Source: an optimization exercise on an open RTL-to-GDS flow (aim: small area). Production flows keep margins and buffers that such runs may drop.
RTL that was checked went through simulation tests only; none was proved equivalent to the original.
The series may have gaps, and a smaller design here may also do less where the tests do not look.
For runs 8 to 10, only the layout was checked, not whether the RTL still works.

==> run_1/port_trees.png <==
Scale: 2 px per µm.
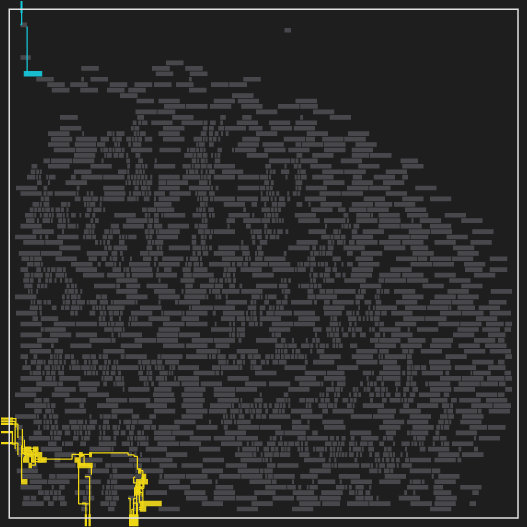
==> run_1/gates.png <==
Scale: 3 px per µm.
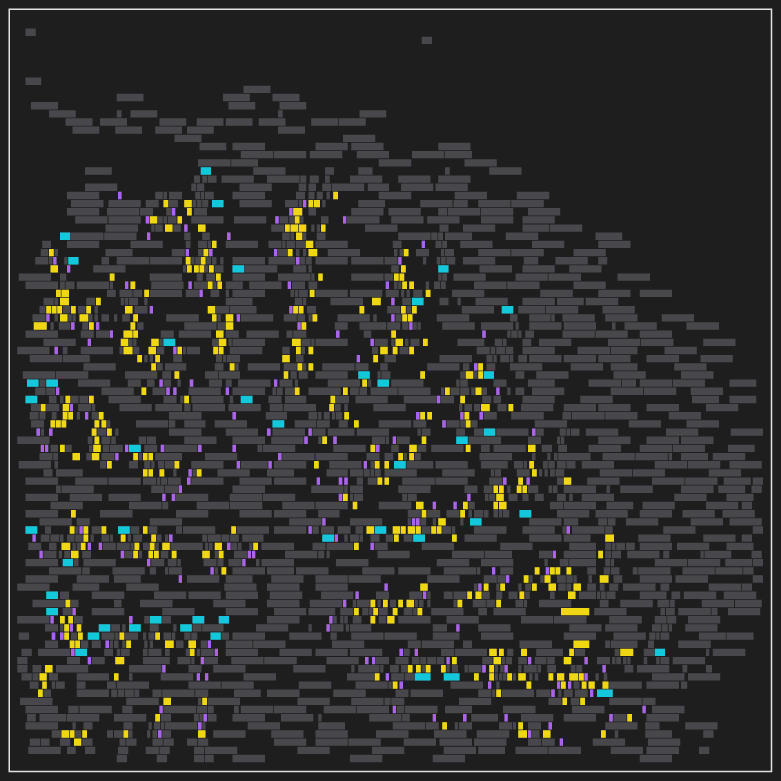
==> run_1/ff_map.png <==
Scale: 2 px per µm.
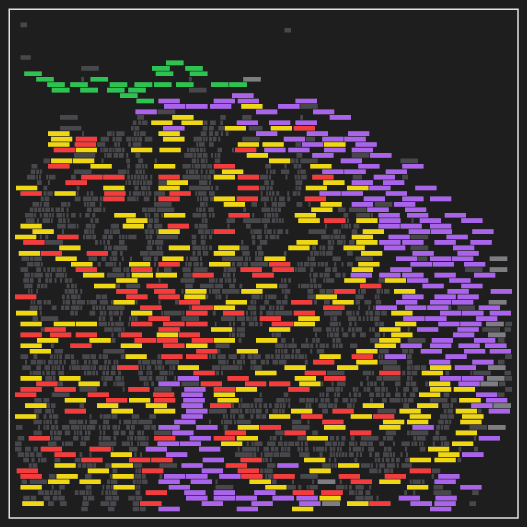
--- run.sh ---
#!/bin/bash
# synth_recipe.tcl (not shown) runs the flow's synth.tcl, then flattens the netlist and writes it again
# the make line also repeats each setting of config.mk as NAME=value (left out here)
make -C /OpenROAD-flow-scripts/flow DESIGN_CONFIG=/design/flow/config.mk WORK_HOME=/design/flow/orfs CLKGATE_MAP_FILE= SYNTH_SCRIPT=/design/flow/synth_recipe.tcl finish
--- config.mk ---
export PLATFORM = sky130hd
export DESIGN_NAME = fixed_point_divider
export DESIGN_NICKNAME = fixed_point_divider
export VERILOG_FILES = /design/flow/design.v
export SDC_FILE = /design/flow/constraint.sdc
export NUM_CORES = 4
export LEC_CHECK = 0
export CAP_MARGIN = 20
export CORE_MARGIN = 2
export CORE_UTILIZATION = 40
export SLEW_MARGIN = 20
--- constraint.sdc ---
create_clock -name core_clock -period 10.0 [get_ports {clk}]
set_input_delay 2.0000 -clock core_clock [delete_from_list [all_inputs] [get_ports {clk}]]
set_output_delay 2.0000 -clock core_clock [all_outputs]
set_load 0.01 [all_outputs]
--- design.v ---
`timescale 1ns / 100ps
module fixed_point_divider #(
    IN_WIDTH = 12,
    OUT_WIDTH = 12  
) (
    input clk,
    input rst_n,
    input logic din_valid,
    input  logic signed [ IN_WIDTH-1:0] rs1,
    input  logic signed [ IN_WIDTH-1:0] rs2,
    output logic        [OUT_WIDTH-1:0] rd,
    output logic                        dout_valid
);
  localparam IN_SGNFC_WIDTH = IN_WIDTH - 1;
  localparam OUT_SGNFC_WIDTH = OUT_WIDTH - 1;
  localparam TOTAL_WIDTH = IN_SGNFC_WIDTH + OUT_SGNFC_WIDTH;
  logic [TOTAL_WIDTH - 1:0] dividend[TOTAL_WIDTH - 1:0];
  logic [TOTAL_WIDTH - 1:0] divisor[TOTAL_WIDTH - 1:0];
  logic [TOTAL_WIDTH-1:0] quotient[TOTAL_WIDTH - 1:0];
  logic [TOTAL_WIDTH-1:0] quotient_msk[TOTAL_WIDTH - 1:0];
  logic [TOTAL_WIDTH - 1:0] outsign;
  logic [TOTAL_WIDTH - 1:0] counter;
  genvar num;
  generate
    for (num = 0; num < TOTAL_WIDTH; num++) begin : gen_quotient_mask
      assign quotient_msk[num] = 1 << (TOTAL_WIDTH - 1 - num);
    end
  endgenerate
  always_ff @(posedge clk or negedge rst_n) begin
    if (!rst_n) begin
      dout_valid <= 1'b0;
      rd <= 'bx;
      counter <= 0;
      quotient[0] <= 0;
    end else begin
      quotient[0] <= 0;   
      begin : IO_assign
        dividend[0] <= (rs1[IN_WIDTH-1] ? -rs1[IN_WIDTH-2:0] : rs1[IN_WIDTH-2:0]) << OUT_SGNFC_WIDTH;
        divisor[0] <= (rs2[IN_WIDTH-1] ? -rs2[IN_WIDTH-2:0] : rs2[IN_WIDTH-2:0]) << OUT_SGNFC_WIDTH;
        outsign[0] <= (rs1[IN_WIDTH-1] != rs2[IN_WIDTH-1]) && |rs2;
        rd <= {outsign[TOTAL_WIDTH-1], quotient[TOTAL_WIDTH-1][TOTAL_WIDTH-1:OUT_SGNFC_WIDTH-1]};
      end
      begin : count_logic
        counter <= {counter[TOTAL_WIDTH-2:0], din_valid};
        dout_valid <= counter[TOTAL_WIDTH-1];
      end
      for (int n = 0; n < TOTAL_WIDTH - 1; n++) begin : pipelined_divide
        if (divisor[n] <= dividend[n]) begin
          dividend[n+1] <= dividend[n] - divisor[n];
          quotient[n+1] <= quotient[n] | quotient_msk[n];
        end else begin
          dividend[n+1] <= dividend[n];
          quotient[n+1] <= quotient[n];
        end
        divisor[n+1] <= divisor[n] >> 1;
        outsign[n+1] <= outsign[n];
      end
    end
  end
endmodule
==> metrics.yaml, run 1 <==
nNonClkInverters: 171
multiInputGateArea_um2: 8140
place_hpwl_um: 30500
synth_edf_count: 505
cp.buffers_inverters: 1
outcome: "finished clean"
cts_bufs_inserted: 57
finish.net_count: 2136
wirelength_um: 44300
routedLengthMet1_um: 19900
post_drt_via_cell_ratio: 5.02
gpl.final_weighted_congestion: 0.854
globalRouteTotalUtil_pct: 13.9
yosysMostFrequentCell: "sky130_fd_sc_hd__edfxtp_1"
route.met2.wl_um: 21600
compound_gate_fraction_of_synth_area_pct: 9.70
totalNegativeSetupSlack_ns: 0
cts_root_buf: "sky130_fd_sc_hd__clkbuf_16"
grt-ovfl-total: 0
fp.dieArea_um2: 64300
dr_wl_met3_um: 1590
path_cells: "clkdlybuf4s50_1"
max-clock-path-buffers: 3
path_max_fanout: 1
muxShareOfSynthArea_pct: 1.99
timing.critical_path.to_type: "output port"
well_tap_count: 837
unrepaired_setup_endpoints_after_global_routing: "false"
synth_area_per_cell_um2: 13.2
critPathLaunchType: "register"
postSynthRegisterBits: 540
hp-start: "counter[15]"
buf_share_pct: 1.70
synth_top_area_share_pct: 60.9
post_synth_fa_ha_maj_area_fraction_pct: 7.56
asyncSetResetFlopFracSynth_pct: 6.48
drt-wirelength-per-cell_um: 15.5
cts_setup_buffers: 0
required_ns: 8.00
grt_first_pass_wirelength_um: 72100
reg2reg_slack_ns: 6.64
clkbuf_count: 77
## Picture notes: port_trees.png
legend:
  din_valid:
    color: cyan
    bits: 1
    direction: input
    edge: north
    end_cells: 1
    wire: 30.9 µm
  rs2:
    color: yellow
    bits: 12
    direction: input
    edge: 7 south, 5 west
    end_cells: 27
    wire: 414 µm
top-level I/O count: 40
number of buffer cells added on primary ports: 39

## Picture notes: gates.png
legend:
  inv cells:
    color: purple
    cells: 171
    most_used: inv_1
  aoi and oai cells:
    color: yellow
    cells: 320
    most_used: a21oi_1
  mux cells:
    color: cyan
    cells: 44
    most_used: mux2_2
final cell count without fillers: 2,851
multi-input gate share of the layout cell area: 28.8%
most common cell after layout, fill and taps aside: sky130_fd_sc_hd__edfxtp_1

## Picture notes: ff_map.png
legend:
  dividend:
    color: yellow
    flops: 187
  counter:
    color: green
    flops: 22
    where: north-west
  divisor:
    color: red
    flops: 132
  quotient:
    color: purple
    flops: 186
not colored: 13
Seq area share: 56.7%
final core utilization: 45.9%
FF+latch area: 16,000 µm²

-- run 1: how the worst max path moves through the flow --
| stage | to | from | slack (ns) | cells past startpoint |
|---|---|---|---|---|
| after floorplan | dividend[0][19] | rs1[1] | 6.83 | 6 |
| after global placement | dividend[11][12] | rst_n | 6.17 | 2 |
| after detailed placement | dividend[11][12] | rst_n | 6.12 | 2 |
| after CTS | rd[10] | rd[10] | 6.37 | 1 |
| after global routing | rd[11] | rd[11] | 6.36 | 1 |
| final | rd[11] | rd[11] | 6.41 | 1 |
-- run 1: metrics by stage --
step | setup WS [ns] | hold WS [ns] | utilization, % | area (µm²)
floorplan | 6.83 | 0.331 | - | 24900
global placement | 6.17 | 0.333 | 42.8 | 26300
detailed placement | 6.12 | 0.335 | 42.8 | 26300
CTS | 6.37 | 0.348 | 45.9 | 28300
global route | 6.36 | 0.351 | 45.9 | 28300
finish | 6.41 | 0.347 | 45.9 | 28300
-- run 1: state kept, by name, summed over array words and instances, names as in the netlist --
| signal | flops |
|---|---|
| dividend | 187 |
| quotient | 186 |
| divisor | 132 |
| counter | 22 |
| rd | 12 |
| dout_valid | 1 |
==> run_1/m2.png <==
Scale: 1.5 px per µm.
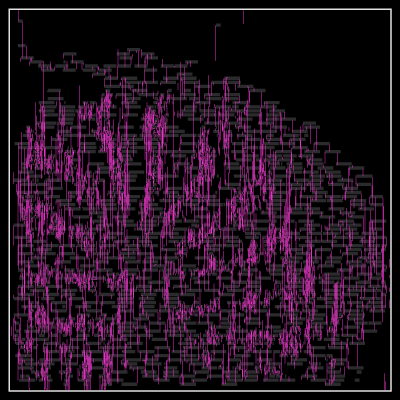

--- run 2 (diff from run 1) ---
==> design.v (replaced) <==
`timescale 1ns / 100ps
module fixed_point_divider #(
    IN_WIDTH = 12,
    OUT_WIDTH = 12
) (
    input clk,
    input rst_n,
    input logic din_valid,
    input  logic signed [ IN_WIDTH-1:0] rs1,
    input  logic signed [ IN_WIDTH-1:0] rs2,
    output logic        [OUT_WIDTH-1:0] rd,
    output logic                        dout_valid
);
  logic [21:0] vld;
  always_ff @(posedge clk or negedge rst_n) begin
    if (!rst_n) begin
      vld <= '0;
      dout_valid <= 1'b0;
    end else begin
      vld <= {vld[20:0], din_valid};
      dout_valid <= vld[21];
    end
  end
  function automatic [11:0] step(input [11:0] t, input [10:0] B);
    logic [11:0] bw;
    logic [10:0] d, r;
    logic q;
    bw[0] = 1'b0;
    for (int i = 0; i < 11; i++) begin
      d[i] = t[i] ^ B[i] ^ bw[i];
      bw[i+1] = (~t[i] & B[i]) | (~(t[i] ^ B[i]) & bw[i]);
    end
    q = t[11] | ~bw[11];
    for (int i = 0; i < 11; i++) r[i] = q ? d[i] : t[i];
    step = {q, r};
  endfunction
  wire [10:0] a = rs1[10:0];
  wire [10:0] b = rs2[10:0];
  wire [10:0] A0 = rs1[11] ? 11'(-a) : a;
  wire [10:0] B0 = rs2[11] ? 11'(-b) : b;
  wire sat = ({1'b0, A0[10:1]} >= B0);
  wire [11:0] s0 = step({1'b0, A0}, B0);
  wire [10:0] r1 = sat ? B0 : s0[10:0];
  logic [10:0] r_p1;
  logic [10:0] B_p1;
  logic [0:0] q_p1;
  always_ff @(posedge clk) begin
    r_p1 <= r1;
    B_p1 <= B0;
    q_p1 <= s0[11];
  end
  wire [11:0] s1 = step({r_p1, 1'b0}, B_p1);
  wire [10:0] r2 = s1[10:0];
  wire [1:0] q1 = {q_p1, s1[11]};
  wire [11:0] s2 = step({r2, 1'b0}, B_p1);
  wire [10:0] r3 = s2[10:0];
  wire [2:0] q2 = {q1, s2[11]};
  logic [10:0] r_p2;
  logic [10:0] B_p2;
  logic [2:0] q_p2;
  always_ff @(posedge clk) begin
    r_p2 <= r3;
    B_p2 <= B_p1;
    q_p2 <= q2;
  end
  wire [11:0] s3 = step({r_p2, 1'b0}, B_p2);
  wire [10:0] r4 = s3[10:0];
  wire [3:0] q3 = {q_p2, s3[11]};
  wire [11:0] s4 = step({r4, 1'b0}, B_p2);
  wire [10:0] r5 = s4[10:0];
  wire [4:0] q4 = {q3, s4[11]};
  logic [10:0] r_p3;
  logic [10:0] B_p3;
  logic [4:0] q_p3;
  always_ff @(posedge clk) begin
    r_p3 <= r5;
    B_p3 <= B_p2;
    q_p3 <= q4;
  end
  wire [11:0] s5 = step({r_p3, 1'b0}, B_p3);
  wire [10:0] r6 = s5[10:0];
  wire [5:0] q5 = {q_p3, s5[11]};
  wire [11:0] s6 = step({r6, 1'b0}, B_p3);
  wire [10:0] r7 = s6[10:0];
  wire [6:0] q6 = {q5, s6[11]};
  logic [10:0] r_p4;
  logic [10:0] B_p4;
  logic [6:0] q_p4;
  always_ff @(posedge clk) begin
    r_p4 <= r7;
    B_p4 <= B_p3;
    q_p4 <= q6;
  end
  wire [11:0] s7 = step({r_p4, 1'b0}, B_p4);
  wire [10:0] r8 = s7[10:0];
  wire [7:0] q7 = {q_p4, s7[11]};
  wire [11:0] s8 = step({r8, 1'b0}, B_p4);
  wire [10:0] r9 = s8[10:0];
  wire [8:0] q8 = {q7, s8[11]};
  logic [10:0] r_p5;
  logic [10:0] B_p5;
  logic [8:0] q_p5;
  always_ff @(posedge clk) begin
    r_p5 <= r9;
    B_p5 <= B_p4;
    q_p5 <= q8;
  end
  wire [11:0] s9 = step({r_p5, 1'b0}, B_p5);
  wire [10:0] r10 = s9[10:0];
  wire [9:0] q9 = {q_p5, s9[11]};
  wire [11:0] s10 = step({r10, 1'b0}, B_p5);
  wire [10:0] r11 = s10[10:0];
  wire [10:0] q10 = {q9, s10[11]};
  logic [10:0] r_p6;
  logic [10:0] B_p6;
  logic [10:0] q_p6;
  always_ff @(posedge clk) begin
    r_p6 <= r11;
    B_p6 <= B_p5;
    q_p6 <= q10;
  end
  wire [11:0] s11 = step({r_p6, 1'b0}, B_p6);
  wire [10:0] r12 = s11[10:0];
  wire [11:0] q11 = {q_p6, s11[11]};
  logic [11:0] q_p7;
  always_ff @(posedge clk) begin
    q_p7 <= q11;
  end
  logic [11:0] dl[15];
  always_ff @(posedge clk) begin
    dl[0] <= q_p7;
    for (int i = 1; i < 15; i++) dl[i] <= dl[i-1];
    rd <= dl[14];
  end
endmodule
--- a/config.mk
+++ b/config.mk
@@ -7,5 +7,6 @@
 export LEC_CHECK = 0
 export CAP_MARGIN = 20
 export CORE_MARGIN = 2
-export CORE_UTILIZATION = 40
+export CORE_UTILIZATION = 60
+export CTS_BUF_LIST = sky130_fd_sc_hd__clkbuf_8
 export SLEW_MARGIN = 20
==> run_2/m2.png <==
Scale: 2 px per µm.
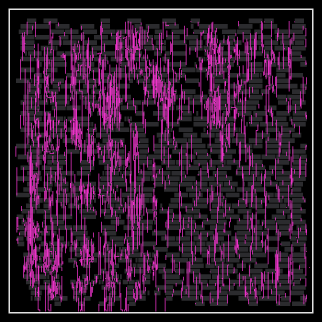
wire length on this layer: 9,070 µm
main direction: vertical
longest straight run: 51.3 µm
nets with wire on the layer: 1,037
grt met2 use: 30.4%
detailed-route wire length: 18,800 µm
via count: 6,248

==> run_2/port_trees.png <==
Scale: 3 px per µm.
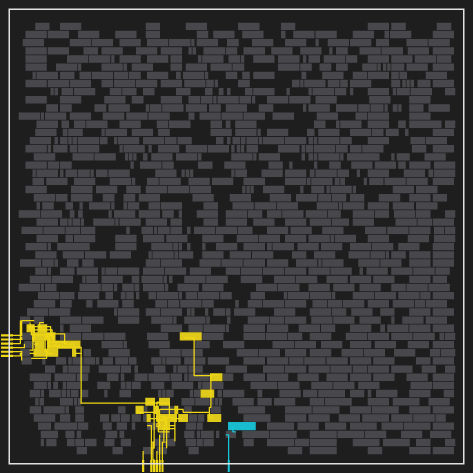

==> metrics.yaml, run 2 <==
placement.io_buffers: 39  # unchanged
cp_peak_stage_delay_ns: 0.42
maxCapViolCount: 0
postLayoutCellArea_um2: 15000  # -47%
cp-startpoint: "B_p5[0]"
grt-ovfl-total: 0  # unchanged
required_ns: 10.47  # +2.47 ns
place_worst_setup_slack_ns: 0.476  # -5.65 ns
yosys-top-cells-area: "sky130_fd_sc_hd__dfxtp_1, sky130_fd_sc_hd__fa_1, sky130_fd_sc_hd__mux2_2, sky130_fd_sc_hd__dfrtp_1, sky130_fd_sc_hd__inv_1"
cts_bufs_inserted: 57  # unchanged
route.met2.wl_um: 9070  # -58%
postSynthRegisterBits: 395  # -27%
compound_gate_fraction_of_synth_area_pct: 2.97  # -6.7 points
timing.critical_path.to_type: "register"
pin_count: 40  # unchanged
fp.dieArea_um2: 22800  # -65%
cp.buffers_inverters: 2  # +1
unrepaired_setup_endpoints_after_global_routing: "false"
fin_worst_hold_slack_ns: 0.289  # -0.0577 ns
synth_area_per_cell_um2: 14.6  # +10%
cp_num_cells: 27  # +26
muxShareOfSynthArea_pct: 9.09  # +7.1 points
finish.net_count: 1147  # -46%
reg2reg_slack_ns: 0.39  # -6.25 ns
dr_wl_met3_um: 693  # -56%
path_max_fanout: 11  # +10
post_drt_via_cell_ratio: 4.78  # -4.7%
post_synth_fa_ha_maj_area_fraction_pct: 19.2  # +12 points
max-clock-path-buffers: 3  # unchanged
endpoint: "r_p6[9]"
place_hpwl_um: 13800  # -55%
synth_top_area_share_pct: 57.5  # -3.4 points
asyncSetResetFlopFracSynth_pct: 5.82  # -0.66 points
top_register: "dl"
synthDistinctLibCells: 39
outcome: "finished clean"
cts_setup_buffers: 0  # unchanged
cts_root_buf: "sky130_fd_sc_hd__clkbuf_8"
routedLengthMet1_um: 8640  # -57%
placedInstanceArea_um2: 13700  # -48%
synth_edf_count: 0  # -100%
post-route-worst-setup-slack_ns: 0.392  # -6.02 ns
==> run_2/gates.png <==
Scale: 4 px per µm.
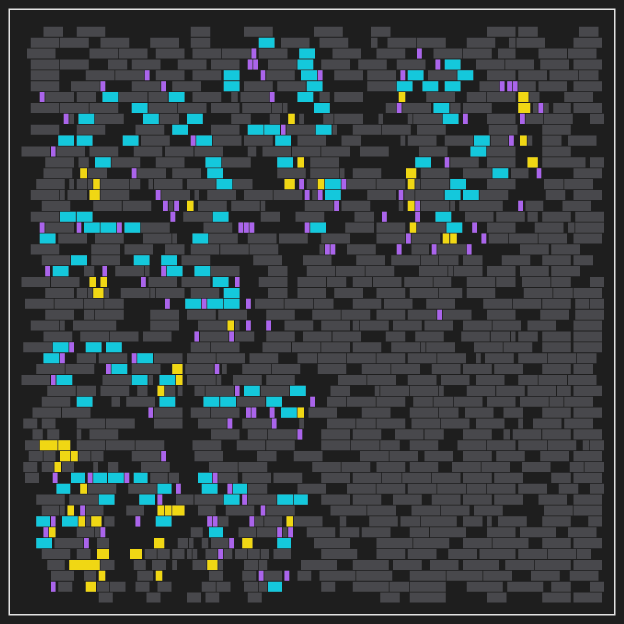
final cell count without fillers: 1,307
multi-input gate share of the layout cell area: 29.7%
most common cell after layout, fill and taps aside: sky130_fd_sc_hd__dfxtp_1

-- run 2: cell count changes after synthesis, sizes merged, moves of 62 or more --
cell | previous run | this run
nor2 | 145 | 29
nand2 | 94 | 15
a21oi | 148 | 13
ha | 133 | 23
o21ai | 84 | 18
inv | 171 | 109
edfxtp | 505 | 0
fa | 11 | 110
dfxtp | 0 | 372
xnor2 | 79 | 10
-- run 2: final cells by class --
| type | count | area (µm²) |
|---|---|---|
| multi-input combinational | 370 | 4470 |
| fill | 1400 | 6050 |
| tap | 275 | 344 |
| clock inverter | 27 | 239 |
| clock buffer | 77 | 1060 |
| inverter | 111 | 417 |
| sequential | 395 | 8020 |
| timing repair buffer | 52 | 488 |
-- run 2: per-stage QoR --
step / utilization (%) / std cells
after floorplan: - / 887
after global placement: 65.1 / 1202
after detailed placement: 65.1 / 1202
after CTS: 71.3 / 1306
after global routing: 71.3 / 1307
final: 71.3 / 1307
-- run 2: kinds of logic (layout without fill, tap and decap cells) --
group,after synthesis,in the layout
flip-flops,395,395
adder cells (fa/ha/maj),133,133
buffers and inverters,122,267
multiplexers,106,106
AO/OA/AOI/OAI,58,58
AND/OR/NAND/NOR,55,55
XOR/XNOR,18,18
==> run_2/ff_map.png <==
Scale: 3 px per µm.
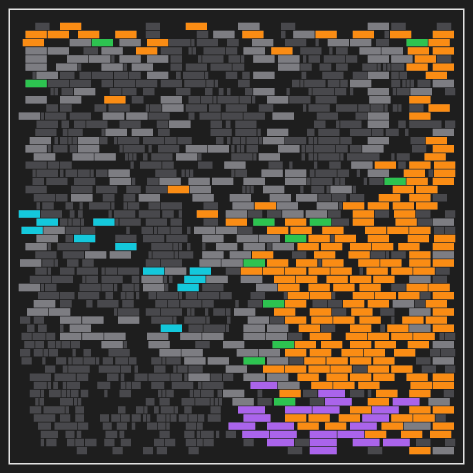

--- run 3 (diff from run 2) ---
--- a/config.mk
+++ b/config.mk
@@ -9,4 +9,6 @@
 export CORE_MARGIN = 2
 export CORE_UTILIZATION = 60
 export CTS_BUF_LIST = sky130_fd_sc_hd__clkbuf_8
+export CTS_CLUSTER_DIAMETER = 50
+export CTS_CLUSTER_SIZE = 20
 export SLEW_MARGIN = 20
==> run_3/ff_map.png <==
Scale: 3 px per µm.
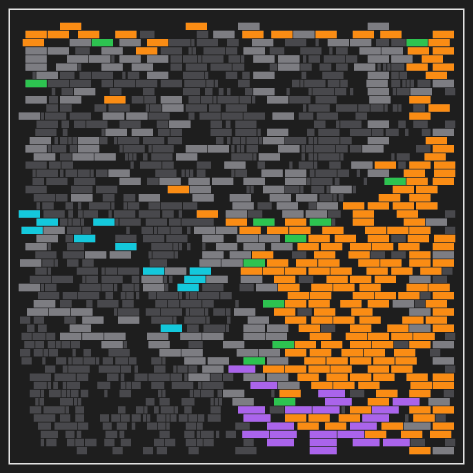
legend:
  vld:
    color: purple
    flops: 22
  q_p7:
    color: green
    flops: 12
  B_p2:
    color: cyan
    flops: 11
  dl:
    color: orange
    flops: 180

==> run_3/m2.png <==
Scale: 2 px per µm.
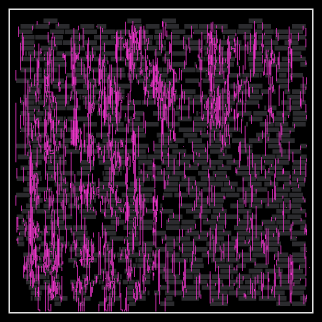
detailed-route wire length: 18,400 µm
via count: 6,067

==> run_3/port_trees.png <==
Scale: 3 px per µm.
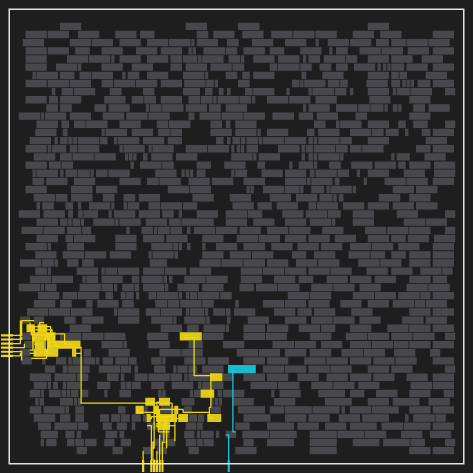
legend:
  din_valid:
    color: cyan
    bits: 1
    direction: input
    edge: south
    end_cells: 1
    wire: 31.2 µm
  rs2:
    color: yellow
    bits: 12
    direction: input
    edge: 6 south, 6 west
    end_cells: 29
    wire: 413 µm

==> metrics.yaml, run 3 <==
routedLengthMet1_um: 8590  # -0.65%
final_cells: 1261  # -3.5%
area.sequential_um2: 8020  # unchanged
fin_util_pct: 68.7  # -2.7 points
place_worst_setup_slack_ns: 0.476  # unchanged
buf_share_pct: 3.37  # +0.13 points
cp_peak_stage_delay_ns: 0.43  # about the same
finalHoldViolCount: 0
timing.critical_path.to_type: "register"
clock_cell_area_share_pct: 5.10  # -3.5 points
grt-ovfl-total: 0  # unchanged
path_max_fanout: 11  # unchanged
well_tap_count: 275  # unchanged
nNonClkInverters: 111  # unchanged
placedInstanceArea_um2: 13700  # unchanged
clock_latency_ns: 0.54
yosys-top-cells-area: "sky130_fd_sc_hd__dfxtp_1, sky130_fd_sc_hd__fa_1, sky130_fd_sc_hd__mux2_2, sky130_fd_sc_hd__dfrtp_1, sky130_fd_sc_hd__inv_1"
seq_cell_count: 395  # unchanged
asyncSetResetFlopFracSynth_pct: 5.82  # unchanged
pin_count: 40  # unchanged
fin_worst_hold_slack_ns: 0.330  # +0.0412 ns
cp.buffers_inverters: 2  # unchanged
synth_top_area_share_pct: 57.5  # unchanged
post-route-worst-setup-slack_ns: 0.371  # -0.0212 ns
postSynthRegisterBits: 395  # unchanged
top_register: "dl"
grt_met2_use_pct: 29.3  # -1.1 points
cts_setup_buffers: 0  # unchanged
die_w_um: 151
cts_bufs_inserted: 34  # -40%
max-clock-path-buffers: 3  # unchanged
multiInputGateArea_um2: 4470  # unchanged
seq_area_share_pct: 55.4  # +2.1 points
synthDistinctLibCells: 39  # unchanged
placement.io_buffers: 39  # unchanged
layout_commonest_cell: "sky130_fd_sc_hd__dfxtp_1"
finalWorstPathRequiredPeriod_ns: 9.63
synth_edf_count: 0  # unchanged
dr_wl_met3_um: 733  # +5.8%
outcome: "finished clean"
maxCapViolCount: 0  # unchanged
multi_input_gate_share_of_the_layout_cell_area_pct: 30.9  # +1.2 points
postLayoutCellArea_um2: 14500  # -3.7%
layout.cells.largest_class: "sequential cells"
multi_input_comb_cells: 370  # unchanged
route.met2.wl_um: 8740  # -3.6%
synth_area_per_cell_um2: 14.6  # unchanged
unrepaired_setup_endpoints_after_global_routing: "false"
place_hpwl_um: 13800  # unchanged
finish.net_count: 1124  # -2.0%
place.detailed.instances: 1202  # unchanged
report.final.setup_viol: 0
fp.dieArea_um2: 22800  # unchanged
[run 3: cell counts after synthesis]
No cell type changed its count.
[run 3: kinds of logic (layout without fill, tap and decap cells)]
kind of cell | count (synthesis) | count (layout) | synth area share (%)
AOI/OAI and AO/OA | 58 | 58 | 2.97
xor gates and xnor gates | 18 | 18 | 1.27
adders and majority gates | 133 | 133 | 19.2
buffers and inverters | 122 | 221 | 3.60
DFF | 395 | 395 | 61.9
muxes | 106 | 106 | 9.09
and+or+nand+nor | 55 | 55 | 1.94
[run 3: path summary, 6_finish.rpt]
path                            from   endpoint  slack [ns]  cells past startpoint
setup / recovery             B_p5[0]    r_p6[7]        0.37                     27
hold / removal             dl[2][11]  dl[3][11]        0.33                      0
setup reg to reg             B_p5[0]    r_p6[7]        0.37                     27
hold reg to reg            dl[2][11]  dl[3][11]        0.33                      0
max in group asynchronous      rst_n     vld[1]        7.43                      1
min in group asynchronous      rst_n    vld[15]        1.97                      1
==> run_3/gates.png <==
Scale: 4 px per µm.
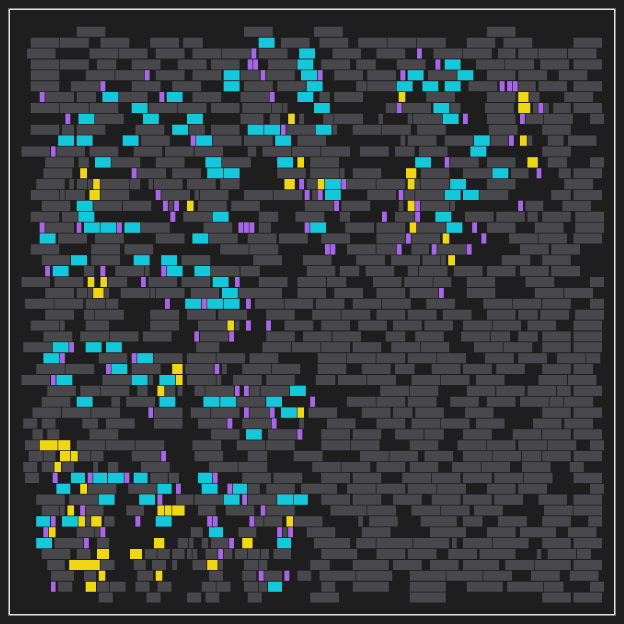

--- run 4 (diff from run 3) ---
--- a/config.mk
+++ b/config.mk
@@ -9,6 +9,6 @@
 export CORE_MARGIN = 2
 export CORE_UTILIZATION = 60
 export CTS_BUF_LIST = sky130_fd_sc_hd__clkbuf_8
-export CTS_CLUSTER_DIAMETER = 50
-export CTS_CLUSTER_SIZE = 20
+export CTS_CLUSTER_DIAMETER = 60
+export CTS_CLUSTER_SIZE = 24
 export SLEW_MARGIN = 20
==> run_4/gates.png <==
Scale: 4 px per µm.
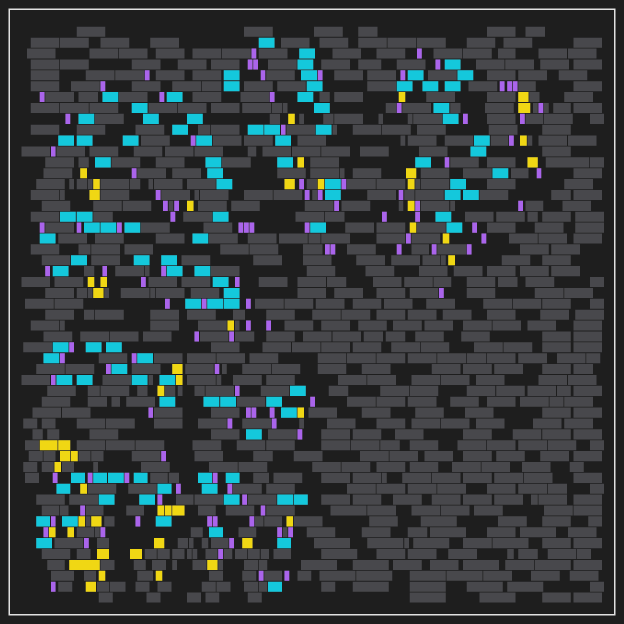
legend:
  inv cells:
    color: purple
    cells: 111
    most_used: inv_1
    where: spread over the die
  aoi and oai cells:
    color: yellow
    cells: 50
    most_used: o21ai_0
    where: spread over the die
  mux cells:
    color: cyan
    cells: 106
    most_used: mux2_2
    where: spread over the die

==> run_4/m2.png <==
Scale: 2 px per µm.
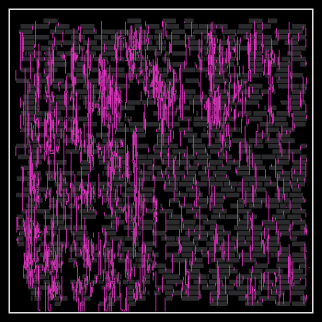
nets with wire on the layer: 1,002
longest straight run: 49.6 µm
main direction: vertical
share of all routed wire: 48%
wire length on this layer: 8,530 µm
via count: 5,989
detailed-route wire length: 17,900 µm
grt met2 use: 28.9%

==> run_4/port_trees.png <==
Scale: 3 px per µm.
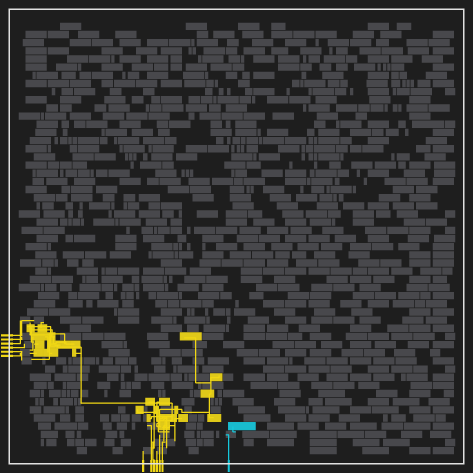
legend:
  din_valid:
    color: cyan
    bits: 1
    direction: input
    edge: south
    end_cells: 1
    wire: 12.6 µm
  rs2:
    color: yellow
    bits: 12
    direction: input
    edge: 6 south, 6 west
    end_cells: 29
    wire: 412 µm

==> metrics.yaml, run 4 <==
outcome: "finished clean"
yosys-top-cells-area: "sky130_fd_sc_hd__dfxtp_1, sky130_fd_sc_hd__fa_1, sky130_fd_sc_hd__mux2_2, sky130_fd_sc_hd__dfrtp_1, sky130_fd_sc_hd__inv_1"
place.detailed.instances: 1202  # unchanged
hold-path-cell-count: 0  # unchanged
dr_wl_met3_um: 596  # -19%
postSynthRegisterBits: 395  # unchanged
fin_worst_hold_slack_ns: 0.320  # -0.0104 ns
fp.dieArea_um2: 22800  # unchanged
cts_setup_buffers: 0  # unchanged
report.final.setup_viol: 0  # unchanged
finalHoldViolCount: 0  # unchanged
pin_count: 40  # unchanged
route.met2.wl_um: 8530  # -2.4%
cts_bufs_inserted: 22  # -35%
hp-start: "q_p6[3]"
synth_top_area_share_pct: 57.5  # unchanged
die_w_um: 151  # unchanged
cp_num_cells: 27  # unchanged
multiInputGateArea_um2: 4470  # about the same
max-clock-path-buffers: 3  # unchanged
asyncSetResetFlopFracSynth_pct: 5.82  # unchanged
## run 4: cell count changes in the layout (fill, tap and decap cells not counted), moves of 2 or more
cell                         delta
sky130_fd_sc_hd__clkinvlp_4     -4
sky130_fd_sc_hd__inv_8          -3
sky130_fd_sc_hd__clkinv_2       +2
sky130_fd_sc_hd__clkbuf_8      -15
sky130_fd_sc_hd__inv_12         -2
## run 4: final cells by class
type / count / share of cell area [%]
clock buffer: 22 / 2.14
clock inverter: 12 / 0.840
inverter: 111 / 2.94
multi-input combinational: 370 / 31.6
sequential: 395 / 56.7
tap: 275 / 2.43
timing repair buffer: 51 / 3.39
## run 4: metrics by stage
step                      utilization (%)
final                                67.1
after global routing                 67.1
after global placement               65.1
after CTS                            67.1
after floorplan                         -
after detailed placement             65.1
## run 4: cells by family (layout without fill, tap and decap cells)
kind of cell             Yosys count  in the layout  synth area share (%)
AND/OR/NAND/NOR                   55             55                  1.94
buffers and inverters            122            196                  3.60
XOR/XNOR                          18             18                  1.27
multiplexers                     106            106                  9.09
flip-flops                       395            395                  61.9
adder cells (fa/ha/maj)          133            133                  19.2
AO/OA/AOI/OAI                     58             58                  2.97
==> run_4/ff_map.png <==
Scale: 3 px per µm.
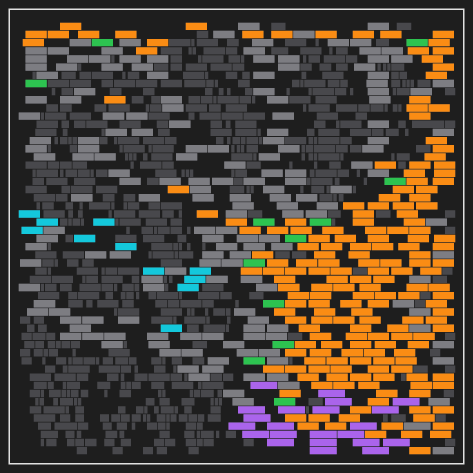

--- run 5 (diff from run 4) ---
--- a/config.mk
+++ b/config.mk
@@ -8,7 +8,7 @@
 export CAP_MARGIN = 20
 export CORE_MARGIN = 2
 export CORE_UTILIZATION = 60
-export CTS_BUF_LIST = sky130_fd_sc_hd__clkbuf_8
-export CTS_CLUSTER_DIAMETER = 60
-export CTS_CLUSTER_SIZE = 24
+export CTS_BUF_LIST = sky130_fd_sc_hd__clkbuf_4 sky130_fd_sc_hd__clkbuf_8
+export CTS_CLUSTER_DIAMETER = 40
+export CTS_CLUSTER_SIZE = 16
 export SLEW_MARGIN = 20
==> run_5/ff_map.png <==
Scale: 3 px per µm.
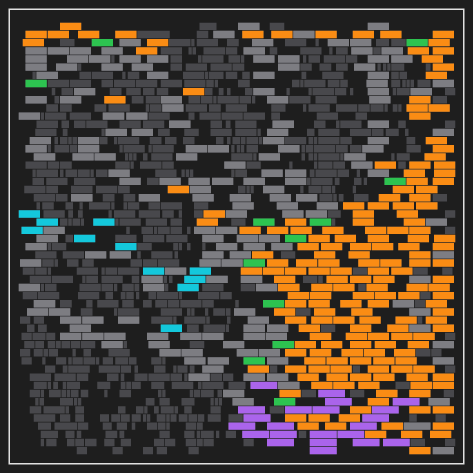
legend:
  dl:
    color: orange
    flops: 180
  q_p7:
    color: green
    flops: 12
  vld:
    color: purple
    flops: 22
  B_p2:
    color: cyan
    flops: 11
not colored: 170
Seq area share: 55.2%
FF+latch area: 8020 µm²
final core utilization: 69.0%

==> run_5/gates.png <==
Scale: 4 px per µm.
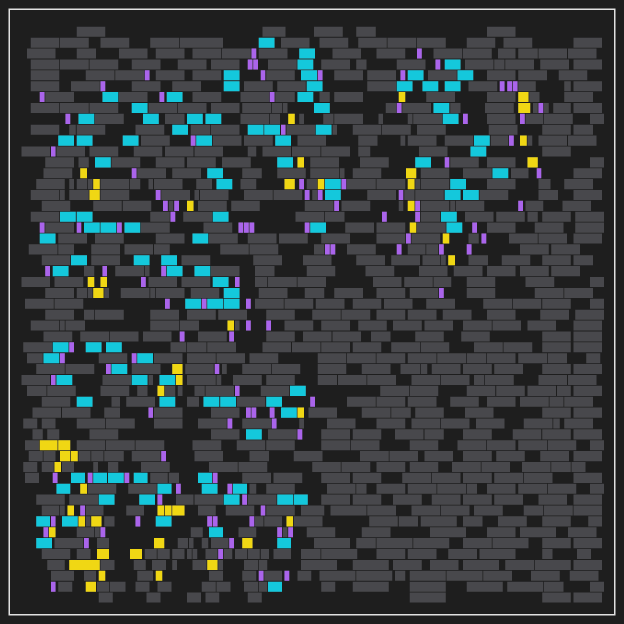
legend:
  mux cells:
    color: cyan
    cells: 106
    most_used: mux2_2
    where: spread over the die
  inv cells:
    color: purple
    cells: 111
    most_used: inv_1
    where: spread over the die
  aoi and oai cells:
    color: yellow
    cells: 50
    most_used: o21ai_0
    where: spread over the die
multi-input gate share of the layout cell area: 30.7%
final cell count without fillers: 1,270

==> run_5/m2.png <==
Scale: 2 px per µm.
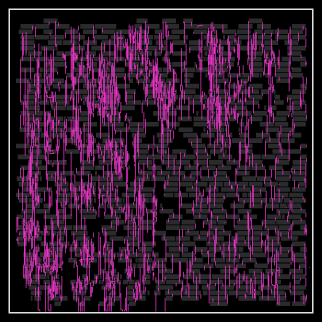
wire length on this layer: 8,680 µm
main direction: vertical

==> metrics.yaml, run 5 <==
place_worst_setup_slack_ns: 0.476
yosys-top-cells-area: "sky130_fd_sc_hd__dfxtp_1, sky130_fd_sc_hd__fa_1, sky130_fd_sc_hd__mux2_2, sky130_fd_sc_hd__dfrtp_1, sky130_fd_sc_hd__inv_1"
die_w_um: 151  # unchanged
hp-start: "dl[3][2]"
nNonClkInverters: 111  # unchanged
clkbuf_count: 46  # +110%
multiInputGateArea_um2: 4470  # about the same
max-clock-path-buffers: 3  # unchanged
postSynthRegisterBits: 395  # unchanged
cts_bufs_inserted: 38  # +73%
crit_top_cell: "sky130_fd_sc_hd__fa_1"
wirelength_um: 18400  # +3.1%
multi_input_comb_cells: 370  # unchanged
area_delta_synth_final_pct: 12.2
report.final.setup_viol: 0  # unchanged
yosysMostFrequentCell: "sky130_fd_sc_hd__dfxtp_1"
cp.buffers_inverters: 2
outcome: "finished clean"
signal_buffers: 52  # +2.0%
hold-path-cell-count: 0  # unchanged
asyncSetResetFlopFracSynth_pct: 5.82  # unchanged
place.detailed.instances: 1202  # unchanged
post-synth-top-area-cell: "sky130_fd_sc_hd__dfxtp_1"
cp_num_cells: 27  # unchanged
fp.dieArea_um2: 22800  # unchanged
synth_top_area_share_pct: 57.5  # unchanged
well_tap_count: 275  # unchanged
tightest_slew_margin_relative_to_the_limit_pct: 36.5
buf_share_pct: 3.36  # -0.038 points
num_vias: 6081  # +1.5%
finalHoldViolCount: 0  # unchanged
cts_setup_buffers: 0  # unchanged
layout.cells.largest_class: "sequential cells"
==> run 5: changes by cell type in the layout (fill, tap and decap cells not counted) <==
cell	change
sky130_fd_sc_hd__clkinvlp_4	+1
sky130_fd_sc_hd__inv_1	-2
sky130_fd_sc_hd__buf_4	+1
sky130_fd_sc_hd__clkinv_8	-1
sky130_fd_sc_hd__inv_12	+2
sky130_fd_sc_hd__inv_6	+1
sky130_fd_sc_hd__nor2_1	+1
sky130_fd_sc_hd__clkinv_4	-1
sky130_fd_sc_hd__inv_8	+6
sky130_fd_sc_hd__clkinv_2	+3
sky130_fd_sc_hd__nor2_2	-1
sky130_fd_sc_hd__clkbuf_4	+8
sky130_fd_sc_hd__clkbuf_8	+16
==> run 5: cell families (layout without fill, tap and decap cells) <==
logic type                 count (synthesis)  after routing  synth area share, %
muxes                                    106            106                 9.09
buffers and inverters                    122            230                 3.60
and+or+nand+nor                           55             55                 1.94
AOI/OAI and AO/OA                         58             58                 2.97
DFF                                      395            395                 61.9
xor gates and xnor gates                  18             18                 1.27
adders and majority gates                133            133                 19.2
==> run_5/port_trees.png <==
Scale: 3 px per µm.
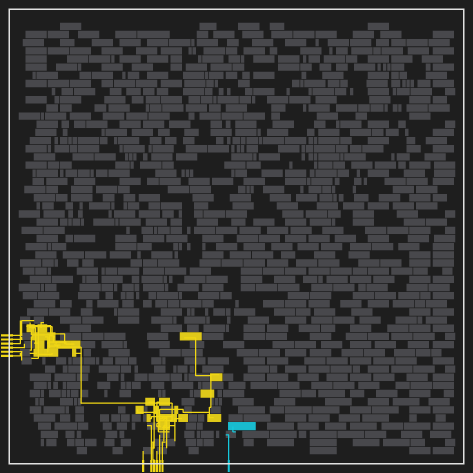

--- run 6 (diff from run 5) ---
--- a/config.mk
+++ b/config.mk
@@ -8,7 +8,7 @@
 export CAP_MARGIN = 20
 export CORE_MARGIN = 2
 export CORE_UTILIZATION = 60
-export CTS_BUF_LIST = sky130_fd_sc_hd__clkbuf_4 sky130_fd_sc_hd__clkbuf_8
-export CTS_CLUSTER_DIAMETER = 40
-export CTS_CLUSTER_SIZE = 16
+export CTS_BUF_LIST = sky130_fd_sc_hd__clkbuf_16
+export CTS_CLUSTER_DIAMETER = 80
+export CTS_CLUSTER_SIZE = 30
 export SLEW_MARGIN = 20
==> run_6/port_trees.png <==
Scale: 3 px per µm.
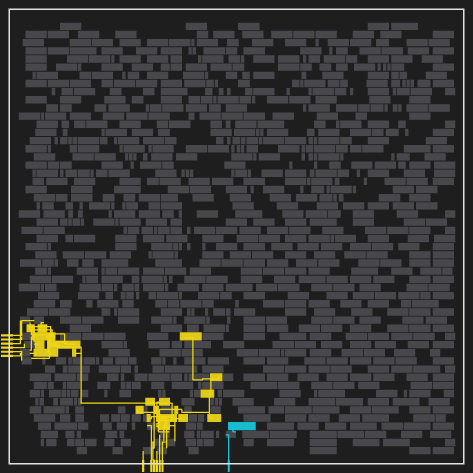
legend:
  din_valid:
    color: cyan
    bits: 1
    direction: input
    edge: south
    end_cells: 1
    wire: 12.6 µm
  rs2:
    color: yellow
    bits: 12
    direction: input
    edge: 6 south, 6 west
    end_cells: 29
    wire: 410 µm

==> run_6/m2.png <==
Scale: 2 px per µm.
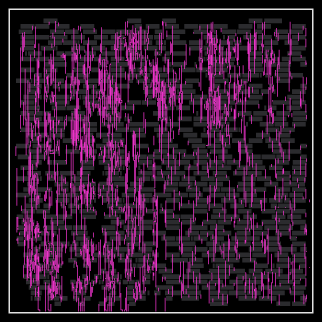
grt met2 use: 29.4%
detailed-route wire length: 18,100 µm
via count: 5,960

==> run_6/gates.png <==
Scale: 4 px per µm.
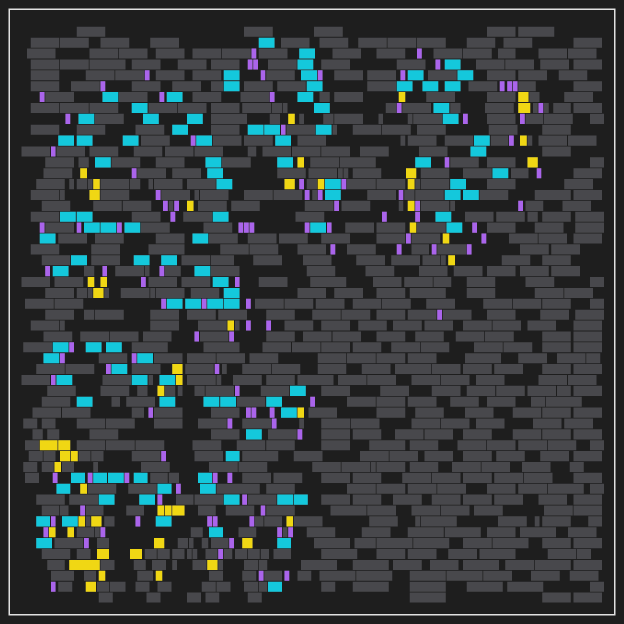
legend:
  mux cells:
    color: cyan
    cells: 106
    most_used: mux2_2
    where: spread over the die
  inv cells:
    color: purple
    cells: 111
    most_used: inv_1
    where: spread over the die
  aoi and oai cells:
    color: yellow
    cells: 50
    most_used: o21ai_0
    where: spread over the die

==> metrics.yaml, run 6 <==
fp.dieArea_um2: 22800  # unchanged
yosysMostFrequentCell: "sky130_fd_sc_hd__dfxtp_1"
outcome: "finished clean"
muxShareOfSynthArea_pct: 9.09  # unchanged
groute.layer.met3.usage_pct: 2.38
grt.busiest_layer: "met2"
cts_setup_buffers: 0  # unchanged
cts_bufs_inserted: 18  # -53%
yosys.area_share.simple_pct: 1.94  # unchanged
grt-ovfl-total: 0
synth_top_family_by_area: "adder cells"
finalHoldViolCount: 0  # unchanged
cp-startpoint: "B_p5[0]"
asyncSetResetFlopFracSynth_pct: 5.82  # unchanged
final_cells: 1230  # -3.1%
tightest_slew_margin_relative_to_the_limit_pct: 51.9  # +15 points
postSynthRegisterBits: 395  # unchanged
area.sequential_um2: 8020  # unchanged
multiInputGateArea_um2: 4470  # about the same
die_w_um: 151  # unchanged
fin_util_pct: 67.8  # -1.2 points
crit_top_cell: "sky130_fd_sc_hd__fa_1"
post_synth_fa_ha_maj_area_fraction_pct: 19.2  # unchanged
place.detailed.instances: 1202  # unchanged
xor_xnor_share_of_the_synthesized_area_pct: 1.27  # unchanged
tightest_slew_ns: 0.721
place_worst_setup_slack_ns: 0.476  # unchanged
compound_gate_fraction_of_synth_area_pct: 2.97  # unchanged
report.final.setup_viol: 0  # unchanged
max-clock-path-buffers: 3  # unchanged
==> run 6: layout make-up <==
| cell class | instances | share of cell area [%] |
|---|---|---|
| clock buffer | 18 | 3.15 |
| clock inverter | 9 | 0.630 |
| inverter | 111 | 2.92 |
| multi-input combinational | 370 | 31.3 |
| sequential | 395 | 56.1 |
| tap | 275 | 2.41 |
| timing repair buffer | 52 | 3.47 |
==> run 6: final timing paths <==
path	to	slack, ns	depth (start not counted)
worst max register to register	r_p6[7]	0.38	27
worst min-delay path	vld[1]	0.32	0
worst max-delay path	r_p6[7]	0.38	27
min in group asynchronous	vld[4]	1.73	1
worst min register to register	vld[1]	0.32	0
max in group asynchronous	vld[11]	7.86	2
==> run_6/ff_map.png <==
Scale: 3 px per µm.
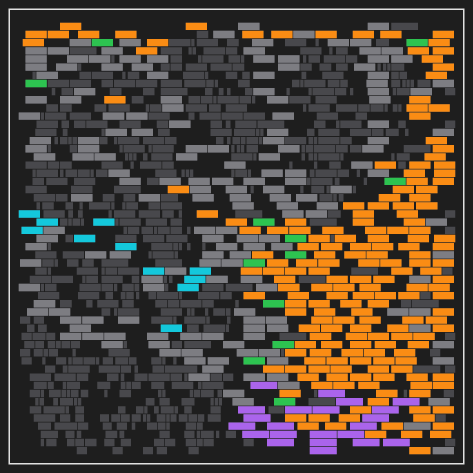

--- run 7 (diff from run 6) ---
--- a/config.mk
+++ b/config.mk
@@ -7,8 +7,5 @@
 export LEC_CHECK = 0
 export CAP_MARGIN = 20
 export CORE_MARGIN = 2
-export CORE_UTILIZATION = 60
-export CTS_BUF_LIST = sky130_fd_sc_hd__clkbuf_16
-export CTS_CLUSTER_DIAMETER = 80
-export CTS_CLUSTER_SIZE = 30
+export CORE_UTILIZATION = 40
 export SLEW_MARGIN = 20
==> run_7/ff_map.png <==
Scale: 2 px per µm.
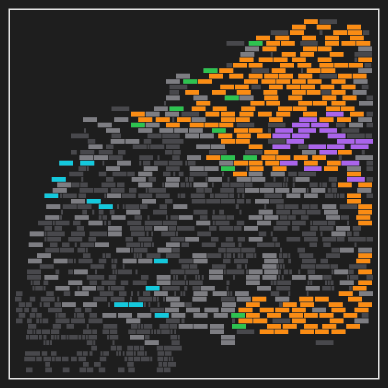
Seq area share: 53.0%
final core utilization: 47.8%

==> run_7/port_trees.png <==
Scale: 2 px per µm.
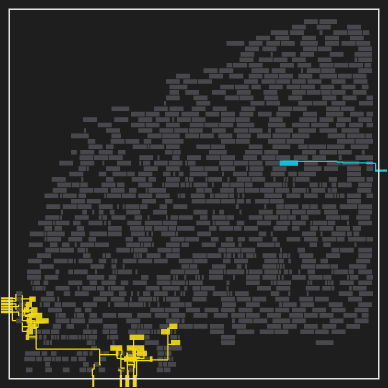

==> run_7/m2.png <==
Scale: 2 px per µm.
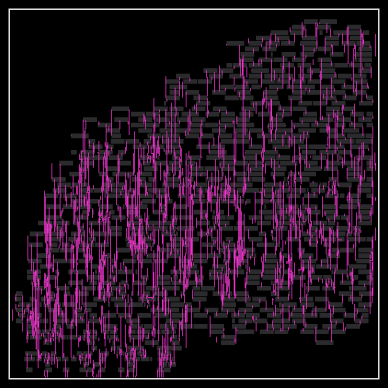
nets with wire on the layer: 986
longest straight run: 50.9 µm
share of all routed wire: 48%
detailed-route wire length: 18,700 µm
via count: 6,036
grt met2 use: 20.1%

==> metrics.yaml, run 7 <==
outcome: "finished clean"
post-synth-top-area-cell: "sky130_fd_sc_hd__dfxtp_1"
synth_edf_count: 0
synth_nets: 1047
route.met2.wl_um: 9020
cts_bufs_inserted: 39  # +21
maxCapViolCount: 0
place_worst_setup_slack_ns: 0.402  # -0.0743 ns
asyncSetResetFlopFracSynth_pct: 5.82  # unchanged
die_w_um: 184  # +22%
synth_sequential_area_ratio_pct: 61.9
final_cells: 1398  # +14%
pin_count: 40
report.final.setup_viol: 0  # unchanged
clock-skew-final_ns: 0.0372
pin_count_of_the_biggest_net_entering_global_routing: 24
yosysMostFrequentCell: "sky130_fd_sc_hd__dfxtp_1"
reg2reg_slack_ns: 0.37  # about the same
grt.busiest_layer: "met2"
max-clock-path-buffers: 3  # unchanged
start_util_pct: 40.9
synth_cells: 887
grt-ovfl-total: 0  # unchanged
place.detailed.instances: 1330  # +11%
num_antenna_cells: 0
dr_wl_met3_um: 659
groute.layer.met3.usage_pct: 2.63  # +0.26 points
top_signal_layer_used: "met4"
tightest_slew_ns: 0.457  # -0.265 ns
clock-sinks: 395
largest_reg_flops: 180
top_register: "dl"
fp.dieArea_um2: 33900  # +49%
slowest_stage: "sky130_fd_sc_hd__dfxtp_1"
cts-hold-fix-buffers: 0
postSynthRegisterBits: 395  # unchanged
cts_setup_buffers: 0  # unchanged
finalHoldViolCount: 0  # unchanged
worstSetupPathType: "register to register"
tightest_slew_margin_relative_to_the_limit_pct: 68.7  # +17 points
crit_top_cell: "sky130_fd_sc_hd__fa_1"
run 7: cell counts after synthesis:
No cell type changed its count.
run 7: kinds of logic after synthesis:
family	Yosys count	share of synthesized area, %
AO/OA/AOI/OAI	58	2.97
XOR/XNOR	18	1.27
adder cells (fa/ha/maj)	133	19.2
buffers and inverters	122	3.60
flip-flops	395	61.9
multiplexers	106	9.09
AND/OR/NAND/NOR	55	1.94
run 7: final timing paths:
path,startpoint,to,cells past startpoint
max,B_p3[0],r_p4[9],27
min,dl[0][6],dl[1][6],0
max reg2reg,B_p3[0],r_p4[9],27
min reg2reg,dl[0][6],dl[1][6],0
max in group asynchronous,rst_n,vld[13],1
min in group asynchronous,rst_n,vld[20],1
run 7: final cells by class:
| type | instances | area, µm² | share of cell area (%) |
|---|---|---|---|
| clock buffer | 52 | 1090 | 7.23 |
| timing repair buffer | 52 | 483 | 3.19 |
| inverter | 111 | 417 | 2.75 |
| sequential | 395 | 8020 | 53.0 |
| multi-input combinational | 370 | 4470 | 29.5 |
| clock inverter | 16 | 155 | 1.02 |
| tap | 402 | 503 | 3.32 |
==> run_7/gates.png <==
Scale: 4 px per µm.
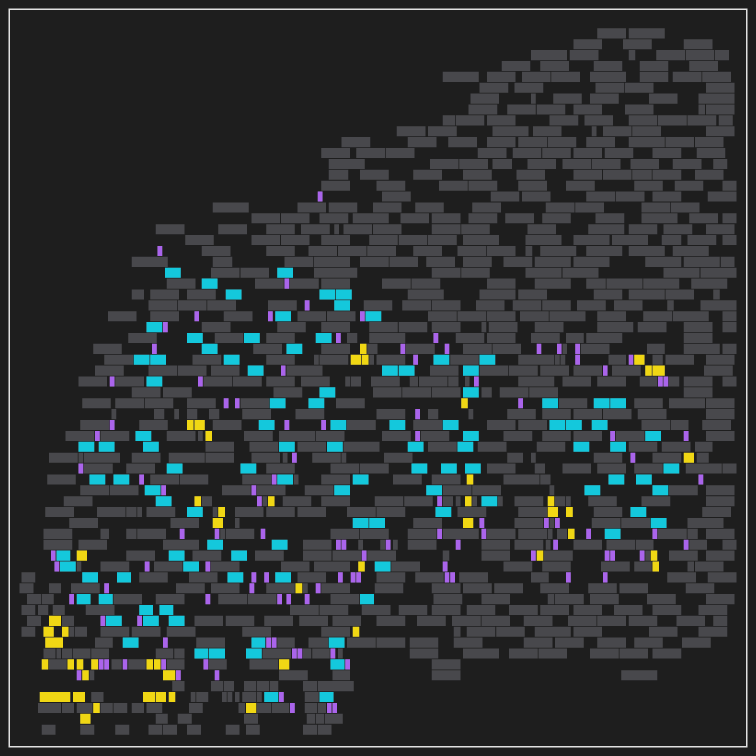

## Run 8: files that changed since run 7, shown whole
removed: run.sh
==> design.v <==
`timescale 1ns / 100ps
module fixed_point_divider #(
    IN_WIDTH = 12,
    OUT_WIDTH = 12
) (
    input clk,
    input rst_n,
    input logic din_valid,
    input  logic signed [ IN_WIDTH-1:0] rs1,
    input  logic signed [ IN_WIDTH-1:0] rs2,
    output logic        [OUT_WIDTH-1:0] rd,
    output logic                        dout_valid
);
  logic [21:0] vld;
  always_ff @(posedge clk or negedge rst_n) begin
    if (!rst_n) begin
      vld <= '0;
      dout_valid <= 1'b0;
    end else begin
      vld <= {vld[20:0], din_valid};
      dout_valid <= vld[21];
    end
  end
  wire [10:0] a = rs1[10:0];
  wire [10:0] b = rs2[10:0];
  wire [10:0] A0 = rs1[11] ? 11'(-a) : a;
  wire [10:0] B0 = rs2[11] ? 11'(-b) : b;
  wire [10:0] nB0 = ~B0;
  wire sat = ({1'b0, A0[10:1]} >= B0);
  wire [11:0] s0_t = {1'b0, A0};
  wire [10:0] s0_g = ~s0_t[10:0] & ~nB0;
  wire [10:0] s0_p = ~(s0_t[10:0] ^ ~nB0);
  wire s0_G1_0 = s0_g[1] | (s0_p[1] & s0_g[0]);
  wire s0_G2_0 = s0_g[2] | (s0_p[2] & s0_G1_0);
  wire s0_G3_0 = s0_g[3] | (s0_p[3] & s0_G2_0);
  wire s0_G4_0 = s0_g[4] | (s0_p[4] & s0_G3_0);
  wire s0_G5_0 = s0_g[5] | (s0_p[5] & s0_G4_0);
  wire s0_G6_0 = s0_g[6] | (s0_p[6] & s0_G5_0);
  wire s0_G7_0 = s0_g[7] | (s0_p[7] & s0_G6_0);
  wire s0_G8_0 = s0_g[8] | (s0_p[8] & s0_G7_0);
  wire s0_G9_0 = s0_g[9] | (s0_p[9] & s0_G8_0);
  wire s0_G10_0 = s0_g[10] | (s0_p[10] & s0_G9_0);
  wire [11:0] s0_c = {s0_G10_0, s0_G9_0, s0_G8_0, s0_G7_0, s0_G6_0, s0_G5_0, s0_G4_0, s0_G3_0, s0_G2_0, s0_G1_0, s0_g[0], 1'b0};
  wire [11:0] s0_bw = s0_c;
  wire s0_q = s0_t[11] | ~s0_bw[11];
  wire [11:0] s0_cc = ~s0_bw;
  wire [10:0] s0_r = s0_q ? (s0_t[10:0] ^ nB0 ^ s0_cc[10:0]) : s0_t[10:0];
  wire [10:0] nB1 = nB0 | {11{sat}};
  wire [0:0] q0 = s0_q;
  logic [10:0] r_p1;
  logic [10:0] nB_p1;
  logic [0:0] q_p1;
  always_ff @(posedge clk) begin
    r_p1 <= ~s0_r;
    nB_p1 <= ~nB1;
    q_p1 <= q0;
  end
  wire [11:0] s1_t = {(~r_p1), 1'b0};
  wire [10:0] s1_g = ~s1_t[10:0] & ~(~nB_p1);
  wire [10:0] s1_p = ~(s1_t[10:0] ^ ~(~nB_p1));
  wire s1_G1_0 = s1_g[1] | (s1_p[1] & s1_g[0]);
  wire s1_G2_0 = s1_g[2] | (s1_p[2] & s1_G1_0);
  wire s1_G3_0 = s1_g[3] | (s1_p[3] & s1_G2_0);
  wire s1_G4_0 = s1_g[4] | (s1_p[4] & s1_G3_0);
  wire s1_G5_0 = s1_g[5] | (s1_p[5] & s1_G4_0);
  wire s1_G6_0 = s1_g[6] | (s1_p[6] & s1_G5_0);
  wire s1_G7_0 = s1_g[7] | (s1_p[7] & s1_G6_0);
  wire s1_G8_0 = s1_g[8] | (s1_p[8] & s1_G7_0);
  wire s1_G9_0 = s1_g[9] | (s1_p[9] & s1_G8_0);
  wire s1_G10_0 = s1_g[10] | (s1_p[10] & s1_G9_0);
  wire [11:0] s1_c = {s1_G10_0, s1_G9_0, s1_G8_0, s1_G7_0, s1_G6_0, s1_G5_0, s1_G4_0, s1_G3_0, s1_G2_0, s1_G1_0, s1_g[0], 1'b0};
  wire [11:0] s1_bw = s1_c;
  wire s1_q = s1_t[11] | ~s1_bw[11];
  wire [11:0] s1_cc = ~s1_bw;
  wire [10:0] s1_r = s1_q ? (s1_t[10:0] ^ (~nB_p1) ^ s1_cc[10:0]) : s1_t[10:0];
  wire [1:0] q1 = {q_p1, s1_q};
  wire [11:0] s2_t = {s1_r, 1'b0};
  wire [10:0] s2_g = ~s2_t[10:0] & ~(~nB_p1);
  wire [10:0] s2_p = ~(s2_t[10:0] ^ ~(~nB_p1));
  wire s2_G1_0 = s2_g[1] | (s2_p[1] & s2_g[0]);
  wire s2_G2_0 = s2_g[2] | (s2_p[2] & s2_G1_0);
  wire s2_G3_0 = s2_g[3] | (s2_p[3] & s2_G2_0);
  wire s2_G4_0 = s2_g[4] | (s2_p[4] & s2_G3_0);
  wire s2_G5_0 = s2_g[5] | (s2_p[5] & s2_G4_0);
  wire s2_G6_0 = s2_g[6] | (s2_p[6] & s2_G5_0);
  wire s2_G7_0 = s2_g[7] | (s2_p[7] & s2_G6_0);
  wire s2_G8_0 = s2_g[8] | (s2_p[8] & s2_G7_0);
  wire s2_G9_0 = s2_g[9] | (s2_p[9] & s2_G8_0);
  wire s2_G10_0 = s2_g[10] | (s2_p[10] & s2_G9_0);
  wire [11:0] s2_c = {s2_G10_0, s2_G9_0, s2_G8_0, s2_G7_0, s2_G6_0, s2_G5_0, s2_G4_0, s2_G3_0, s2_G2_0, s2_G1_0, s2_g[0], 1'b0};
  wire [11:0] s2_bw = s2_c;
  wire s2_q = s2_t[11] | ~s2_bw[11];
  wire [11:0] s2_cc = ~s2_bw;
  wire [10:0] s2_r = s2_q ? (s2_t[10:0] ^ (~nB_p1) ^ s2_cc[10:0]) : s2_t[10:0];
  wire [2:0] q2 = {q1, s2_q};
  logic [10:0] r_p2;
  logic [10:0] nB_p2;
  logic [2:0] q_p2;
  always_ff @(posedge clk) begin
    r_p2 <= ~s2_r;
    nB_p2 <= ~(~nB_p1);
    q_p2 <= q2;
  end
  wire [11:0] s3_t = {(~r_p2), 1'b0};
  wire [10:0] s3_g = ~s3_t[10:0] & ~(~nB_p2);
  wire [10:0] s3_p = ~(s3_t[10:0] ^ ~(~nB_p2));
  wire s3_G1_0 = s3_g[1] | (s3_p[1] & s3_g[0]);
  wire s3_G2_0 = s3_g[2] | (s3_p[2] & s3_G1_0);
  wire s3_G3_0 = s3_g[3] | (s3_p[3] & s3_G2_0);
  wire s3_G4_0 = s3_g[4] | (s3_p[4] & s3_G3_0);
  wire s3_G5_0 = s3_g[5] | (s3_p[5] & s3_G4_0);
  wire s3_G6_0 = s3_g[6] | (s3_p[6] & s3_G5_0);
  wire s3_G7_0 = s3_g[7] | (s3_p[7] & s3_G6_0);
  wire s3_G8_0 = s3_g[8] | (s3_p[8] & s3_G7_0);
  wire s3_G9_0 = s3_g[9] | (s3_p[9] & s3_G8_0);
  wire s3_G10_0 = s3_g[10] | (s3_p[10] & s3_G9_0);
  wire [11:0] s3_c = {s3_G10_0, s3_G9_0, s3_G8_0, s3_G7_0, s3_G6_0, s3_G5_0, s3_G4_0, s3_G3_0, s3_G2_0, s3_G1_0, s3_g[0], 1'b0};
  wire [11:0] s3_bw = s3_c;
  wire s3_q = s3_t[11] | ~s3_bw[11];
  wire [11:0] s3_cc = ~s3_bw;
  wire [10:0] s3_r = s3_q ? (s3_t[10:0] ^ (~nB_p2) ^ s3_cc[10:0]) : s3_t[10:0];
  wire [3:0] q3 = {q_p2, s3_q};
  wire [11:0] s4_t = {s3_r, 1'b0};
  wire [10:0] s4_g = ~s4_t[10:0] & ~(~nB_p2);
  wire [10:0] s4_p = ~(s4_t[10:0] ^ ~(~nB_p2));
  wire s4_G1_0 = s4_g[1] | (s4_p[1] & s4_g[0]);
  wire s4_G2_0 = s4_g[2] | (s4_p[2] & s4_G1_0);
  wire s4_G3_0 = s4_g[3] | (s4_p[3] & s4_G2_0);
  wire s4_G4_0 = s4_g[4] | (s4_p[4] & s4_G3_0);
  wire s4_G5_0 = s4_g[5] | (s4_p[5] & s4_G4_0);
  wire s4_G6_0 = s4_g[6] | (s4_p[6] & s4_G5_0);
  wire s4_G7_0 = s4_g[7] | (s4_p[7] & s4_G6_0);
  wire s4_G8_0 = s4_g[8] | (s4_p[8] & s4_G7_0);
  wire s4_G9_0 = s4_g[9] | (s4_p[9] & s4_G8_0);
  wire s4_G10_0 = s4_g[10] | (s4_p[10] & s4_G9_0);
  wire [11:0] s4_c = {s4_G10_0, s4_G9_0, s4_G8_0, s4_G7_0, s4_G6_0, s4_G5_0, s4_G4_0, s4_G3_0, s4_G2_0, s4_G1_0, s4_g[0], 1'b0};
  wire [11:0] s4_bw = s4_c;
  wire s4_q = s4_t[11] | ~s4_bw[11];
  wire [11:0] s4_cc = ~s4_bw;
  wire [10:0] s4_r = s4_q ? (s4_t[10:0] ^ (~nB_p2) ^ s4_cc[10:0]) : s4_t[10:0];
  wire [4:0] q4 = {q3, s4_q};
  logic [10:0] r_p3;
  logic [10:0] nB_p3;
  logic [4:0] q_p3;
  always_ff @(posedge clk) begin
    r_p3 <= ~s4_r;
    nB_p3 <= ~(~nB_p2);
    q_p3 <= q4;
  end
  wire [11:0] s5_t = {(~r_p3), 1'b0};
  wire [10:0] s5_g = ~s5_t[10:0] & ~(~nB_p3);
  wire [10:0] s5_p = ~(s5_t[10:0] ^ ~(~nB_p3));
  wire s5_G1_0 = s5_g[1] | (s5_p[1] & s5_g[0]);
  wire s5_G2_0 = s5_g[2] | (s5_p[2] & s5_G1_0);
  wire s5_G3_0 = s5_g[3] | (s5_p[3] & s5_G2_0);
  wire s5_G4_0 = s5_g[4] | (s5_p[4] & s5_G3_0);
  wire s5_G5_0 = s5_g[5] | (s5_p[5] & s5_G4_0);
  wire s5_G6_0 = s5_g[6] | (s5_p[6] & s5_G5_0);
  wire s5_G7_0 = s5_g[7] | (s5_p[7] & s5_G6_0);
  wire s5_G8_0 = s5_g[8] | (s5_p[8] & s5_G7_0);
  wire s5_G9_0 = s5_g[9] | (s5_p[9] & s5_G8_0);
  wire s5_G10_0 = s5_g[10] | (s5_p[10] & s5_G9_0);
  wire [11:0] s5_c = {s5_G10_0, s5_G9_0, s5_G8_0, s5_G7_0, s5_G6_0, s5_G5_0, s5_G4_0, s5_G3_0, s5_G2_0, s5_G1_0, s5_g[0], 1'b0};
  wire [11:0] s5_bw = s5_c;
  wire s5_q = s5_t[11] | ~s5_bw[11];
  wire [11:0] s5_cc = ~s5_bw;
  wire [10:0] s5_r = s5_q ? (s5_t[10:0] ^ (~nB_p3) ^ s5_cc[10:0]) : s5_t[10:0];
  wire [5:0] q5 = {q_p3, s5_q};
  wire [11:0] s6_t = {s5_r, 1'b0};
  wire [10:0] s6_g = ~s6_t[10:0] & ~(~nB_p3);
  wire [10:0] s6_p = ~(s6_t[10:0] ^ ~(~nB_p3));
  wire s6_G1_0 = s6_g[1] | (s6_p[1] & s6_g[0]);
  wire s6_G2_0 = s6_g[2] | (s6_p[2] & s6_G1_0);
  wire s6_G3_0 = s6_g[3] | (s6_p[3] & s6_G2_0);
  wire s6_G4_0 = s6_g[4] | (s6_p[4] & s6_G3_0);
  wire s6_G5_0 = s6_g[5] | (s6_p[5] & s6_G4_0);
  wire s6_G6_0 = s6_g[6] | (s6_p[6] & s6_G5_0);
  wire s6_G7_0 = s6_g[7] | (s6_p[7] & s6_G6_0);
  wire s6_G8_0 = s6_g[8] | (s6_p[8] & s6_G7_0);
  wire s6_G9_0 = s6_g[9] | (s6_p[9] & s6_G8_0);
  wire s6_G10_0 = s6_g[10] | (s6_p[10] & s6_G9_0);
  wire [11:0] s6_c = {s6_G10_0, s6_G9_0, s6_G8_0, s6_G7_0, s6_G6_0, s6_G5_0, s6_G4_0, s6_G3_0, s6_G2_0, s6_G1_0, s6_g[0], 1'b0};
  wire [11:0] s6_bw = s6_c;
  wire s6_q = s6_t[11] | ~s6_bw[11];
  wire [11:0] s6_cc = ~s6_bw;
  wire [10:0] s6_r = s6_q ? (s6_t[10:0] ^ (~nB_p3) ^ s6_cc[10:0]) : s6_t[10:0];
  wire [6:0] q6 = {q5, s6_q};
  logic [10:0] r_p4;
  logic [10:0] nB_p4;
  logic [6:0] q_p4;
  always_ff @(posedge clk) begin
    r_p4 <= ~s6_r;
    nB_p4 <= ~(~nB_p3);
    q_p4 <= q6;
  end
  wire [11:0] s7_t = {(~r_p4), 1'b0};
  wire [10:0] s7_g = ~s7_t[10:0] & ~(~nB_p4);
  wire [10:0] s7_p = ~(s7_t[10:0] ^ ~(~nB_p4));
  wire s7_G1_0 = s7_g[1] | (s7_p[1] & s7_g[0]);
  wire s7_G2_0 = s7_g[2] | (s7_p[2] & s7_G1_0);
  wire s7_G3_0 = s7_g[3] | (s7_p[3] & s7_G2_0);
  wire s7_G4_0 = s7_g[4] | (s7_p[4] & s7_G3_0);
  wire s7_G5_0 = s7_g[5] | (s7_p[5] & s7_G4_0);
  wire s7_G6_0 = s7_g[6] | (s7_p[6] & s7_G5_0);
  wire s7_G7_0 = s7_g[7] | (s7_p[7] & s7_G6_0);
  wire s7_G8_0 = s7_g[8] | (s7_p[8] & s7_G7_0);
  wire s7_G9_0 = s7_g[9] | (s7_p[9] & s7_G8_0);
  wire s7_G10_0 = s7_g[10] | (s7_p[10] & s7_G9_0);
  wire [11:0] s7_c = {s7_G10_0, s7_G9_0, s7_G8_0, s7_G7_0, s7_G6_0, s7_G5_0, s7_G4_0, s7_G3_0, s7_G2_0, s7_G1_0, s7_g[0], 1'b0};
  wire [11:0] s7_bw = s7_c;
  wire s7_q = s7_t[11] | ~s7_bw[11];
  wire [11:0] s7_cc = ~s7_bw;
  wire [10:0] s7_r = s7_q ? (s7_t[10:0] ^ (~nB_p4) ^ s7_cc[10:0]) : s7_t[10:0];
  wire [7:0] q7 = {q_p4, s7_q};
  wire [11:0] s8_t = {s7_r, 1'b0};
  wire [10:0] s8_g = ~s8_t[10:0] & ~(~nB_p4);
  wire [10:0] s8_p = ~(s8_t[10:0] ^ ~(~nB_p4));
  wire s8_G1_0 = s8_g[1] | (s8_p[1] & s8_g[0]);
  wire s8_G2_0 = s8_g[2] | (s8_p[2] & s8_G1_0);
  wire s8_G3_0 = s8_g[3] | (s8_p[3] & s8_G2_0);
  wire s8_G4_0 = s8_g[4] | (s8_p[4] & s8_G3_0);
  wire s8_G5_0 = s8_g[5] | (s8_p[5] & s8_G4_0);
  wire s8_G6_0 = s8_g[6] | (s8_p[6] & s8_G5_0);
  wire s8_G7_0 = s8_g[7] | (s8_p[7] & s8_G6_0);
  wire s8_G8_0 = s8_g[8] | (s8_p[8] & s8_G7_0);
  wire s8_G9_0 = s8_g[9] | (s8_p[9] & s8_G8_0);
  wire s8_G10_0 = s8_g[10] | (s8_p[10] & s8_G9_0);
  wire [11:0] s8_c = {s8_G10_0, s8_G9_0, s8_G8_0, s8_G7_0, s8_G6_0, s8_G5_0, s8_G4_0, s8_G3_0, s8_G2_0, s8_G1_0, s8_g[0], 1'b0};
  wire [11:0] s8_bw = s8_c;
  wire s8_q = s8_t[11] | ~s8_bw[11];
  wire [11:0] s8_cc = ~s8_bw;
  wire [10:0] s8_r = s8_q ? (s8_t[10:0] ^ (~nB_p4) ^ s8_cc[10:0]) : s8_t[10:0];
  wire [8:0] q8 = {q7, s8_q};
  logic [10:0] r_p5;
  logic [10:0] nB_p5;
  logic [8:0] q_p5;
  always_ff @(posedge clk) begin
    r_p5 <= ~s8_r;
    nB_p5 <= ~(~nB_p4);
    q_p5 <= q8;
  end
  wire [11:0] s9_t = {(~r_p5), 1'b0};
  wire [10:0] s9_g = ~s9_t[10:0] & ~(~nB_p5);
  wire [10:0] s9_p = ~(s9_t[10:0] ^ ~(~nB_p5));
  wire s9_G1_0 = s9_g[1] | (s9_p[1] & s9_g[0]);
  wire s9_G2_0 = s9_g[2] | (s9_p[2] & s9_G1_0);
  wire s9_G3_0 = s9_g[3] | (s9_p[3] & s9_G2_0);
  wire s9_G4_0 = s9_g[4] | (s9_p[4] & s9_G3_0);
  wire s9_G5_0 = s9_g[5] | (s9_p[5] & s9_G4_0);
  wire s9_G6_0 = s9_g[6] | (s9_p[6] & s9_G5_0);
  wire s9_G7_0 = s9_g[7] | (s9_p[7] & s9_G6_0);
  wire s9_G8_0 = s9_g[8] | (s9_p[8] & s9_G7_0);
  wire s9_G9_0 = s9_g[9] | (s9_p[9] & s9_G8_0);
  wire s9_G10_0 = s9_g[10] | (s9_p[10] & s9_G9_0);
  wire [11:0] s9_c = {s9_G10_0, s9_G9_0, s9_G8_0, s9_G7_0, s9_G6_0, s9_G5_0, s9_G4_0, s9_G3_0, s9_G2_0, s9_G1_0, s9_g[0], 1'b0};
  wire [11:0] s9_bw = s9_c;
  wire s9_q = s9_t[11] | ~s9_bw[11];
  wire [11:0] s9_cc = ~s9_bw;
  wire [10:0] s9_r = s9_q ? (s9_t[10:0] ^ (~nB_p5) ^ s9_cc[10:0]) : s9_t[10:0];
  wire [9:0] q9 = {q_p5, s9_q};
  wire [11:0] s10_t = {s9_r, 1'b0};
  wire [10:0] s10_g = ~s10_t[10:0] & ~(~nB_p5);
  wire [10:0] s10_p = ~(s10_t[10:0] ^ ~(~nB_p5));
  wire s10_G1_0 = s10_g[1] | (s10_p[1] & s10_g[0]);
  wire s10_G3_2 = s10_g[3] | (s10_p[3] & s10_g[2]);
  wire s10_P3_2 = s10_p[3] & s10_p[2];
  wire s10_G5_4 = s10_g[5] | (s10_p[5] & s10_g[4]);
  wire s10_P5_4 = s10_p[5] & s10_p[4];
  wire s10_G7_6 = s10_g[7] | (s10_p[7] & s10_g[6]);
  wire s10_P7_6 = s10_p[7] & s10_p[6];
  wire s10_G9_8 = s10_g[9] | (s10_p[9] & s10_g[8]);
  wire s10_P9_8 = s10_p[9] & s10_p[8];
  wire s10_G3_0 = s10_G3_2 | (s10_P3_2 & s10_G1_0);
  wire s10_G7_4 = s10_G7_6 | (s10_P7_6 & s10_G5_4);
  wire s10_P7_4 = s10_P7_6 & s10_P5_4;
  wire s10_G7_0 = s10_G7_4 | (s10_P7_4 & s10_G3_0);
  wire s10_G5_0 = s10_G5_4 | (s10_P5_4 & s10_G3_0);
  wire s10_G9_0 = s10_G9_8 | (s10_P9_8 & s10_G7_0);
  wire s10_G2_0 = s10_g[2] | (s10_p[2] & s10_G1_0);
  wire s10_G4_0 = s10_g[4] | (s10_p[4] & s10_G3_0);
  wire s10_G6_0 = s10_g[6] | (s10_p[6] & s10_G5_0);
  wire s10_G8_0 = s10_g[8] | (s10_p[8] & s10_G7_0);
  wire s10_G10_0 = s10_g[10] | (s10_p[10] & s10_G9_0);
  wire [11:0] s10_c = {s10_G10_0, s10_G9_0, s10_G8_0, s10_G7_0, s10_G6_0, s10_G5_0, s10_G4_0, s10_G3_0, s10_G2_0, s10_G1_0, s10_g[0], 1'b0};
  wire [11:0] s10_bw = s10_c;
  wire s10_q = s10_t[11] | ~s10_bw[11];
  wire [11:0] s10_cc = ~s10_bw;
  wire [10:0] s10_r = s10_q ? (s10_t[10:0] ^ (~nB_p5) ^ s10_cc[10:0]) : s10_t[10:0];
  wire [10:0] q10 = {q9, s10_q};
  wire [11:0] s11_t = {s10_r, 1'b0};
  wire [10:0] s11_g = ~s11_t[10:0] & ~(~nB_p5);
  wire [10:0] s11_p = ~(s11_t[10:0] ^ ~(~nB_p5));
  wire s11_G1_0 = s11_g[1] | (s11_p[1] & s11_g[0]);
  wire s11_G3_2 = s11_g[3] | (s11_p[3] & s11_g[2]);
  wire s11_P3_2 = s11_p[3] & s11_p[2];
  wire s11_G5_4 = s11_g[5] | (s11_p[5] & s11_g[4]);
  wire s11_P5_4 = s11_p[5] & s11_p[4];
  wire s11_G7_6 = s11_g[7] | (s11_p[7] & s11_g[6]);
  wire s11_P7_6 = s11_p[7] & s11_p[6];
  wire s11_G9_8 = s11_g[9] | (s11_p[9] & s11_g[8]);
  wire s11_P9_8 = s11_p[9] & s11_p[8];
  wire s11_G2_0 = s11_g[2] | (s11_p[2] & s11_G1_0);
  wire s11_G3_0 = s11_G3_2 | (s11_P3_2 & s11_G1_0);
  wire s11_G6_4 = s11_g[6] | (s11_p[6] & s11_G5_4);
  wire s11_P6_4 = s11_p[6] & s11_P5_4;
  wire s11_G7_4 = s11_G7_6 | (s11_P7_6 & s11_G5_4);
  wire s11_P7_4 = s11_P7_6 & s11_P5_4;
  wire s11_G10_8 = s11_g[10] | (s11_p[10] & s11_G9_8);
  wire s11_P10_8 = s11_p[10] & s11_P9_8;
  wire s11_G4_0 = s11_g[4] | (s11_p[4] & s11_G3_0);
  wire s11_G5_0 = s11_G5_4 | (s11_P5_4 & s11_G3_0);
  wire s11_G6_0 = s11_G6_4 | (s11_P6_4 & s11_G3_0);
  wire s11_G7_0 = s11_G7_4 | (s11_P7_4 & s11_G3_0);
  wire s11_G8_0 = s11_g[8] | (s11_p[8] & s11_G7_0);
  wire s11_G9_0 = s11_G9_8 | (s11_P9_8 & s11_G7_0);
  wire s11_G10_0 = s11_G10_8 | (s11_P10_8 & s11_G7_0);
  wire [11:0] s11_c = {s11_G10_0, s11_G9_0, s11_G8_0, s11_G7_0, s11_G6_0, s11_G5_0, s11_G4_0, s11_G3_0, s11_G2_0, s11_G1_0, s11_g[0], 1'b0};
  wire [11:0] s11_bw = s11_c;
  wire s11_q = s11_t[11] | ~s11_bw[11];
  wire [11:0] s11_cc = ~s11_bw;
  wire [11:0] q11 = {q10, s11_q};
  logic [11:0] q_p6;
  always_ff @(posedge clk) begin
    q_p6 <= q11;
  end
  logic [11:0] dl[16];
  always_ff @(posedge clk) begin
    dl[0] <= q_p6;
    for (int i = 1; i < 16; i++) dl[i] <= dl[i-1];
    rd <= dl[15];
  end
endmodule
==> flow/run.sh <==
#!/bin/bash
# Layout flow: the standard ORFS flow (standard.sh), with two changes to
# how the layout is built:
#  - ports are buffered with sky130_fd_sc_hd__buf_1 instead of the buffer
#    ORFS picks by itself (a 10 um2 clock-delay buffer);
#  - clock tree synthesis uses clkbuf_8 leaf clusters and no dummy loads.
# Everything else (synthesis, floorplan, power grid, placement, routing) is
# the standard flow.  The full output goes to flow.log in this folder; the
# per-step ORFS logs are under orfs/logs/.
set -euo pipefail
cd "$(dirname "$0")/.."
export BUFFER_PORTS_ARGS="-buffer_cell sky130_fd_sc_hd__buf_1"
export CTS_ARGS="-sink_clustering_enable -repair_clock_nets -dont_use_dummy_load -buf_list sky130_fd_sc_hd__clkbuf_8 -sink_clustering_size 24 -sink_clustering_max_diameter 60"
bash standard.sh > flow.log 2>&1
==> standard.sh <==
#!/bin/bash
# synth_recipe.tcl (not shown) runs the flow's synth.tcl, then flattens the netlist and writes it again
# the make line also repeats each setting of config.mk as NAME=value (left out here)
make -C /OpenROAD-flow-scripts/flow DESIGN_CONFIG=/design/flow/config.mk WORK_HOME=/design/flow/orfs CLKGATE_MAP_FILE= SYNTH_SCRIPT=/design/flow/synth_recipe.tcl "${@:-finish}"
==> config.mk <==
export PLATFORM = sky130hd
export DESIGN_NAME = fixed_point_divider
export DESIGN_NICKNAME = fixed_point_divider
export VERILOG_FILES = /design/flow/design.v
export SDC_FILE = /design/flow/constraint.sdc
export NUM_CORES = 4
export LEC_CHECK = 0
export CAP_MARGIN = 20
export CORE_MARGIN = 2
export CORE_UTILIZATION = 60
export SLEW_MARGIN = 20
==> run_8/gates.png <==
Scale: 4 px per µm.
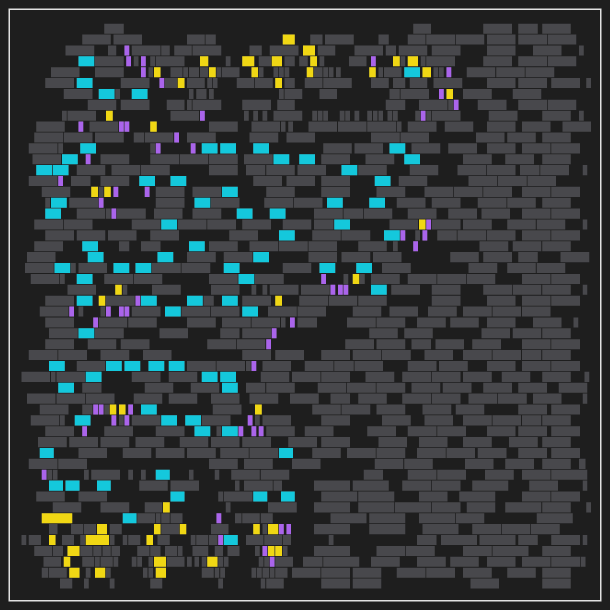
legend:
  inv cells:
    color: purple
    cells: 58
    most_used: inv_1
  aoi and oai cells:
    color: yellow
    cells: 48
    most_used: a21oi_1
  mux cells:
    color: cyan
    cells: 80
    most_used: mux2_2
multi-input gate share of the layout cell area: 34.0%
final cell count without fillers: 1,180

==> run_8/m2.png <==
Scale: 2 px per µm.
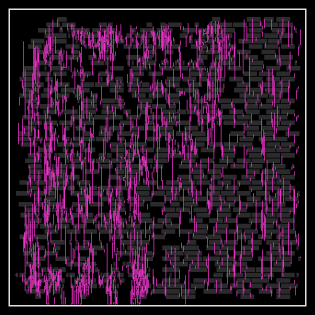
main direction: vertical
wire length on this layer: 7,630 µm
share of all routed wire: 48%
longest straight run: 37.7 µm
nets with wire on the layer: 956

==> metrics.yaml, run 8 <==
yosysMostFrequentCell: "sky130_fd_sc_hd__dfxtp_1"
crit_top_cell: "sky130_fd_sc_hd__fa_1"
clock_cell_area_share_pct: 2.52  # -5.7 points
route.met2.wl_um: 7630  # -15%
top_register: "dl"
nNonClkInverters: 58  # -48%
largest_reg_flops: 192  # +6.7%
tightest_slew_ns: 0.724  # +0.268 ns
place.detailed.instances: 1156  # -13%
dr_wl_met3_um: 557  # -15%
synth_cells: 858  # -3.3%
synth_top_family_by_area: "adder cells"
r2r.worst_path.cells: 28  # +3.7%
pin_count_of_the_biggest_net_entering_global_routing: 25  # +4.2%
reg2reg_slack_ns: 0.64  # +0.27 ns
buf_share_pct: 1.35  # -1.8 points
yosys.area_share.simple_pct: 3.78  # +1.8 points
post_synth_fa_ha_maj_area_fraction_pct: 20.3  # +1.1 points
top_signal_layer_used: "met4"
compound_gate_fraction_of_synth_area_pct: 3.33  # +0.36 points
cts-hold-fix-buffers: 0  # unchanged
outcome: "finished clean"
slowest_stage: "sky130_fd_sc_hd__fa_1"
tightest_slew_margin_relative_to_the_limit_pct: 51.6  # -17 points
max-clock-path-buffers: 3  # unchanged
report.final.setup_viol: 0  # unchanged
xor_xnor_share_of_the_synthesized_area_pct: 1.56  # +0.29 points
fp.dieArea_um2: 21700  # -36%
layout.cells.largest_class: "sequential cells"
post-synth-top-area-cell: "sky130_fd_sc_hd__dfxtp_1"
maxCapViolCount: 0  # unchanged
clock-skew-final_ns: 0.0651  # +0.0279 ns
postSynthRegisterBits: 374  # -5.3%
multiInputGateArea_um2: 4470  # about the same
hp-start: "q_p2[2]"
cts_setup_buffers: 0  # unchanged
signal_buffers: 43  # -17%
well_tap_count: 270  # -33%
worst_r2r_endpoint: "r_p4[6]"
start_util_pct: 61.0  # +20 points
hold-path-cell-count: 0  # unchanged
clkbuf_count: 24  # -54%
multi_input_comb_cells: 411  # +11%
synth_edf_count: 0  # unchanged
==> run_8/ff_map.png <==
Scale: 3 px per µm.
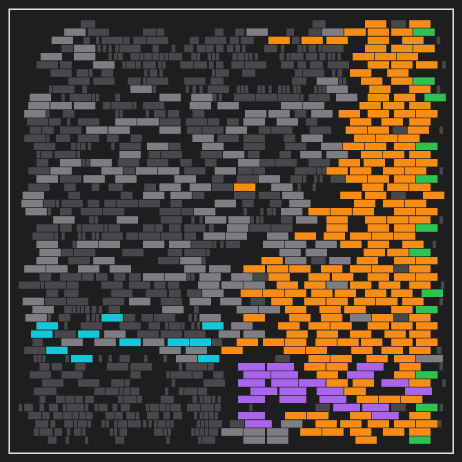
legend:
  vld:
    color: purple
    flops: 22
  rd:
    color: green
    flops: 12
  r_p1:
    color: cyan
    flops: 11
  dl:
    color: orange
    flops: 192
final core utilization: 64.9%
FF+latch area: 7600 µm²

==> run 8: cell types whose count changed in the layout (fill, tap and decap cells not counted), sizes merged, moves of 6 or more <==
| cell | previous run | this run |
|---|---|---|
| xnor2 | 10 | 16 |
| clkdlybuf4s50 | 38 | 0 |
| a21oi | 13 | 19 |
| clkbuf | 52 | 25 |
| clkinv | 12 | 0 |
| inv | 114 | 58 |
| mux2 | 94 | 69 |
| ha | 23 | 31 |
| o21ai | 18 | 12 |
| nand2 | 15 | 63 |
| buf | 14 | 42 |
| dfxtp | 372 | 351 |
==> run 8: worst max-delay path by stage <==
stage              from      end
2_1_floorplan  nB_p1[0]  r_p2[2]
3_3_place_gp   nB_p4[0]  r_p5[3]
3_5_place_dp   nB_p4[0]  r_p5[3]
4_1_cts        nB_p3[0]  r_p4[6]
5_1_grt        nB_p3[0]  r_p4[6]
6_report       nB_p3[0]  r_p4[6]
==> run 8: critical path: cells and delay by family (launching register included) <==
family	cells	cell delay, ns
mux	1	0.39
fa+ha+maj	20	7.46
flops	1	0.39
buf+inv	4	0.28
simple gates	3	0.68
==> run_8/port_trees.png <==
Scale: 3 px per µm.
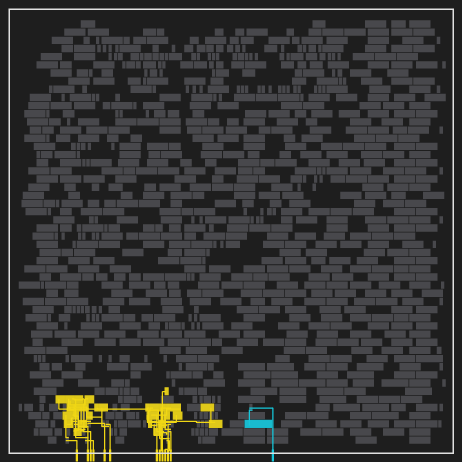

--- run 9 (diff from run 8) ---
--- a/config.mk
+++ b/config.mk
@@ -7,5 +7,5 @@
 export LEC_CHECK = 0
 export CAP_MARGIN = 20
 export CORE_MARGIN = 2
-export CORE_UTILIZATION = 60
+export CORE_UTILIZATION = 70
 export SLEW_MARGIN = 20
==> run_9/port_trees.png <==
Scale: 3 px per µm.
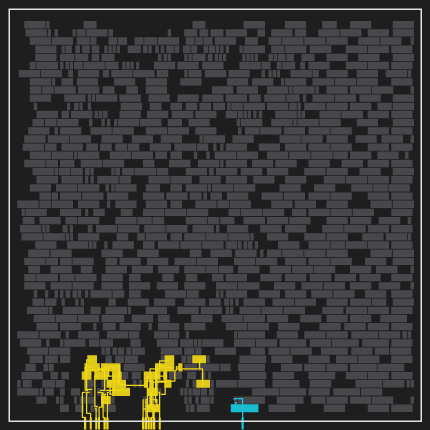
legend:
  rs2:
    color: yellow
    bits: 12
    direction: input
    edge: south
    end_cells: 28
    wire: 343 µm
  din_valid:
    color: cyan
    bits: 1
    direction: input
    edge: south
    end_cells: 1
    wire: 12.2 µm

==> run_9/ff_map.png <==
Scale: 3 px per µm.
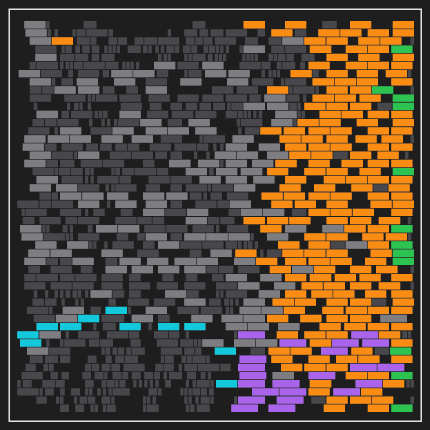
legend:
  r_p1:
    color: cyan
    flops: 11
  dl:
    color: orange
    flops: 192
  vld:
    color: purple
    flops: 22
  rd:
    color: green
    flops: 12
final core utilization: 75.3%

==> metrics.yaml, run 9 <==
r2r.worst_path.cells: 28  # unchanged
crit_top_cell: "sky130_fd_sc_hd__fa_1"
synth_cells: 858  # unchanged
compound_gate_fraction_of_synth_area_pct: 3.33  # unchanged
slowest_stage: "sky130_fd_sc_hd__fa_1"
signal_buffers: 42  # -2.3%
clock-sinks: 374
hp-start: "dl[0][4]"
xor_xnor_share_of_the_synthesized_area_pct: 1.56  # unchanged
multiInputGateArea_um2: 4470  # about the same
place.detailed.instances: 1110  # -4.0%
synth_flop_cell: "sky130_fd_sc_hd__dfxtp_1"
synth_nets: 1022
buf_share_pct: 1.31  # -0.047 points
synth_edf_count: 0  # unchanged
fp.dieArea_um2: 18700  # -14%
clock_cell_area_share_pct: 2.22  # -0.30 points
tightest_slew_margin_relative_to_the_limit_pct: 48.3  # -3.3 points
synth_top_family_by_area: "adder cells"
max-clock-path-buffers: 3  # unchanged
pin_count_of_the_biggest_net_entering_global_routing: 25  # unchanged
cp.buffers_inverters: 4  # unchanged
post-synth-top-area-cell: "sky130_fd_sc_hd__dfxtp_1"
layout.cells.largest_class: "sequential cells"
tightest_slew_ns: 0.774  # +0.0496 ns
initial_antenna_violation_count: 1
critical_path_arrival_ns: 9.72
cts-hold-fix-buffers: 0  # unchanged
nNonClkInverters: 58  # unchanged
yosys.area_share.simple_pct: 3.78  # unchanged
report.final.setup_viol: 0  # unchanged
area.sequential_um2: 7600  # unchanged
detail_route.drc_violations: 0
start_util_pct: 71.4  # +10 points
top_register: "dl"
reg2reg_slack_ns: 0.68  # +0.04 ns
clock-skew-final_ns: 0.0719  # +0.00674 ns
post_synth_fa_ha_maj_area_fraction_pct: 20.3  # unchanged
outcome: "finished clean"
worst_r2r_endpoint: "r_p4[9]"
postSynthRegisterBits: 374  # unchanged
multi_input_comb_cells: 411  # unchanged
hold-path-cell-count: 0  # unchanged
clkbuf_count: 21  # -13%
well_tap_count: 225  # -17%
yosysMostFrequentCell: "sky130_fd_sc_hd__dfxtp_1"
maxCapViolCount: 0  # unchanged
largest_reg_flops: 192  # unchanged
cts_root_buf: "sky130_fd_sc_hd__clkbuf_8"
path_delay_family: "adder cells"
==> run_9/gates.png <==
Scale: 6 px per µm.
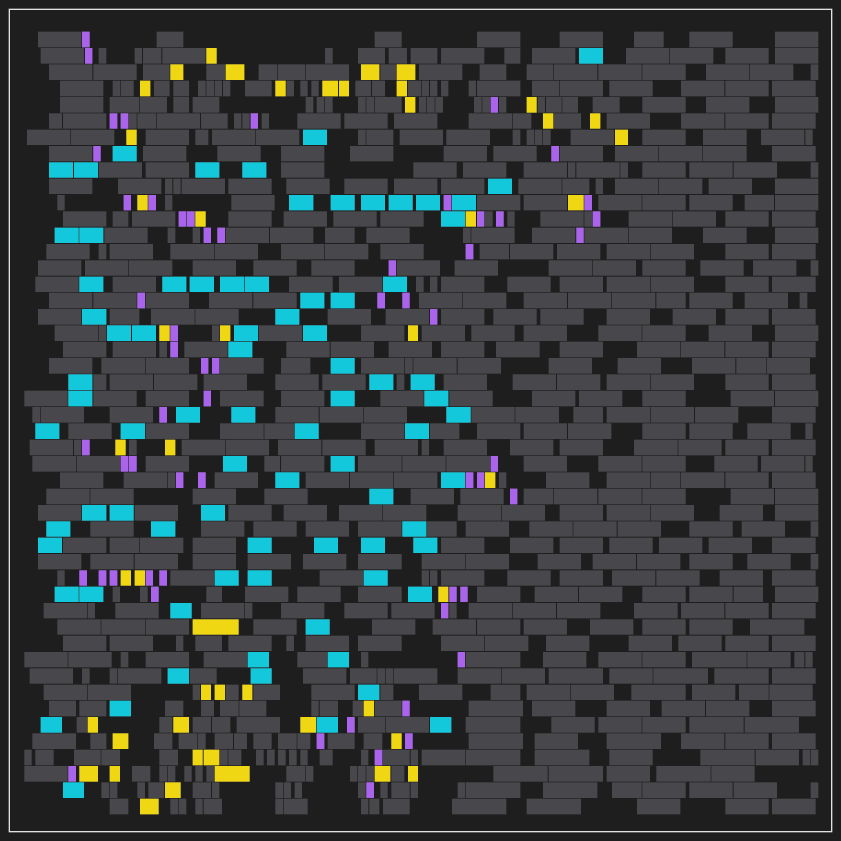
multi-input gate share of the layout cell area: 34.3%
final cell count without fillers: 1,131

-- run 9: cell types whose count changed in the layout (fill, tap and decap cells not counted), sizes merged --
cell / change
buf: -1
clkbuf: -3
-- run 9: layer usage --
| layer | part of all wire, % | global-route usage, % | vias to the layer above |
|---|---|---|---|
| met1 | 46 | 26.1 | 2857 |
| met2 | 49 | 32.7 | 72 |
| li1 | - | - | 2827 |
| met4 | 1.6 | 4.30 | 0 |
| met3 | 3.5 | 3.59 | 24 |
| met5 | 0 | 0 | - |
-- run 9: worst max-delay path by stage --
stage	start	depth (start not counted)	slack (ns)	to
6_report	nB_p3[0]	28	0.68	r_p4[9]
5_1_grt	nB_p3[1]	28	0.21	r_p4[7]
4_1_cts	nB_p3[1]	28	0.40	r_p4[9]
3_5_place_dp	nB_p3[0]	28	0.42	r_p4[1]
3_3_place_gp	nB_p3[0]	28	0.75	r_p4[1]
2_1_floorplan	nB_p1[0]	30	0.90	r_p2[2]
-- run 9: worst reg2reg max path: cells and delay by family (launching register included) --
family                   cells  cell delay [ns]
multiplexers                 1             0.40
buffers and inverters        4             0.28
flip-flops                   1             0.37
adder cells (fa/ha/maj)     20             7.36
AND/OR/NAND/NOR              3             0.79
==> run_9/m2.png <==
Scale: 3 px per µm.
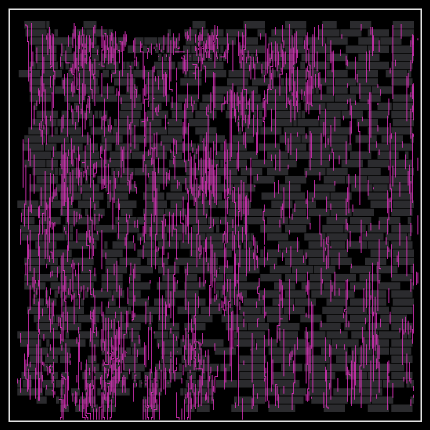

--- run 10 (diff from run 9) ---
--- a/flow/run.sh
+++ b/flow/run.sh
@@ -10,5 +10,5 @@
 set -euo pipefail
 cd "$(dirname "$0")/.."
 export BUFFER_PORTS_ARGS="-buffer_cell sky130_fd_sc_hd__buf_1"
-export CTS_ARGS="-sink_clustering_enable -repair_clock_nets -dont_use_dummy_load -buf_list sky130_fd_sc_hd__clkbuf_8 -sink_clustering_size 24 -sink_clustering_max_diameter 60"
+export CTS_ARGS="-sink_clustering_enable -repair_clock_nets -dont_use_dummy_load -buf_list sky130_fd_sc_hd__clkbuf_8 -sink_clustering_size 20 -sink_clustering_max_diameter 50"
 bash standard.sh > flow.log 2>&1
--- a/config.mk
+++ b/config.mk
@@ -7,5 +7,5 @@
 export LEC_CHECK = 0
 export CAP_MARGIN = 20
 export CORE_MARGIN = 2
-export CORE_UTILIZATION = 70
+export CORE_UTILIZATION = 60
 export SLEW_MARGIN = 20
==> run_10/m2.png <==
Scale: 2 px per µm.
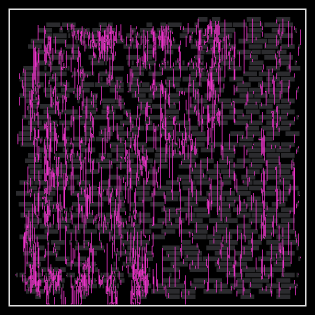
main direction: vertical
longest straight run: 51.7 µm
wire length on this layer: 7,720 µm
grt met2 use: 27.9%
via count: 5,867
detailed-route wire length: 16,100 µm

==> run_10/ff_map.png <==
Scale: 3 px per µm.
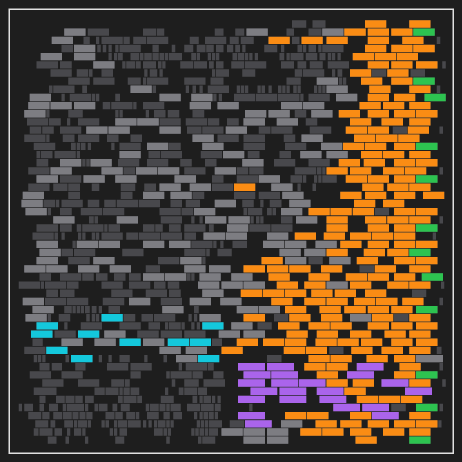
Seq area share: 57.6%
final core utilization: 65.2%

==> run_10/port_trees.png <==
Scale: 3 px per µm.
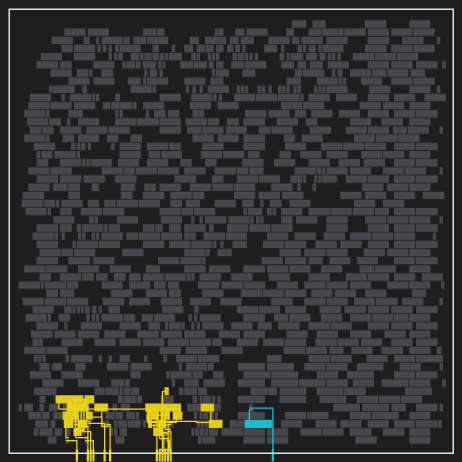

==> metrics.yaml, run 10 <==
synth_nets: 1022  # unchanged
placement_rows: 52
largest_reg_flops: 192  # unchanged
groute.layer.met3.usage_pct: 2.28  # -1.3 points
startpoint_of_the_worst_slack_reg_to_reg_timing_path: "nB_p4[0]"
crit_top_cell: "sky130_fd_sc_hd__fa_1"
clock-sinks: 374  # unchanged
tightest_slew_ns: 0.720  # -0.0542 ns
yosysWarnings: 2
yosysMostFrequentCell: "sky130_fd_sc_hd__dfxtp_1"
outcome: "finished clean"
routedLengthMet1_um: 7410  # -1.3%
place.detailed.instances: 1156  # +4.1%
synth_edf_count: 0  # unchanged
placedInstanceArea_um2: 12800
maxCapViolCount: 0  # unchanged
postLayoutCellArea_um2: 13200
cts-hold-fix-buffers: 0  # unchanged
grtUsageMet1_pct: 23.0  # -3.1 points
path_delay_family: "adder cells"
dieHeight_um: 147
cp.buffers_inverters: 4  # unchanged
top_signal_layer_used: "met4"
cts.repair.resized: 0
initial_antenna_violation_count: 0  # -1
hp-start: "q_p2[2]"
synth_cells: 858  # unchanged
post_synth_most_frequent_cells: "sky130_fd_sc_hd__dfxtp_1, sky130_fd_sc_hd__fa_1, sky130_fd_sc_hd__mux2_2"
report.final.setup_viol: 0  # unchanged
placement.io_buffers: 39
required_ns: 10.41
cts_root_buf: "sky130_fd_sc_hd__clkbuf_8"
initialDrtViolationCount: 158
hold_path.class: "register to register"
cp-startpoint: "nB_p4[0]"
max-clock-path-buffers: 3  # unchanged
detail_route.drc_violations: 0  # unchanged
top_register: "dl"
critical_path_arrival_ns: 9.77  # +0.05 ns
synth_flop_cell: "sky130_fd_sc_hd__dfxtp_1"
clock-skew-final_ns: 0.0571  # -0.0148 ns
route.met2.wl_um: 7720  # -4.2%
final_cells: 1185  # +4.8%
layout_top_registers: "dl x192, vld x22"
pin_count_of_the_biggest_net_entering_global_routing: 24  # -4.0%
synth_area_per_cell_um2: 14.4
dr_wl_met3_um: 617  # +8.1%
post-synth-top-area-cell: "sky130_fd_sc_hd__dfxtp_1"
tightest_slew_margin_relative_to_the_limit_pct: 51.9  # +3.6 points
slowest_stage: "sky130_fd_sc_hd__fa_1"
cts_bufs_inserted: 29
postSynthRegisterBits: 374  # unchanged
start_util_pct: 61.0  # -10 points
fp.dieArea_um2: 21700  # +16%
grt.busiest_layer: "met2"
## run 10: cell counts after synthesis
Identical to the previous run, type by type.
## run 10: path summary, 6_finish.rpt
kind,to,slack [ns],cells after the start
min reg2reg,q_p3[4],0.26,0
max,r_p5[3],0.64,28
max reg2reg,r_p5[3],0.64,28
min,q_p3[4],0.26,0
min in group asynchronous,dout_valid,1.40,1
max in group asynchronous,vld[7],8.22,1
## run 10: worst reg2reg max path: cells and delay by family (launching register included)
family,cells,cell delay (ns)
fa+ha+maj,20,7.49
simple gates,3,0.74
mux,1,0.40
flops,1,0.36
buf+inv,4,0.27
## run 10: cell families after synthesis
logic type	count (synthesis)	share of synthesized area, %
flip-flops	374	61.6
buffers and inverters	73	2.27
adder cells (fa/ha/maj)	137	20.3
multiplexers	80	7.18
AND/OR/NAND/NOR	111	3.78
AO/OA/AOI/OAI	61	3.33
XOR/XNOR	22	1.56
## run 10: final cells by class
cell class,count,area [µm²]
repair buffers,43,178
flip-flops and latches,374,7600
well taps,270,338
multi-input cells,411,4470
clock buffers,29,399
fillers,1510,7030
inverters,58,218
==> run_10/gates.png <==
Scale: 4 px per µm.
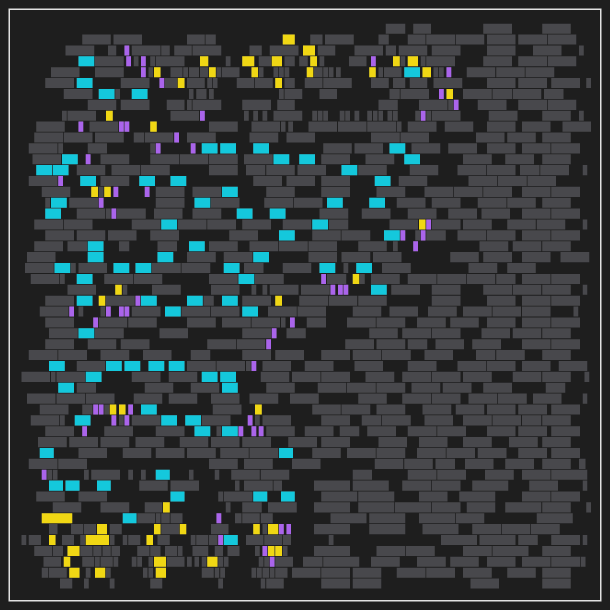

--- run 11 (diff from run 10) ---
--- a/design.v
+++ b/design.v
@@ -23,8 +23,15 @@
   end
   wire [10:0] a = rs1[10:0];
   wire [10:0] b = rs2[10:0];
-  wire [10:0] A0 = rs1[11] ? 11'(-a) : a;
-  wire [10:0] B0 = rs2[11] ? 11'(-b) : b;
+  wire [11:0] ma, mb;
+  assign ma[0] = 1'b0;
+  assign mb[0] = 1'b0;
+  for (genvar i = 0; i < 11; i++) begin : g_neg
+    assign ma[i+1] = ma[i] | (rs1[11] & a[i]);
+    assign mb[i+1] = mb[i] | (rs2[11] & b[i]);
+  end
+  wire [10:0] A0 = a ^ ma[10:0];
+  wire [10:0] B0 = b ^ mb[10:0];
   wire [10:0] nB0 = ~B0;
   wire sat = ({1'b0, A0[10:1]} >= B0);
   wire [11:0] s0_t = {1'b0, A0};
--- a/flow/run.sh
+++ b/flow/run.sh
@@ -10,5 +10,5 @@
 set -euo pipefail
 cd "$(dirname "$0")/.."
 export BUFFER_PORTS_ARGS="-buffer_cell sky130_fd_sc_hd__buf_1"
-export CTS_ARGS="-sink_clustering_enable -repair_clock_nets -dont_use_dummy_load -buf_list sky130_fd_sc_hd__clkbuf_8 -sink_clustering_size 20 -sink_clustering_max_diameter 50"
+export CTS_ARGS="-sink_clustering_enable -repair_clock_nets -dont_use_dummy_load -buf_list sky130_fd_sc_hd__clkbuf_8 -sink_clustering_size 22 -sink_clustering_max_diameter 50"
 bash standard.sh > flow.log 2>&1
--- a/config.mk
+++ b/config.mk
@@ -7,5 +7,5 @@
 export LEC_CHECK = 0
 export CAP_MARGIN = 20
 export CORE_MARGIN = 2
-export CORE_UTILIZATION = 60
+export CORE_UTILIZATION = 75
 export SLEW_MARGIN = 20
==> run_11/gates.png <==
Scale: 6 px per µm.
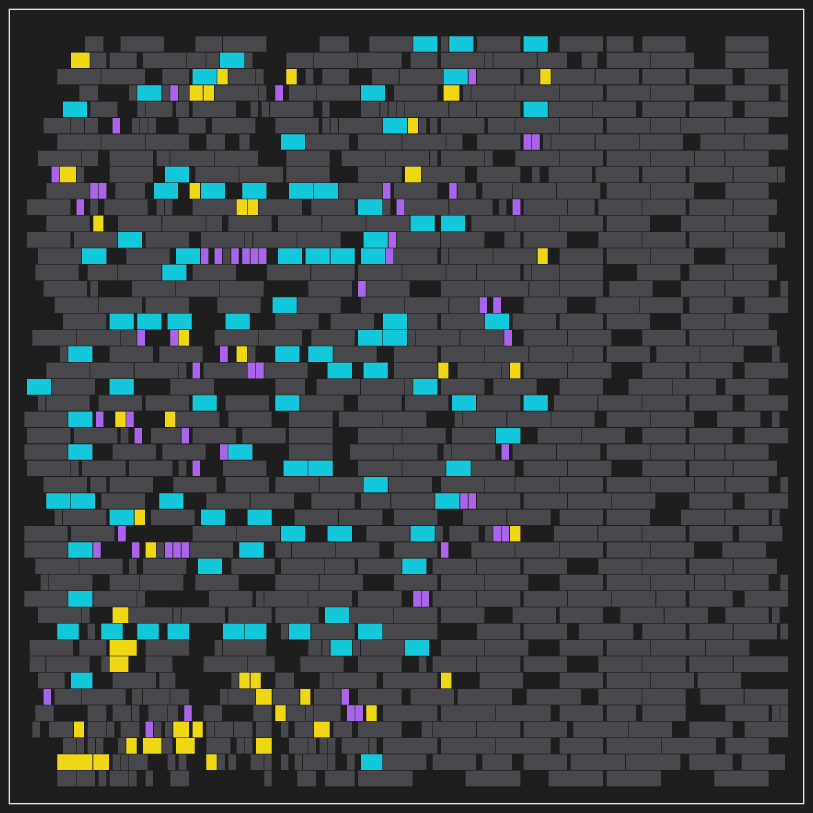
legend:
  mux cells:
    color: cyan
    cells: 87
    most_used: mux2_2
  aoi and oai cells:
    color: yellow
    cells: 45
    most_used: a21oi_1
  inv cells:
    color: purple
    cells: 58
    most_used: inv_1

==> run_11/port_trees.png <==
Scale: 4 px per µm.
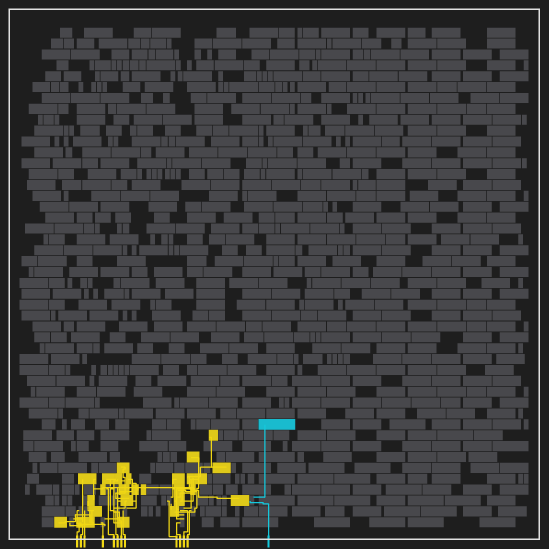
legend:
  rs2:
    color: yellow
    bits: 12
    direction: input
    edge: south
    end_cells: 28
    wire: 359 µm
  din_valid:
    color: cyan
    bits: 1
    direction: input
    edge: south
    end_cells: 1
    wire: 34.4 µm

==> run_11/m2.png <==
Scale: 3 px per µm.
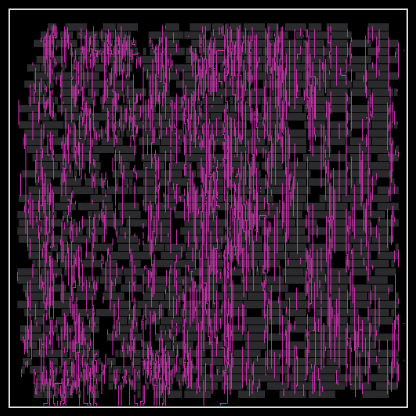
longest straight run: 38.1 µm
main direction: vertical
share of all routed wire: 52%
nets with wire on the layer: 970
detailed-route wire length: 19,100 µm
via count: 5,904
grt met2 use: 43.3%

==> metrics.yaml, run 11 <==
outcome: "finished clean"
pin_count_of_the_biggest_net_entering_global_routing: 24  # unchanged
placement_rows: 46  # -12%
dieHeight_um: 132  # -10%
initial_antenna_violation_count: 0  # unchanged
hold_path.class: "register to register"
yosysWarnings: 2  # unchanged
synth_area_per_cell_um2: 14.6  # +1.5%
tightest_slew_ns: 0.714  # -0.00568 ns
startpoint_of_the_worst_slack_reg_to_reg_timing_path: "nB_p2[0]"
detail_route.drc_violations: 0  # unchanged
cts-hold-fix-buffers: 0  # unchanged
cts.repair.resized: 0  # unchanged
top_signal_layer_used: "met4"
top_register: "dl"
post_synth_most_frequent_cells: "sky130_fd_sc_hd__dfxtp_1, sky130_fd_sc_hd__fa_1, sky130_fd_sc_hd__mux2_2"
r2r.worst_path.cells: 28  # unchanged
endpoint: "r_p3[5]"
clock-sinks: 374  # unchanged
tightest_slew_margin_relative_to_the_limit_pct: 51.2  # -0.71 points
clock-skew-final_ns: 0.0679  # +0.0108 ns
place.detailed.instances: 1089  # -5.8%
required_ns: 10.40  # about the same
maxCapViolCount: 0  # unchanged
synth_cells: 843  # -1.7%
dr_wl_met3_um: 803  # +30%
route.met2.wl_um: 9970  # +29%
crit_top_cell: "sky130_fd_sc_hd__fa_1"
postLayoutCellArea_um2: 13100  # -0.95%
cts_bufs_inserted: 26  # -10%
synth_nets: 1005  # -1.7%
routedLengthMet1_um: 7910  # +6.7%
largest_reg_flops: 192  # unchanged
[run 11: layout make-up]
type	count	area, µm²	share of cell area, %
multi-input cells	397	4440	34.0
repair buffers	44	185	1.42
inverters	58	218	1.66
flip-flops and latches	374	7600	58.1
clock buffers	26	358	2.74
well taps	216	270	2.07
[run 11: worst min path at each step]
| stage | end |
|---|---|
| final | q_p2[2] |
| after global routing | q_p2[2] |
| after CTS | q_p2[2] |
| after detailed placement | dl[12][7] |
| after global placement | dl[4][0] |
| after floorplan | dl[0][0] |
[run 11: per-layer routing]
| layer | global-route usage (%) | vias up |
|---|---|---|
| li1 | - | 2800 |
| met1 | 30.8 | 2953 |
| met2 | 43.3 | 107 |
| met3 | 4.19 | 44 |
| met4 | 6.82 | 0 |
| met5 | 0 | - |
[run 11: cell families after synthesis]
logic type / after synthesis / share of synthesized area (%)
flops: 374 / 61.7
compound gates: 56 / 3.03
fa+ha+maj: 135 / 20.2
xor+xnor: 25 / 1.78
mux: 87 / 7.85
simple gates: 94 / 3.25
buf+inv: 72 / 2.19
==> run_11/ff_map.png <==
Scale: 4 px per µm.
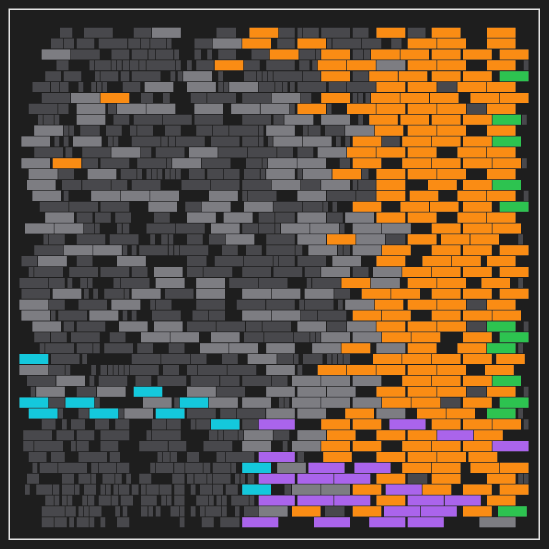

--- run 12 (diff from run 11) ---
--- a/config.mk
+++ b/config.mk
@@ -7,5 +7,5 @@
 export LEC_CHECK = 0
 export CAP_MARGIN = 20
 export CORE_MARGIN = 2
-export CORE_UTILIZATION = 75
+export CORE_UTILIZATION = 70
 export SLEW_MARGIN = 20
==> run_12/ff_map.png <==
Scale: 3 px per µm.
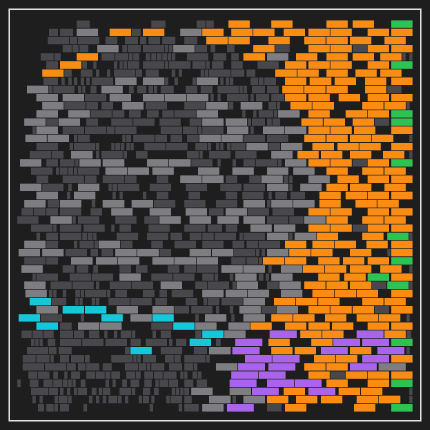
legend:
  r_p1:
    color: cyan
    flops: 11
  dl:
    color: orange
    flops: 192
  vld:
    color: purple
    flops: 22
  rd:
    color: green
    flops: 12
not colored: 137
Seq area share: 58.0%
final core utilization: 76.0%

==> run_12/gates.png <==
Scale: 6 px per µm.
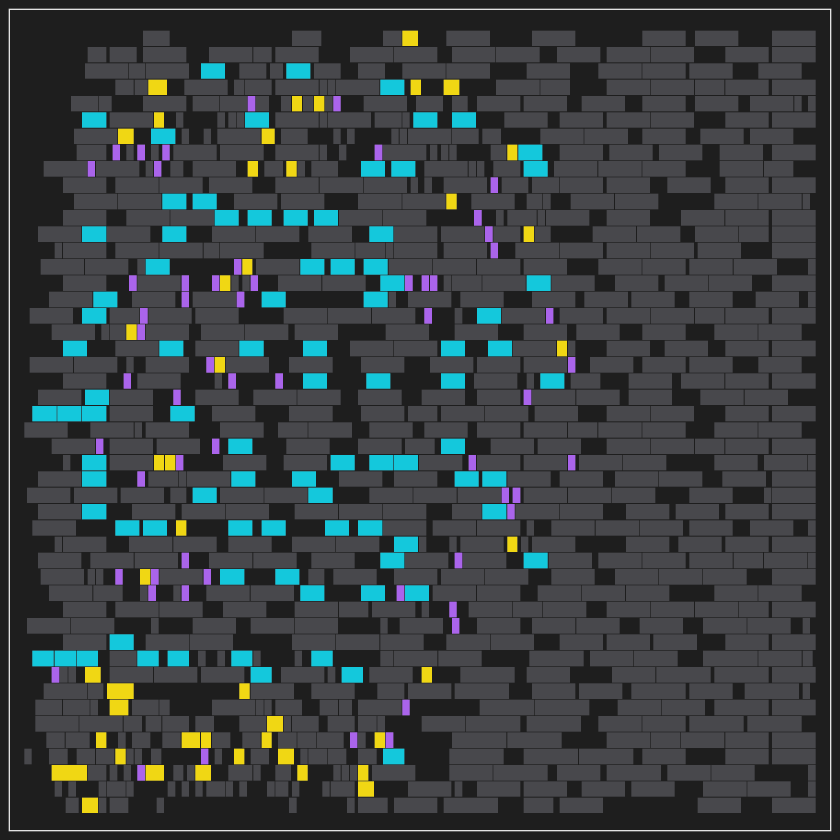
legend:
  mux cells:
    color: cyan
    cells: 87
    most_used: mux2_2
  aoi and oai cells:
    color: yellow
    cells: 45
    most_used: a21oi_1
  inv cells:
    color: purple
    cells: 58
    most_used: inv_1

==> metrics.yaml, run 12 <==
critical_path_arrival_ns: 9.80
fmax_achieved_mhz: 107
syn_area_um2: 12300
area_delta_synth_final_pct: 6.36
multiInputGateArea_um2: 4440  # unchanged
tightest_slew_ns: 0.732  # +0.0177 ns
cts_setup_buffers: 0
required_ns: 10.42  # +0.02 ns
cts-hold-fix-buffers: 0  # unchanged
tightest_slew_margin_relative_to_the_limit_pct: 50.0  # -1.2 points
maxCapViolCount: 0  # unchanged
gpl.final_weighted_congestion: 0.787
largest_reg_flops: 192  # unchanged
placement_rows: 48  # +4.3%
top_signal_layer_used: "met4"
route.met2.wl_um: 8050  # -19%
postLayoutCellArea_um2: 13100  # +0.17%
critPathLaunchType: "register"
dr_wl_met3_um: 725  # -9.7%
initial_antenna_violation_count: 0  # unchanged
pin_count_of_the_biggest_net_entering_global_routing: 24  # unchanged
place.detailed.instances: 1097  # +0.73%
top_register: "dl"
synth_cells: 843  # unchanged
yosysWarnings: 2  # unchanged
synth_nets: 1005  # unchanged
clock-sinks: 374  # unchanged
area.sequential_um2: 7600  # unchanged
dieHeight_um: 137  # +3.4%
place_hpwl_um: 12500
hold_path.class: "register to register"
synth_area_per_cell_um2: 14.6  # unchanged
layout-drive-gt1-share_pct: 13.0
cts_bufs_inserted: 27  # +3.8%
cts_tree: "yes"
cts.repair.resized: 0  # unchanged
post_synth_most_frequent_cells: "sky130_fd_sc_hd__dfxtp_1, sky130_fd_sc_hd__fa_1, sky130_fd_sc_hd__mux2_2"
outcome: "finished clean"
crit_top_cell: "sky130_fd_sc_hd__fa_1"
finalWorstPathRequiredPeriod_ns: 9.38
clock-skew-final_ns: 0.0549  # -0.0130 ns
routedLengthMet1_um: 7400  # -6.4%
yosysMostFrequentCell: "sky130_fd_sc_hd__dfxtp_1"
layout_commonest_cell: "sky130_fd_sc_hd__dfxtp_1"
detail_route.drc_violations: 0  # unchanged
post-route-worst-setup-slack_ns: 0.620
==> run_12/m2.png <==
Scale: 3 px per µm.
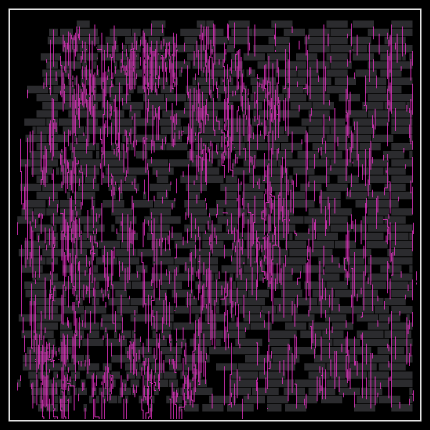
share of all routed wire: 49%
longest straight run: 40.5 µm
main direction: vertical
detailed-route wire length: 16,500 µm
grt met2 use: 34.4%
via count: 5,788

[run 12: cell counts after synthesis]
No cell type changed its count.
[run 12: final timing paths]
kind,start,to,slack [ns],cells after the start
max in group asynchronous,rst_n,vld[12],8.19,1
setup reg to reg,nB_p2[0],r_p3[9],0.62,28
hold reg to reg,q_p4[6],q_p5[8],0.28,0
hold / removal,q_p4[6],q_p5[8],0.28,0
min in group asynchronous,rst_n,vld[17],1.41,1
setup / recovery,nB_p2[0],r_p3[9],0.62,28
[run 12: routing by layer]
layer	vias to the layer above	GRT usage, %
li1	2801	-
met1	2852	25.7
met2	96	34.4
met3	39	3.41
met4	0	5.90
met5	-	0
[run 12: final cells by class]
type,instances,share of cell area [%]
inverter,58,1.66
timing repair buffer,44,1.39
sequential,374,58.0
multi-input combinational,397,33.9
clock buffer,27,2.84
tap,225,2.15
[run 12: kinds of logic (layout without fill, tap and decap cells)]
family	count (synthesis)	in the layout	synth area share (%)
fa+ha+maj	135	135	20.2
buf+inv	72	129	2.19
compound gates	56	56	3.03
xor+xnor	25	25	1.78
flops	374	374	61.7
simple gates	94	94	3.25
mux	87	87	7.85
==> run_12/port_trees.png <==
Scale: 3 px per µm.
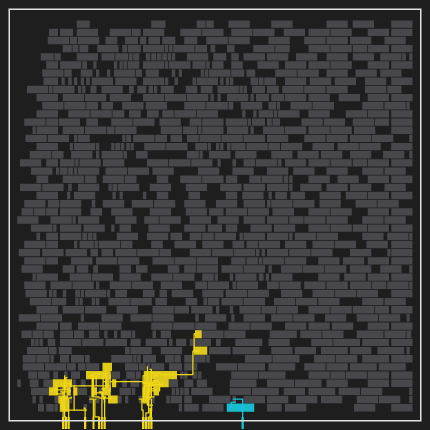

--- run 13 (diff from run 12) ---
--- a/design.v
+++ b/design.v
@@ -11,16 +11,13 @@
     output logic        [OUT_WIDTH-1:0] rd,
     output logic                        dout_valid
 );
-  logic [21:0] vld;
+  logic [4:0] rcnt;
+  wire rdone = (rcnt == 5'd23);
   always_ff @(posedge clk or negedge rst_n) begin
-    if (!rst_n) begin
-      vld <= '0;
-      dout_valid <= 1'b0;
-    end else begin
-      vld <= {vld[20:0], din_valid};
-      dout_valid <= vld[21];
-    end
+    if (!rst_n) rcnt <= '0;
+    else if (!rdone) rcnt <= rcnt + 5'd1;
   end
+  assign dout_valid = rdone & (rd != 12'h7ff);
   wire [10:0] a = rs1[10:0];
   wire [10:0] b = rs2[10:0];
   wire [11:0] ma, mb;
@@ -52,8 +49,8 @@
   wire s0_q = s0_t[11] | ~s0_bw[11];
   wire [11:0] s0_cc = ~s0_bw;
   wire [10:0] s0_r = s0_q ? (s0_t[10:0] ^ nB0 ^ s0_cc[10:0]) : s0_t[10:0];
-  wire [10:0] nB1 = nB0 | {11{sat}};
-  wire [0:0] q0 = s0_q;
+  wire [10:0] nB1 = nB0 | {11{sat | ~din_valid}};
+  wire [0:0] q0 = s0_q & din_valid;
   logic [10:0] r_p1;
   logic [10:0] nB_p1;
   logic [0:0] q_p1;
==> run_13/port_trees.png <==
Scale: 3 px per µm.
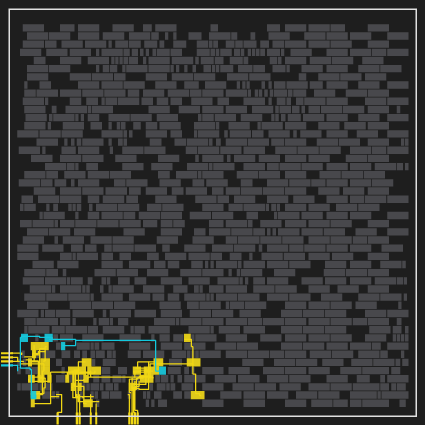
legend:
  rs2:
    color: yellow
    bits: 12
    direction: input
    edge: 9 south, 3 west
    end_cells: 32
    wire: 431 µm
  din_valid:
    color: cyan
    bits: 1
    direction: input
    edge: west
    end_cells: 5
    wire: 95.0 µm

==> run_13/m2.png <==
Scale: 3 px per µm.
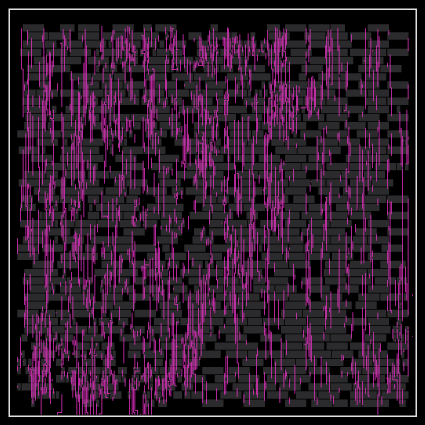
grt met2 use: 35.6%
detailed-route wire length: 16,900 µm

==> metrics.yaml, run 13 <==
area.sequential_um2: 7150  # -5.9%
gpl.final_weighted_congestion: 0.791  # +0.60%
hold-path-cell-count: 0  # unchanged
yosysWarnings: 2  # unchanged
route.met2.wl_um: 8400  # +4.4%
cts_bufs_inserted: 26  # -3.7%
critical_path_arrival_ns: 9.89  # +0.09 ns
grtUsageMet1_pct: 27.5  # +1.8 points
largest_reg_flops: 192  # unchanged
num_vias: 5836  # +0.83%
critPathLaunchType: "register"
cts.repair.resized: 0  # unchanged
holdPathEnd: "q_p3[4]"
seq_cell_count: 356  # -4.8%
clock-skew-final_ns: 0.0586  # +0.00365 ns
syn_area_um2: 12000  # -2.2%
tightest_slew_ns: 0.767  # +0.0356 ns
layout-drive-gt1-share_pct: 12.6  # -0.42 points
layout_commonest_cell: "sky130_fd_sc_hd__dfxtp_1"
dieHeight_um: 135  # -1.1%
cts_tree: "yes"
xor_xnor_share_of_the_synthesized_area_pct: 2.03  # +0.25 points
routedLengthMet1_um: 7590  # +2.6%
outcome: "finished clean"
initial_antenna_violation_count: 0  # unchanged
post_synth_fa_ha_maj_area_fraction_pct: 20.7  # +0.57 points
required_ns: 10.41  # about the same
top_signal_layer_used: "met4"
buf_share_pct: 1.44  # +0.042 points
finalWorstPathRequiredPeriod_ns: 9.48  # +0.103 ns
startpoint_of_the_worst_slack_reg_to_reg_timing_path: "nB_p3[0]"
placement_rows: 47  # -2.1%
reg2reg_slack_ns: 0.52  # -0.10 ns
hp-start: "q_p2[2]"
hold_path.class: "register to register"
synth_area_per_cell_um2: 14.0  # -4.1%
post-route-worst-setup-slack_ns: 0.517  # -0.103 ns
clock_cell_area_share_pct: 2.80  # -0.041 points
synth_top_family_by_area: "adder cells"
crit_top_cell: "sky130_fd_sc_hd__fa_1"
muxShareOfSynthArea_pct: 8.15  # +0.29 points
seq_area_share_pct: 55.9  # -2.2 points
cts_setup_buffers: 0  # unchanged
area_delta_synth_final_pct: 6.31  # about the same
cts-hold-fix-buffers: 0  # unchanged
synth_cells: 859  # +1.9%
top_register: "dl"
synth_nets: 1022  # +1.7%
worst_r2r_endpoint: "r_p4[6]"
groute.layer.met3.usage_pct: 3.29  # -0.12 points
==> run_13/ff_map.png <==
Scale: 3 px per µm.
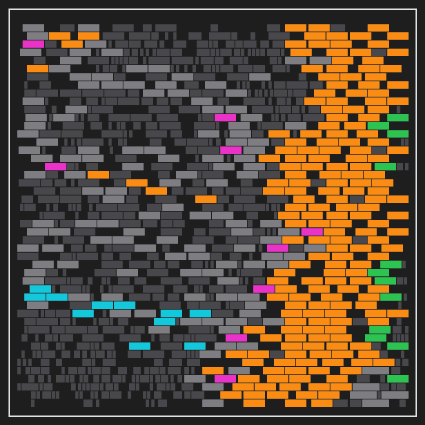
legend:
  q_p5:
    color: magenta
    flops: 9
  r_p1:
    color: cyan
    flops: 11
  rd:
    color: green
    flops: 12
  dl:
    color: orange
    flops: 192
not colored: 132

==> run 13: worst max path at each step <==
| stage | from | end | slack [ns] | depth (start not counted) |
|---|---|---|---|---|
| global route | nB_p3[0] | r_p4[6] | 0.07 | 28 |
| CTS | nB_p3[0] | r_p4[6] | 0.41 | 28 |
| detailed placement | nB_p3[0] | r_p4[4] | 0.49 | 28 |
| floorplan | nB_p1[0] | r_p2[2] | 0.76 | 30 |
| finish | nB_p3[0] | r_p4[6] | 0.52 | 28 |
| global placement | nB_p3[0] | r_p4[4] | 0.57 | 28 |
==> run 13: logic make-up (layout without fill, tap and decap cells) <==
logic type | Yosys count | count (layout)
AOI/OAI and AO/OA | 57 | 57
buffers and inverters | 77 | 132
xor gates and xnor gates | 27 | 27
and+or+nand+nor | 118 | 118
muxes | 88 | 88
adders and majority gates | 136 | 136
DFF | 356 | 356

-- separate check: timing with driven ports --
How much do the figures lean on ideal ports? The routed layouts below were timed once more, with nothing changed but the port constraints.
Step 1, drivers: a clkbuf_16 drives clk and a buf_2 each remaining input, both assumed.
Step 2 adds t to the input delays and takes it off the output delays; t is the mean of the earliest and latest rising clock arrival at the registers after step 1. Input paths then give back, and output paths get back, about the clock's delay inside the block.
a / b / c = no drivers / after step 1 / after step 2; a / b = the first two.
run | t, ns | slack for setup (ns) | slew at the worst register clock pin (ns)
run 1 | 0.658 | 6.412 / 6.355 / 6.085 | 0.06 / 0.06
run 2 | 0.626 | 0.392 / 0.392 / 0.392 | 0.07 / 0.07
run 3 | 0.569 | 0.371 / 0.371 / 0.371 | 0.11 / 0.11
run 4 | 0.590 | 0.361 / 0.361 / 0.361 | 0.13 / 0.13
run 5 | 0.598 | 0.384 / 0.384 / 0.384 | 0.10 / 0.10
run 6 | 0.546 | 0.377 / 0.377 / 0.377 | 0.10 / 0.10
run 7 | 0.564 | 0.368 / 0.368 / 0.368 | 0.06 / 0.06
run 8 | 0.547 | 0.637 / 0.637 / 0.637 | 0.13 / 0.13
run 9 | 0.552 | 0.682 / 0.682 / 0.682 | 0.12 / 0.12
run 10 | 0.564 | 0.643 / 0.643 / 0.643 | 0.11 / 0.11
run 11 | 0.568 | 0.617 / 0.617 / 0.617 | 0.12 / 0.12
run 12 | 0.579 | 0.620 / 0.620 / 0.620 | 0.11 / 0.11
run 13 | 0.568 | 0.517 / 0.517 / 0.517 | 0.12 / 0.12
After both steps every run listed still meets setup and hold. The setup slack of run 1, which loses most, moves by -0.057 ns with the drivers and by -0.327 ns with both steps.
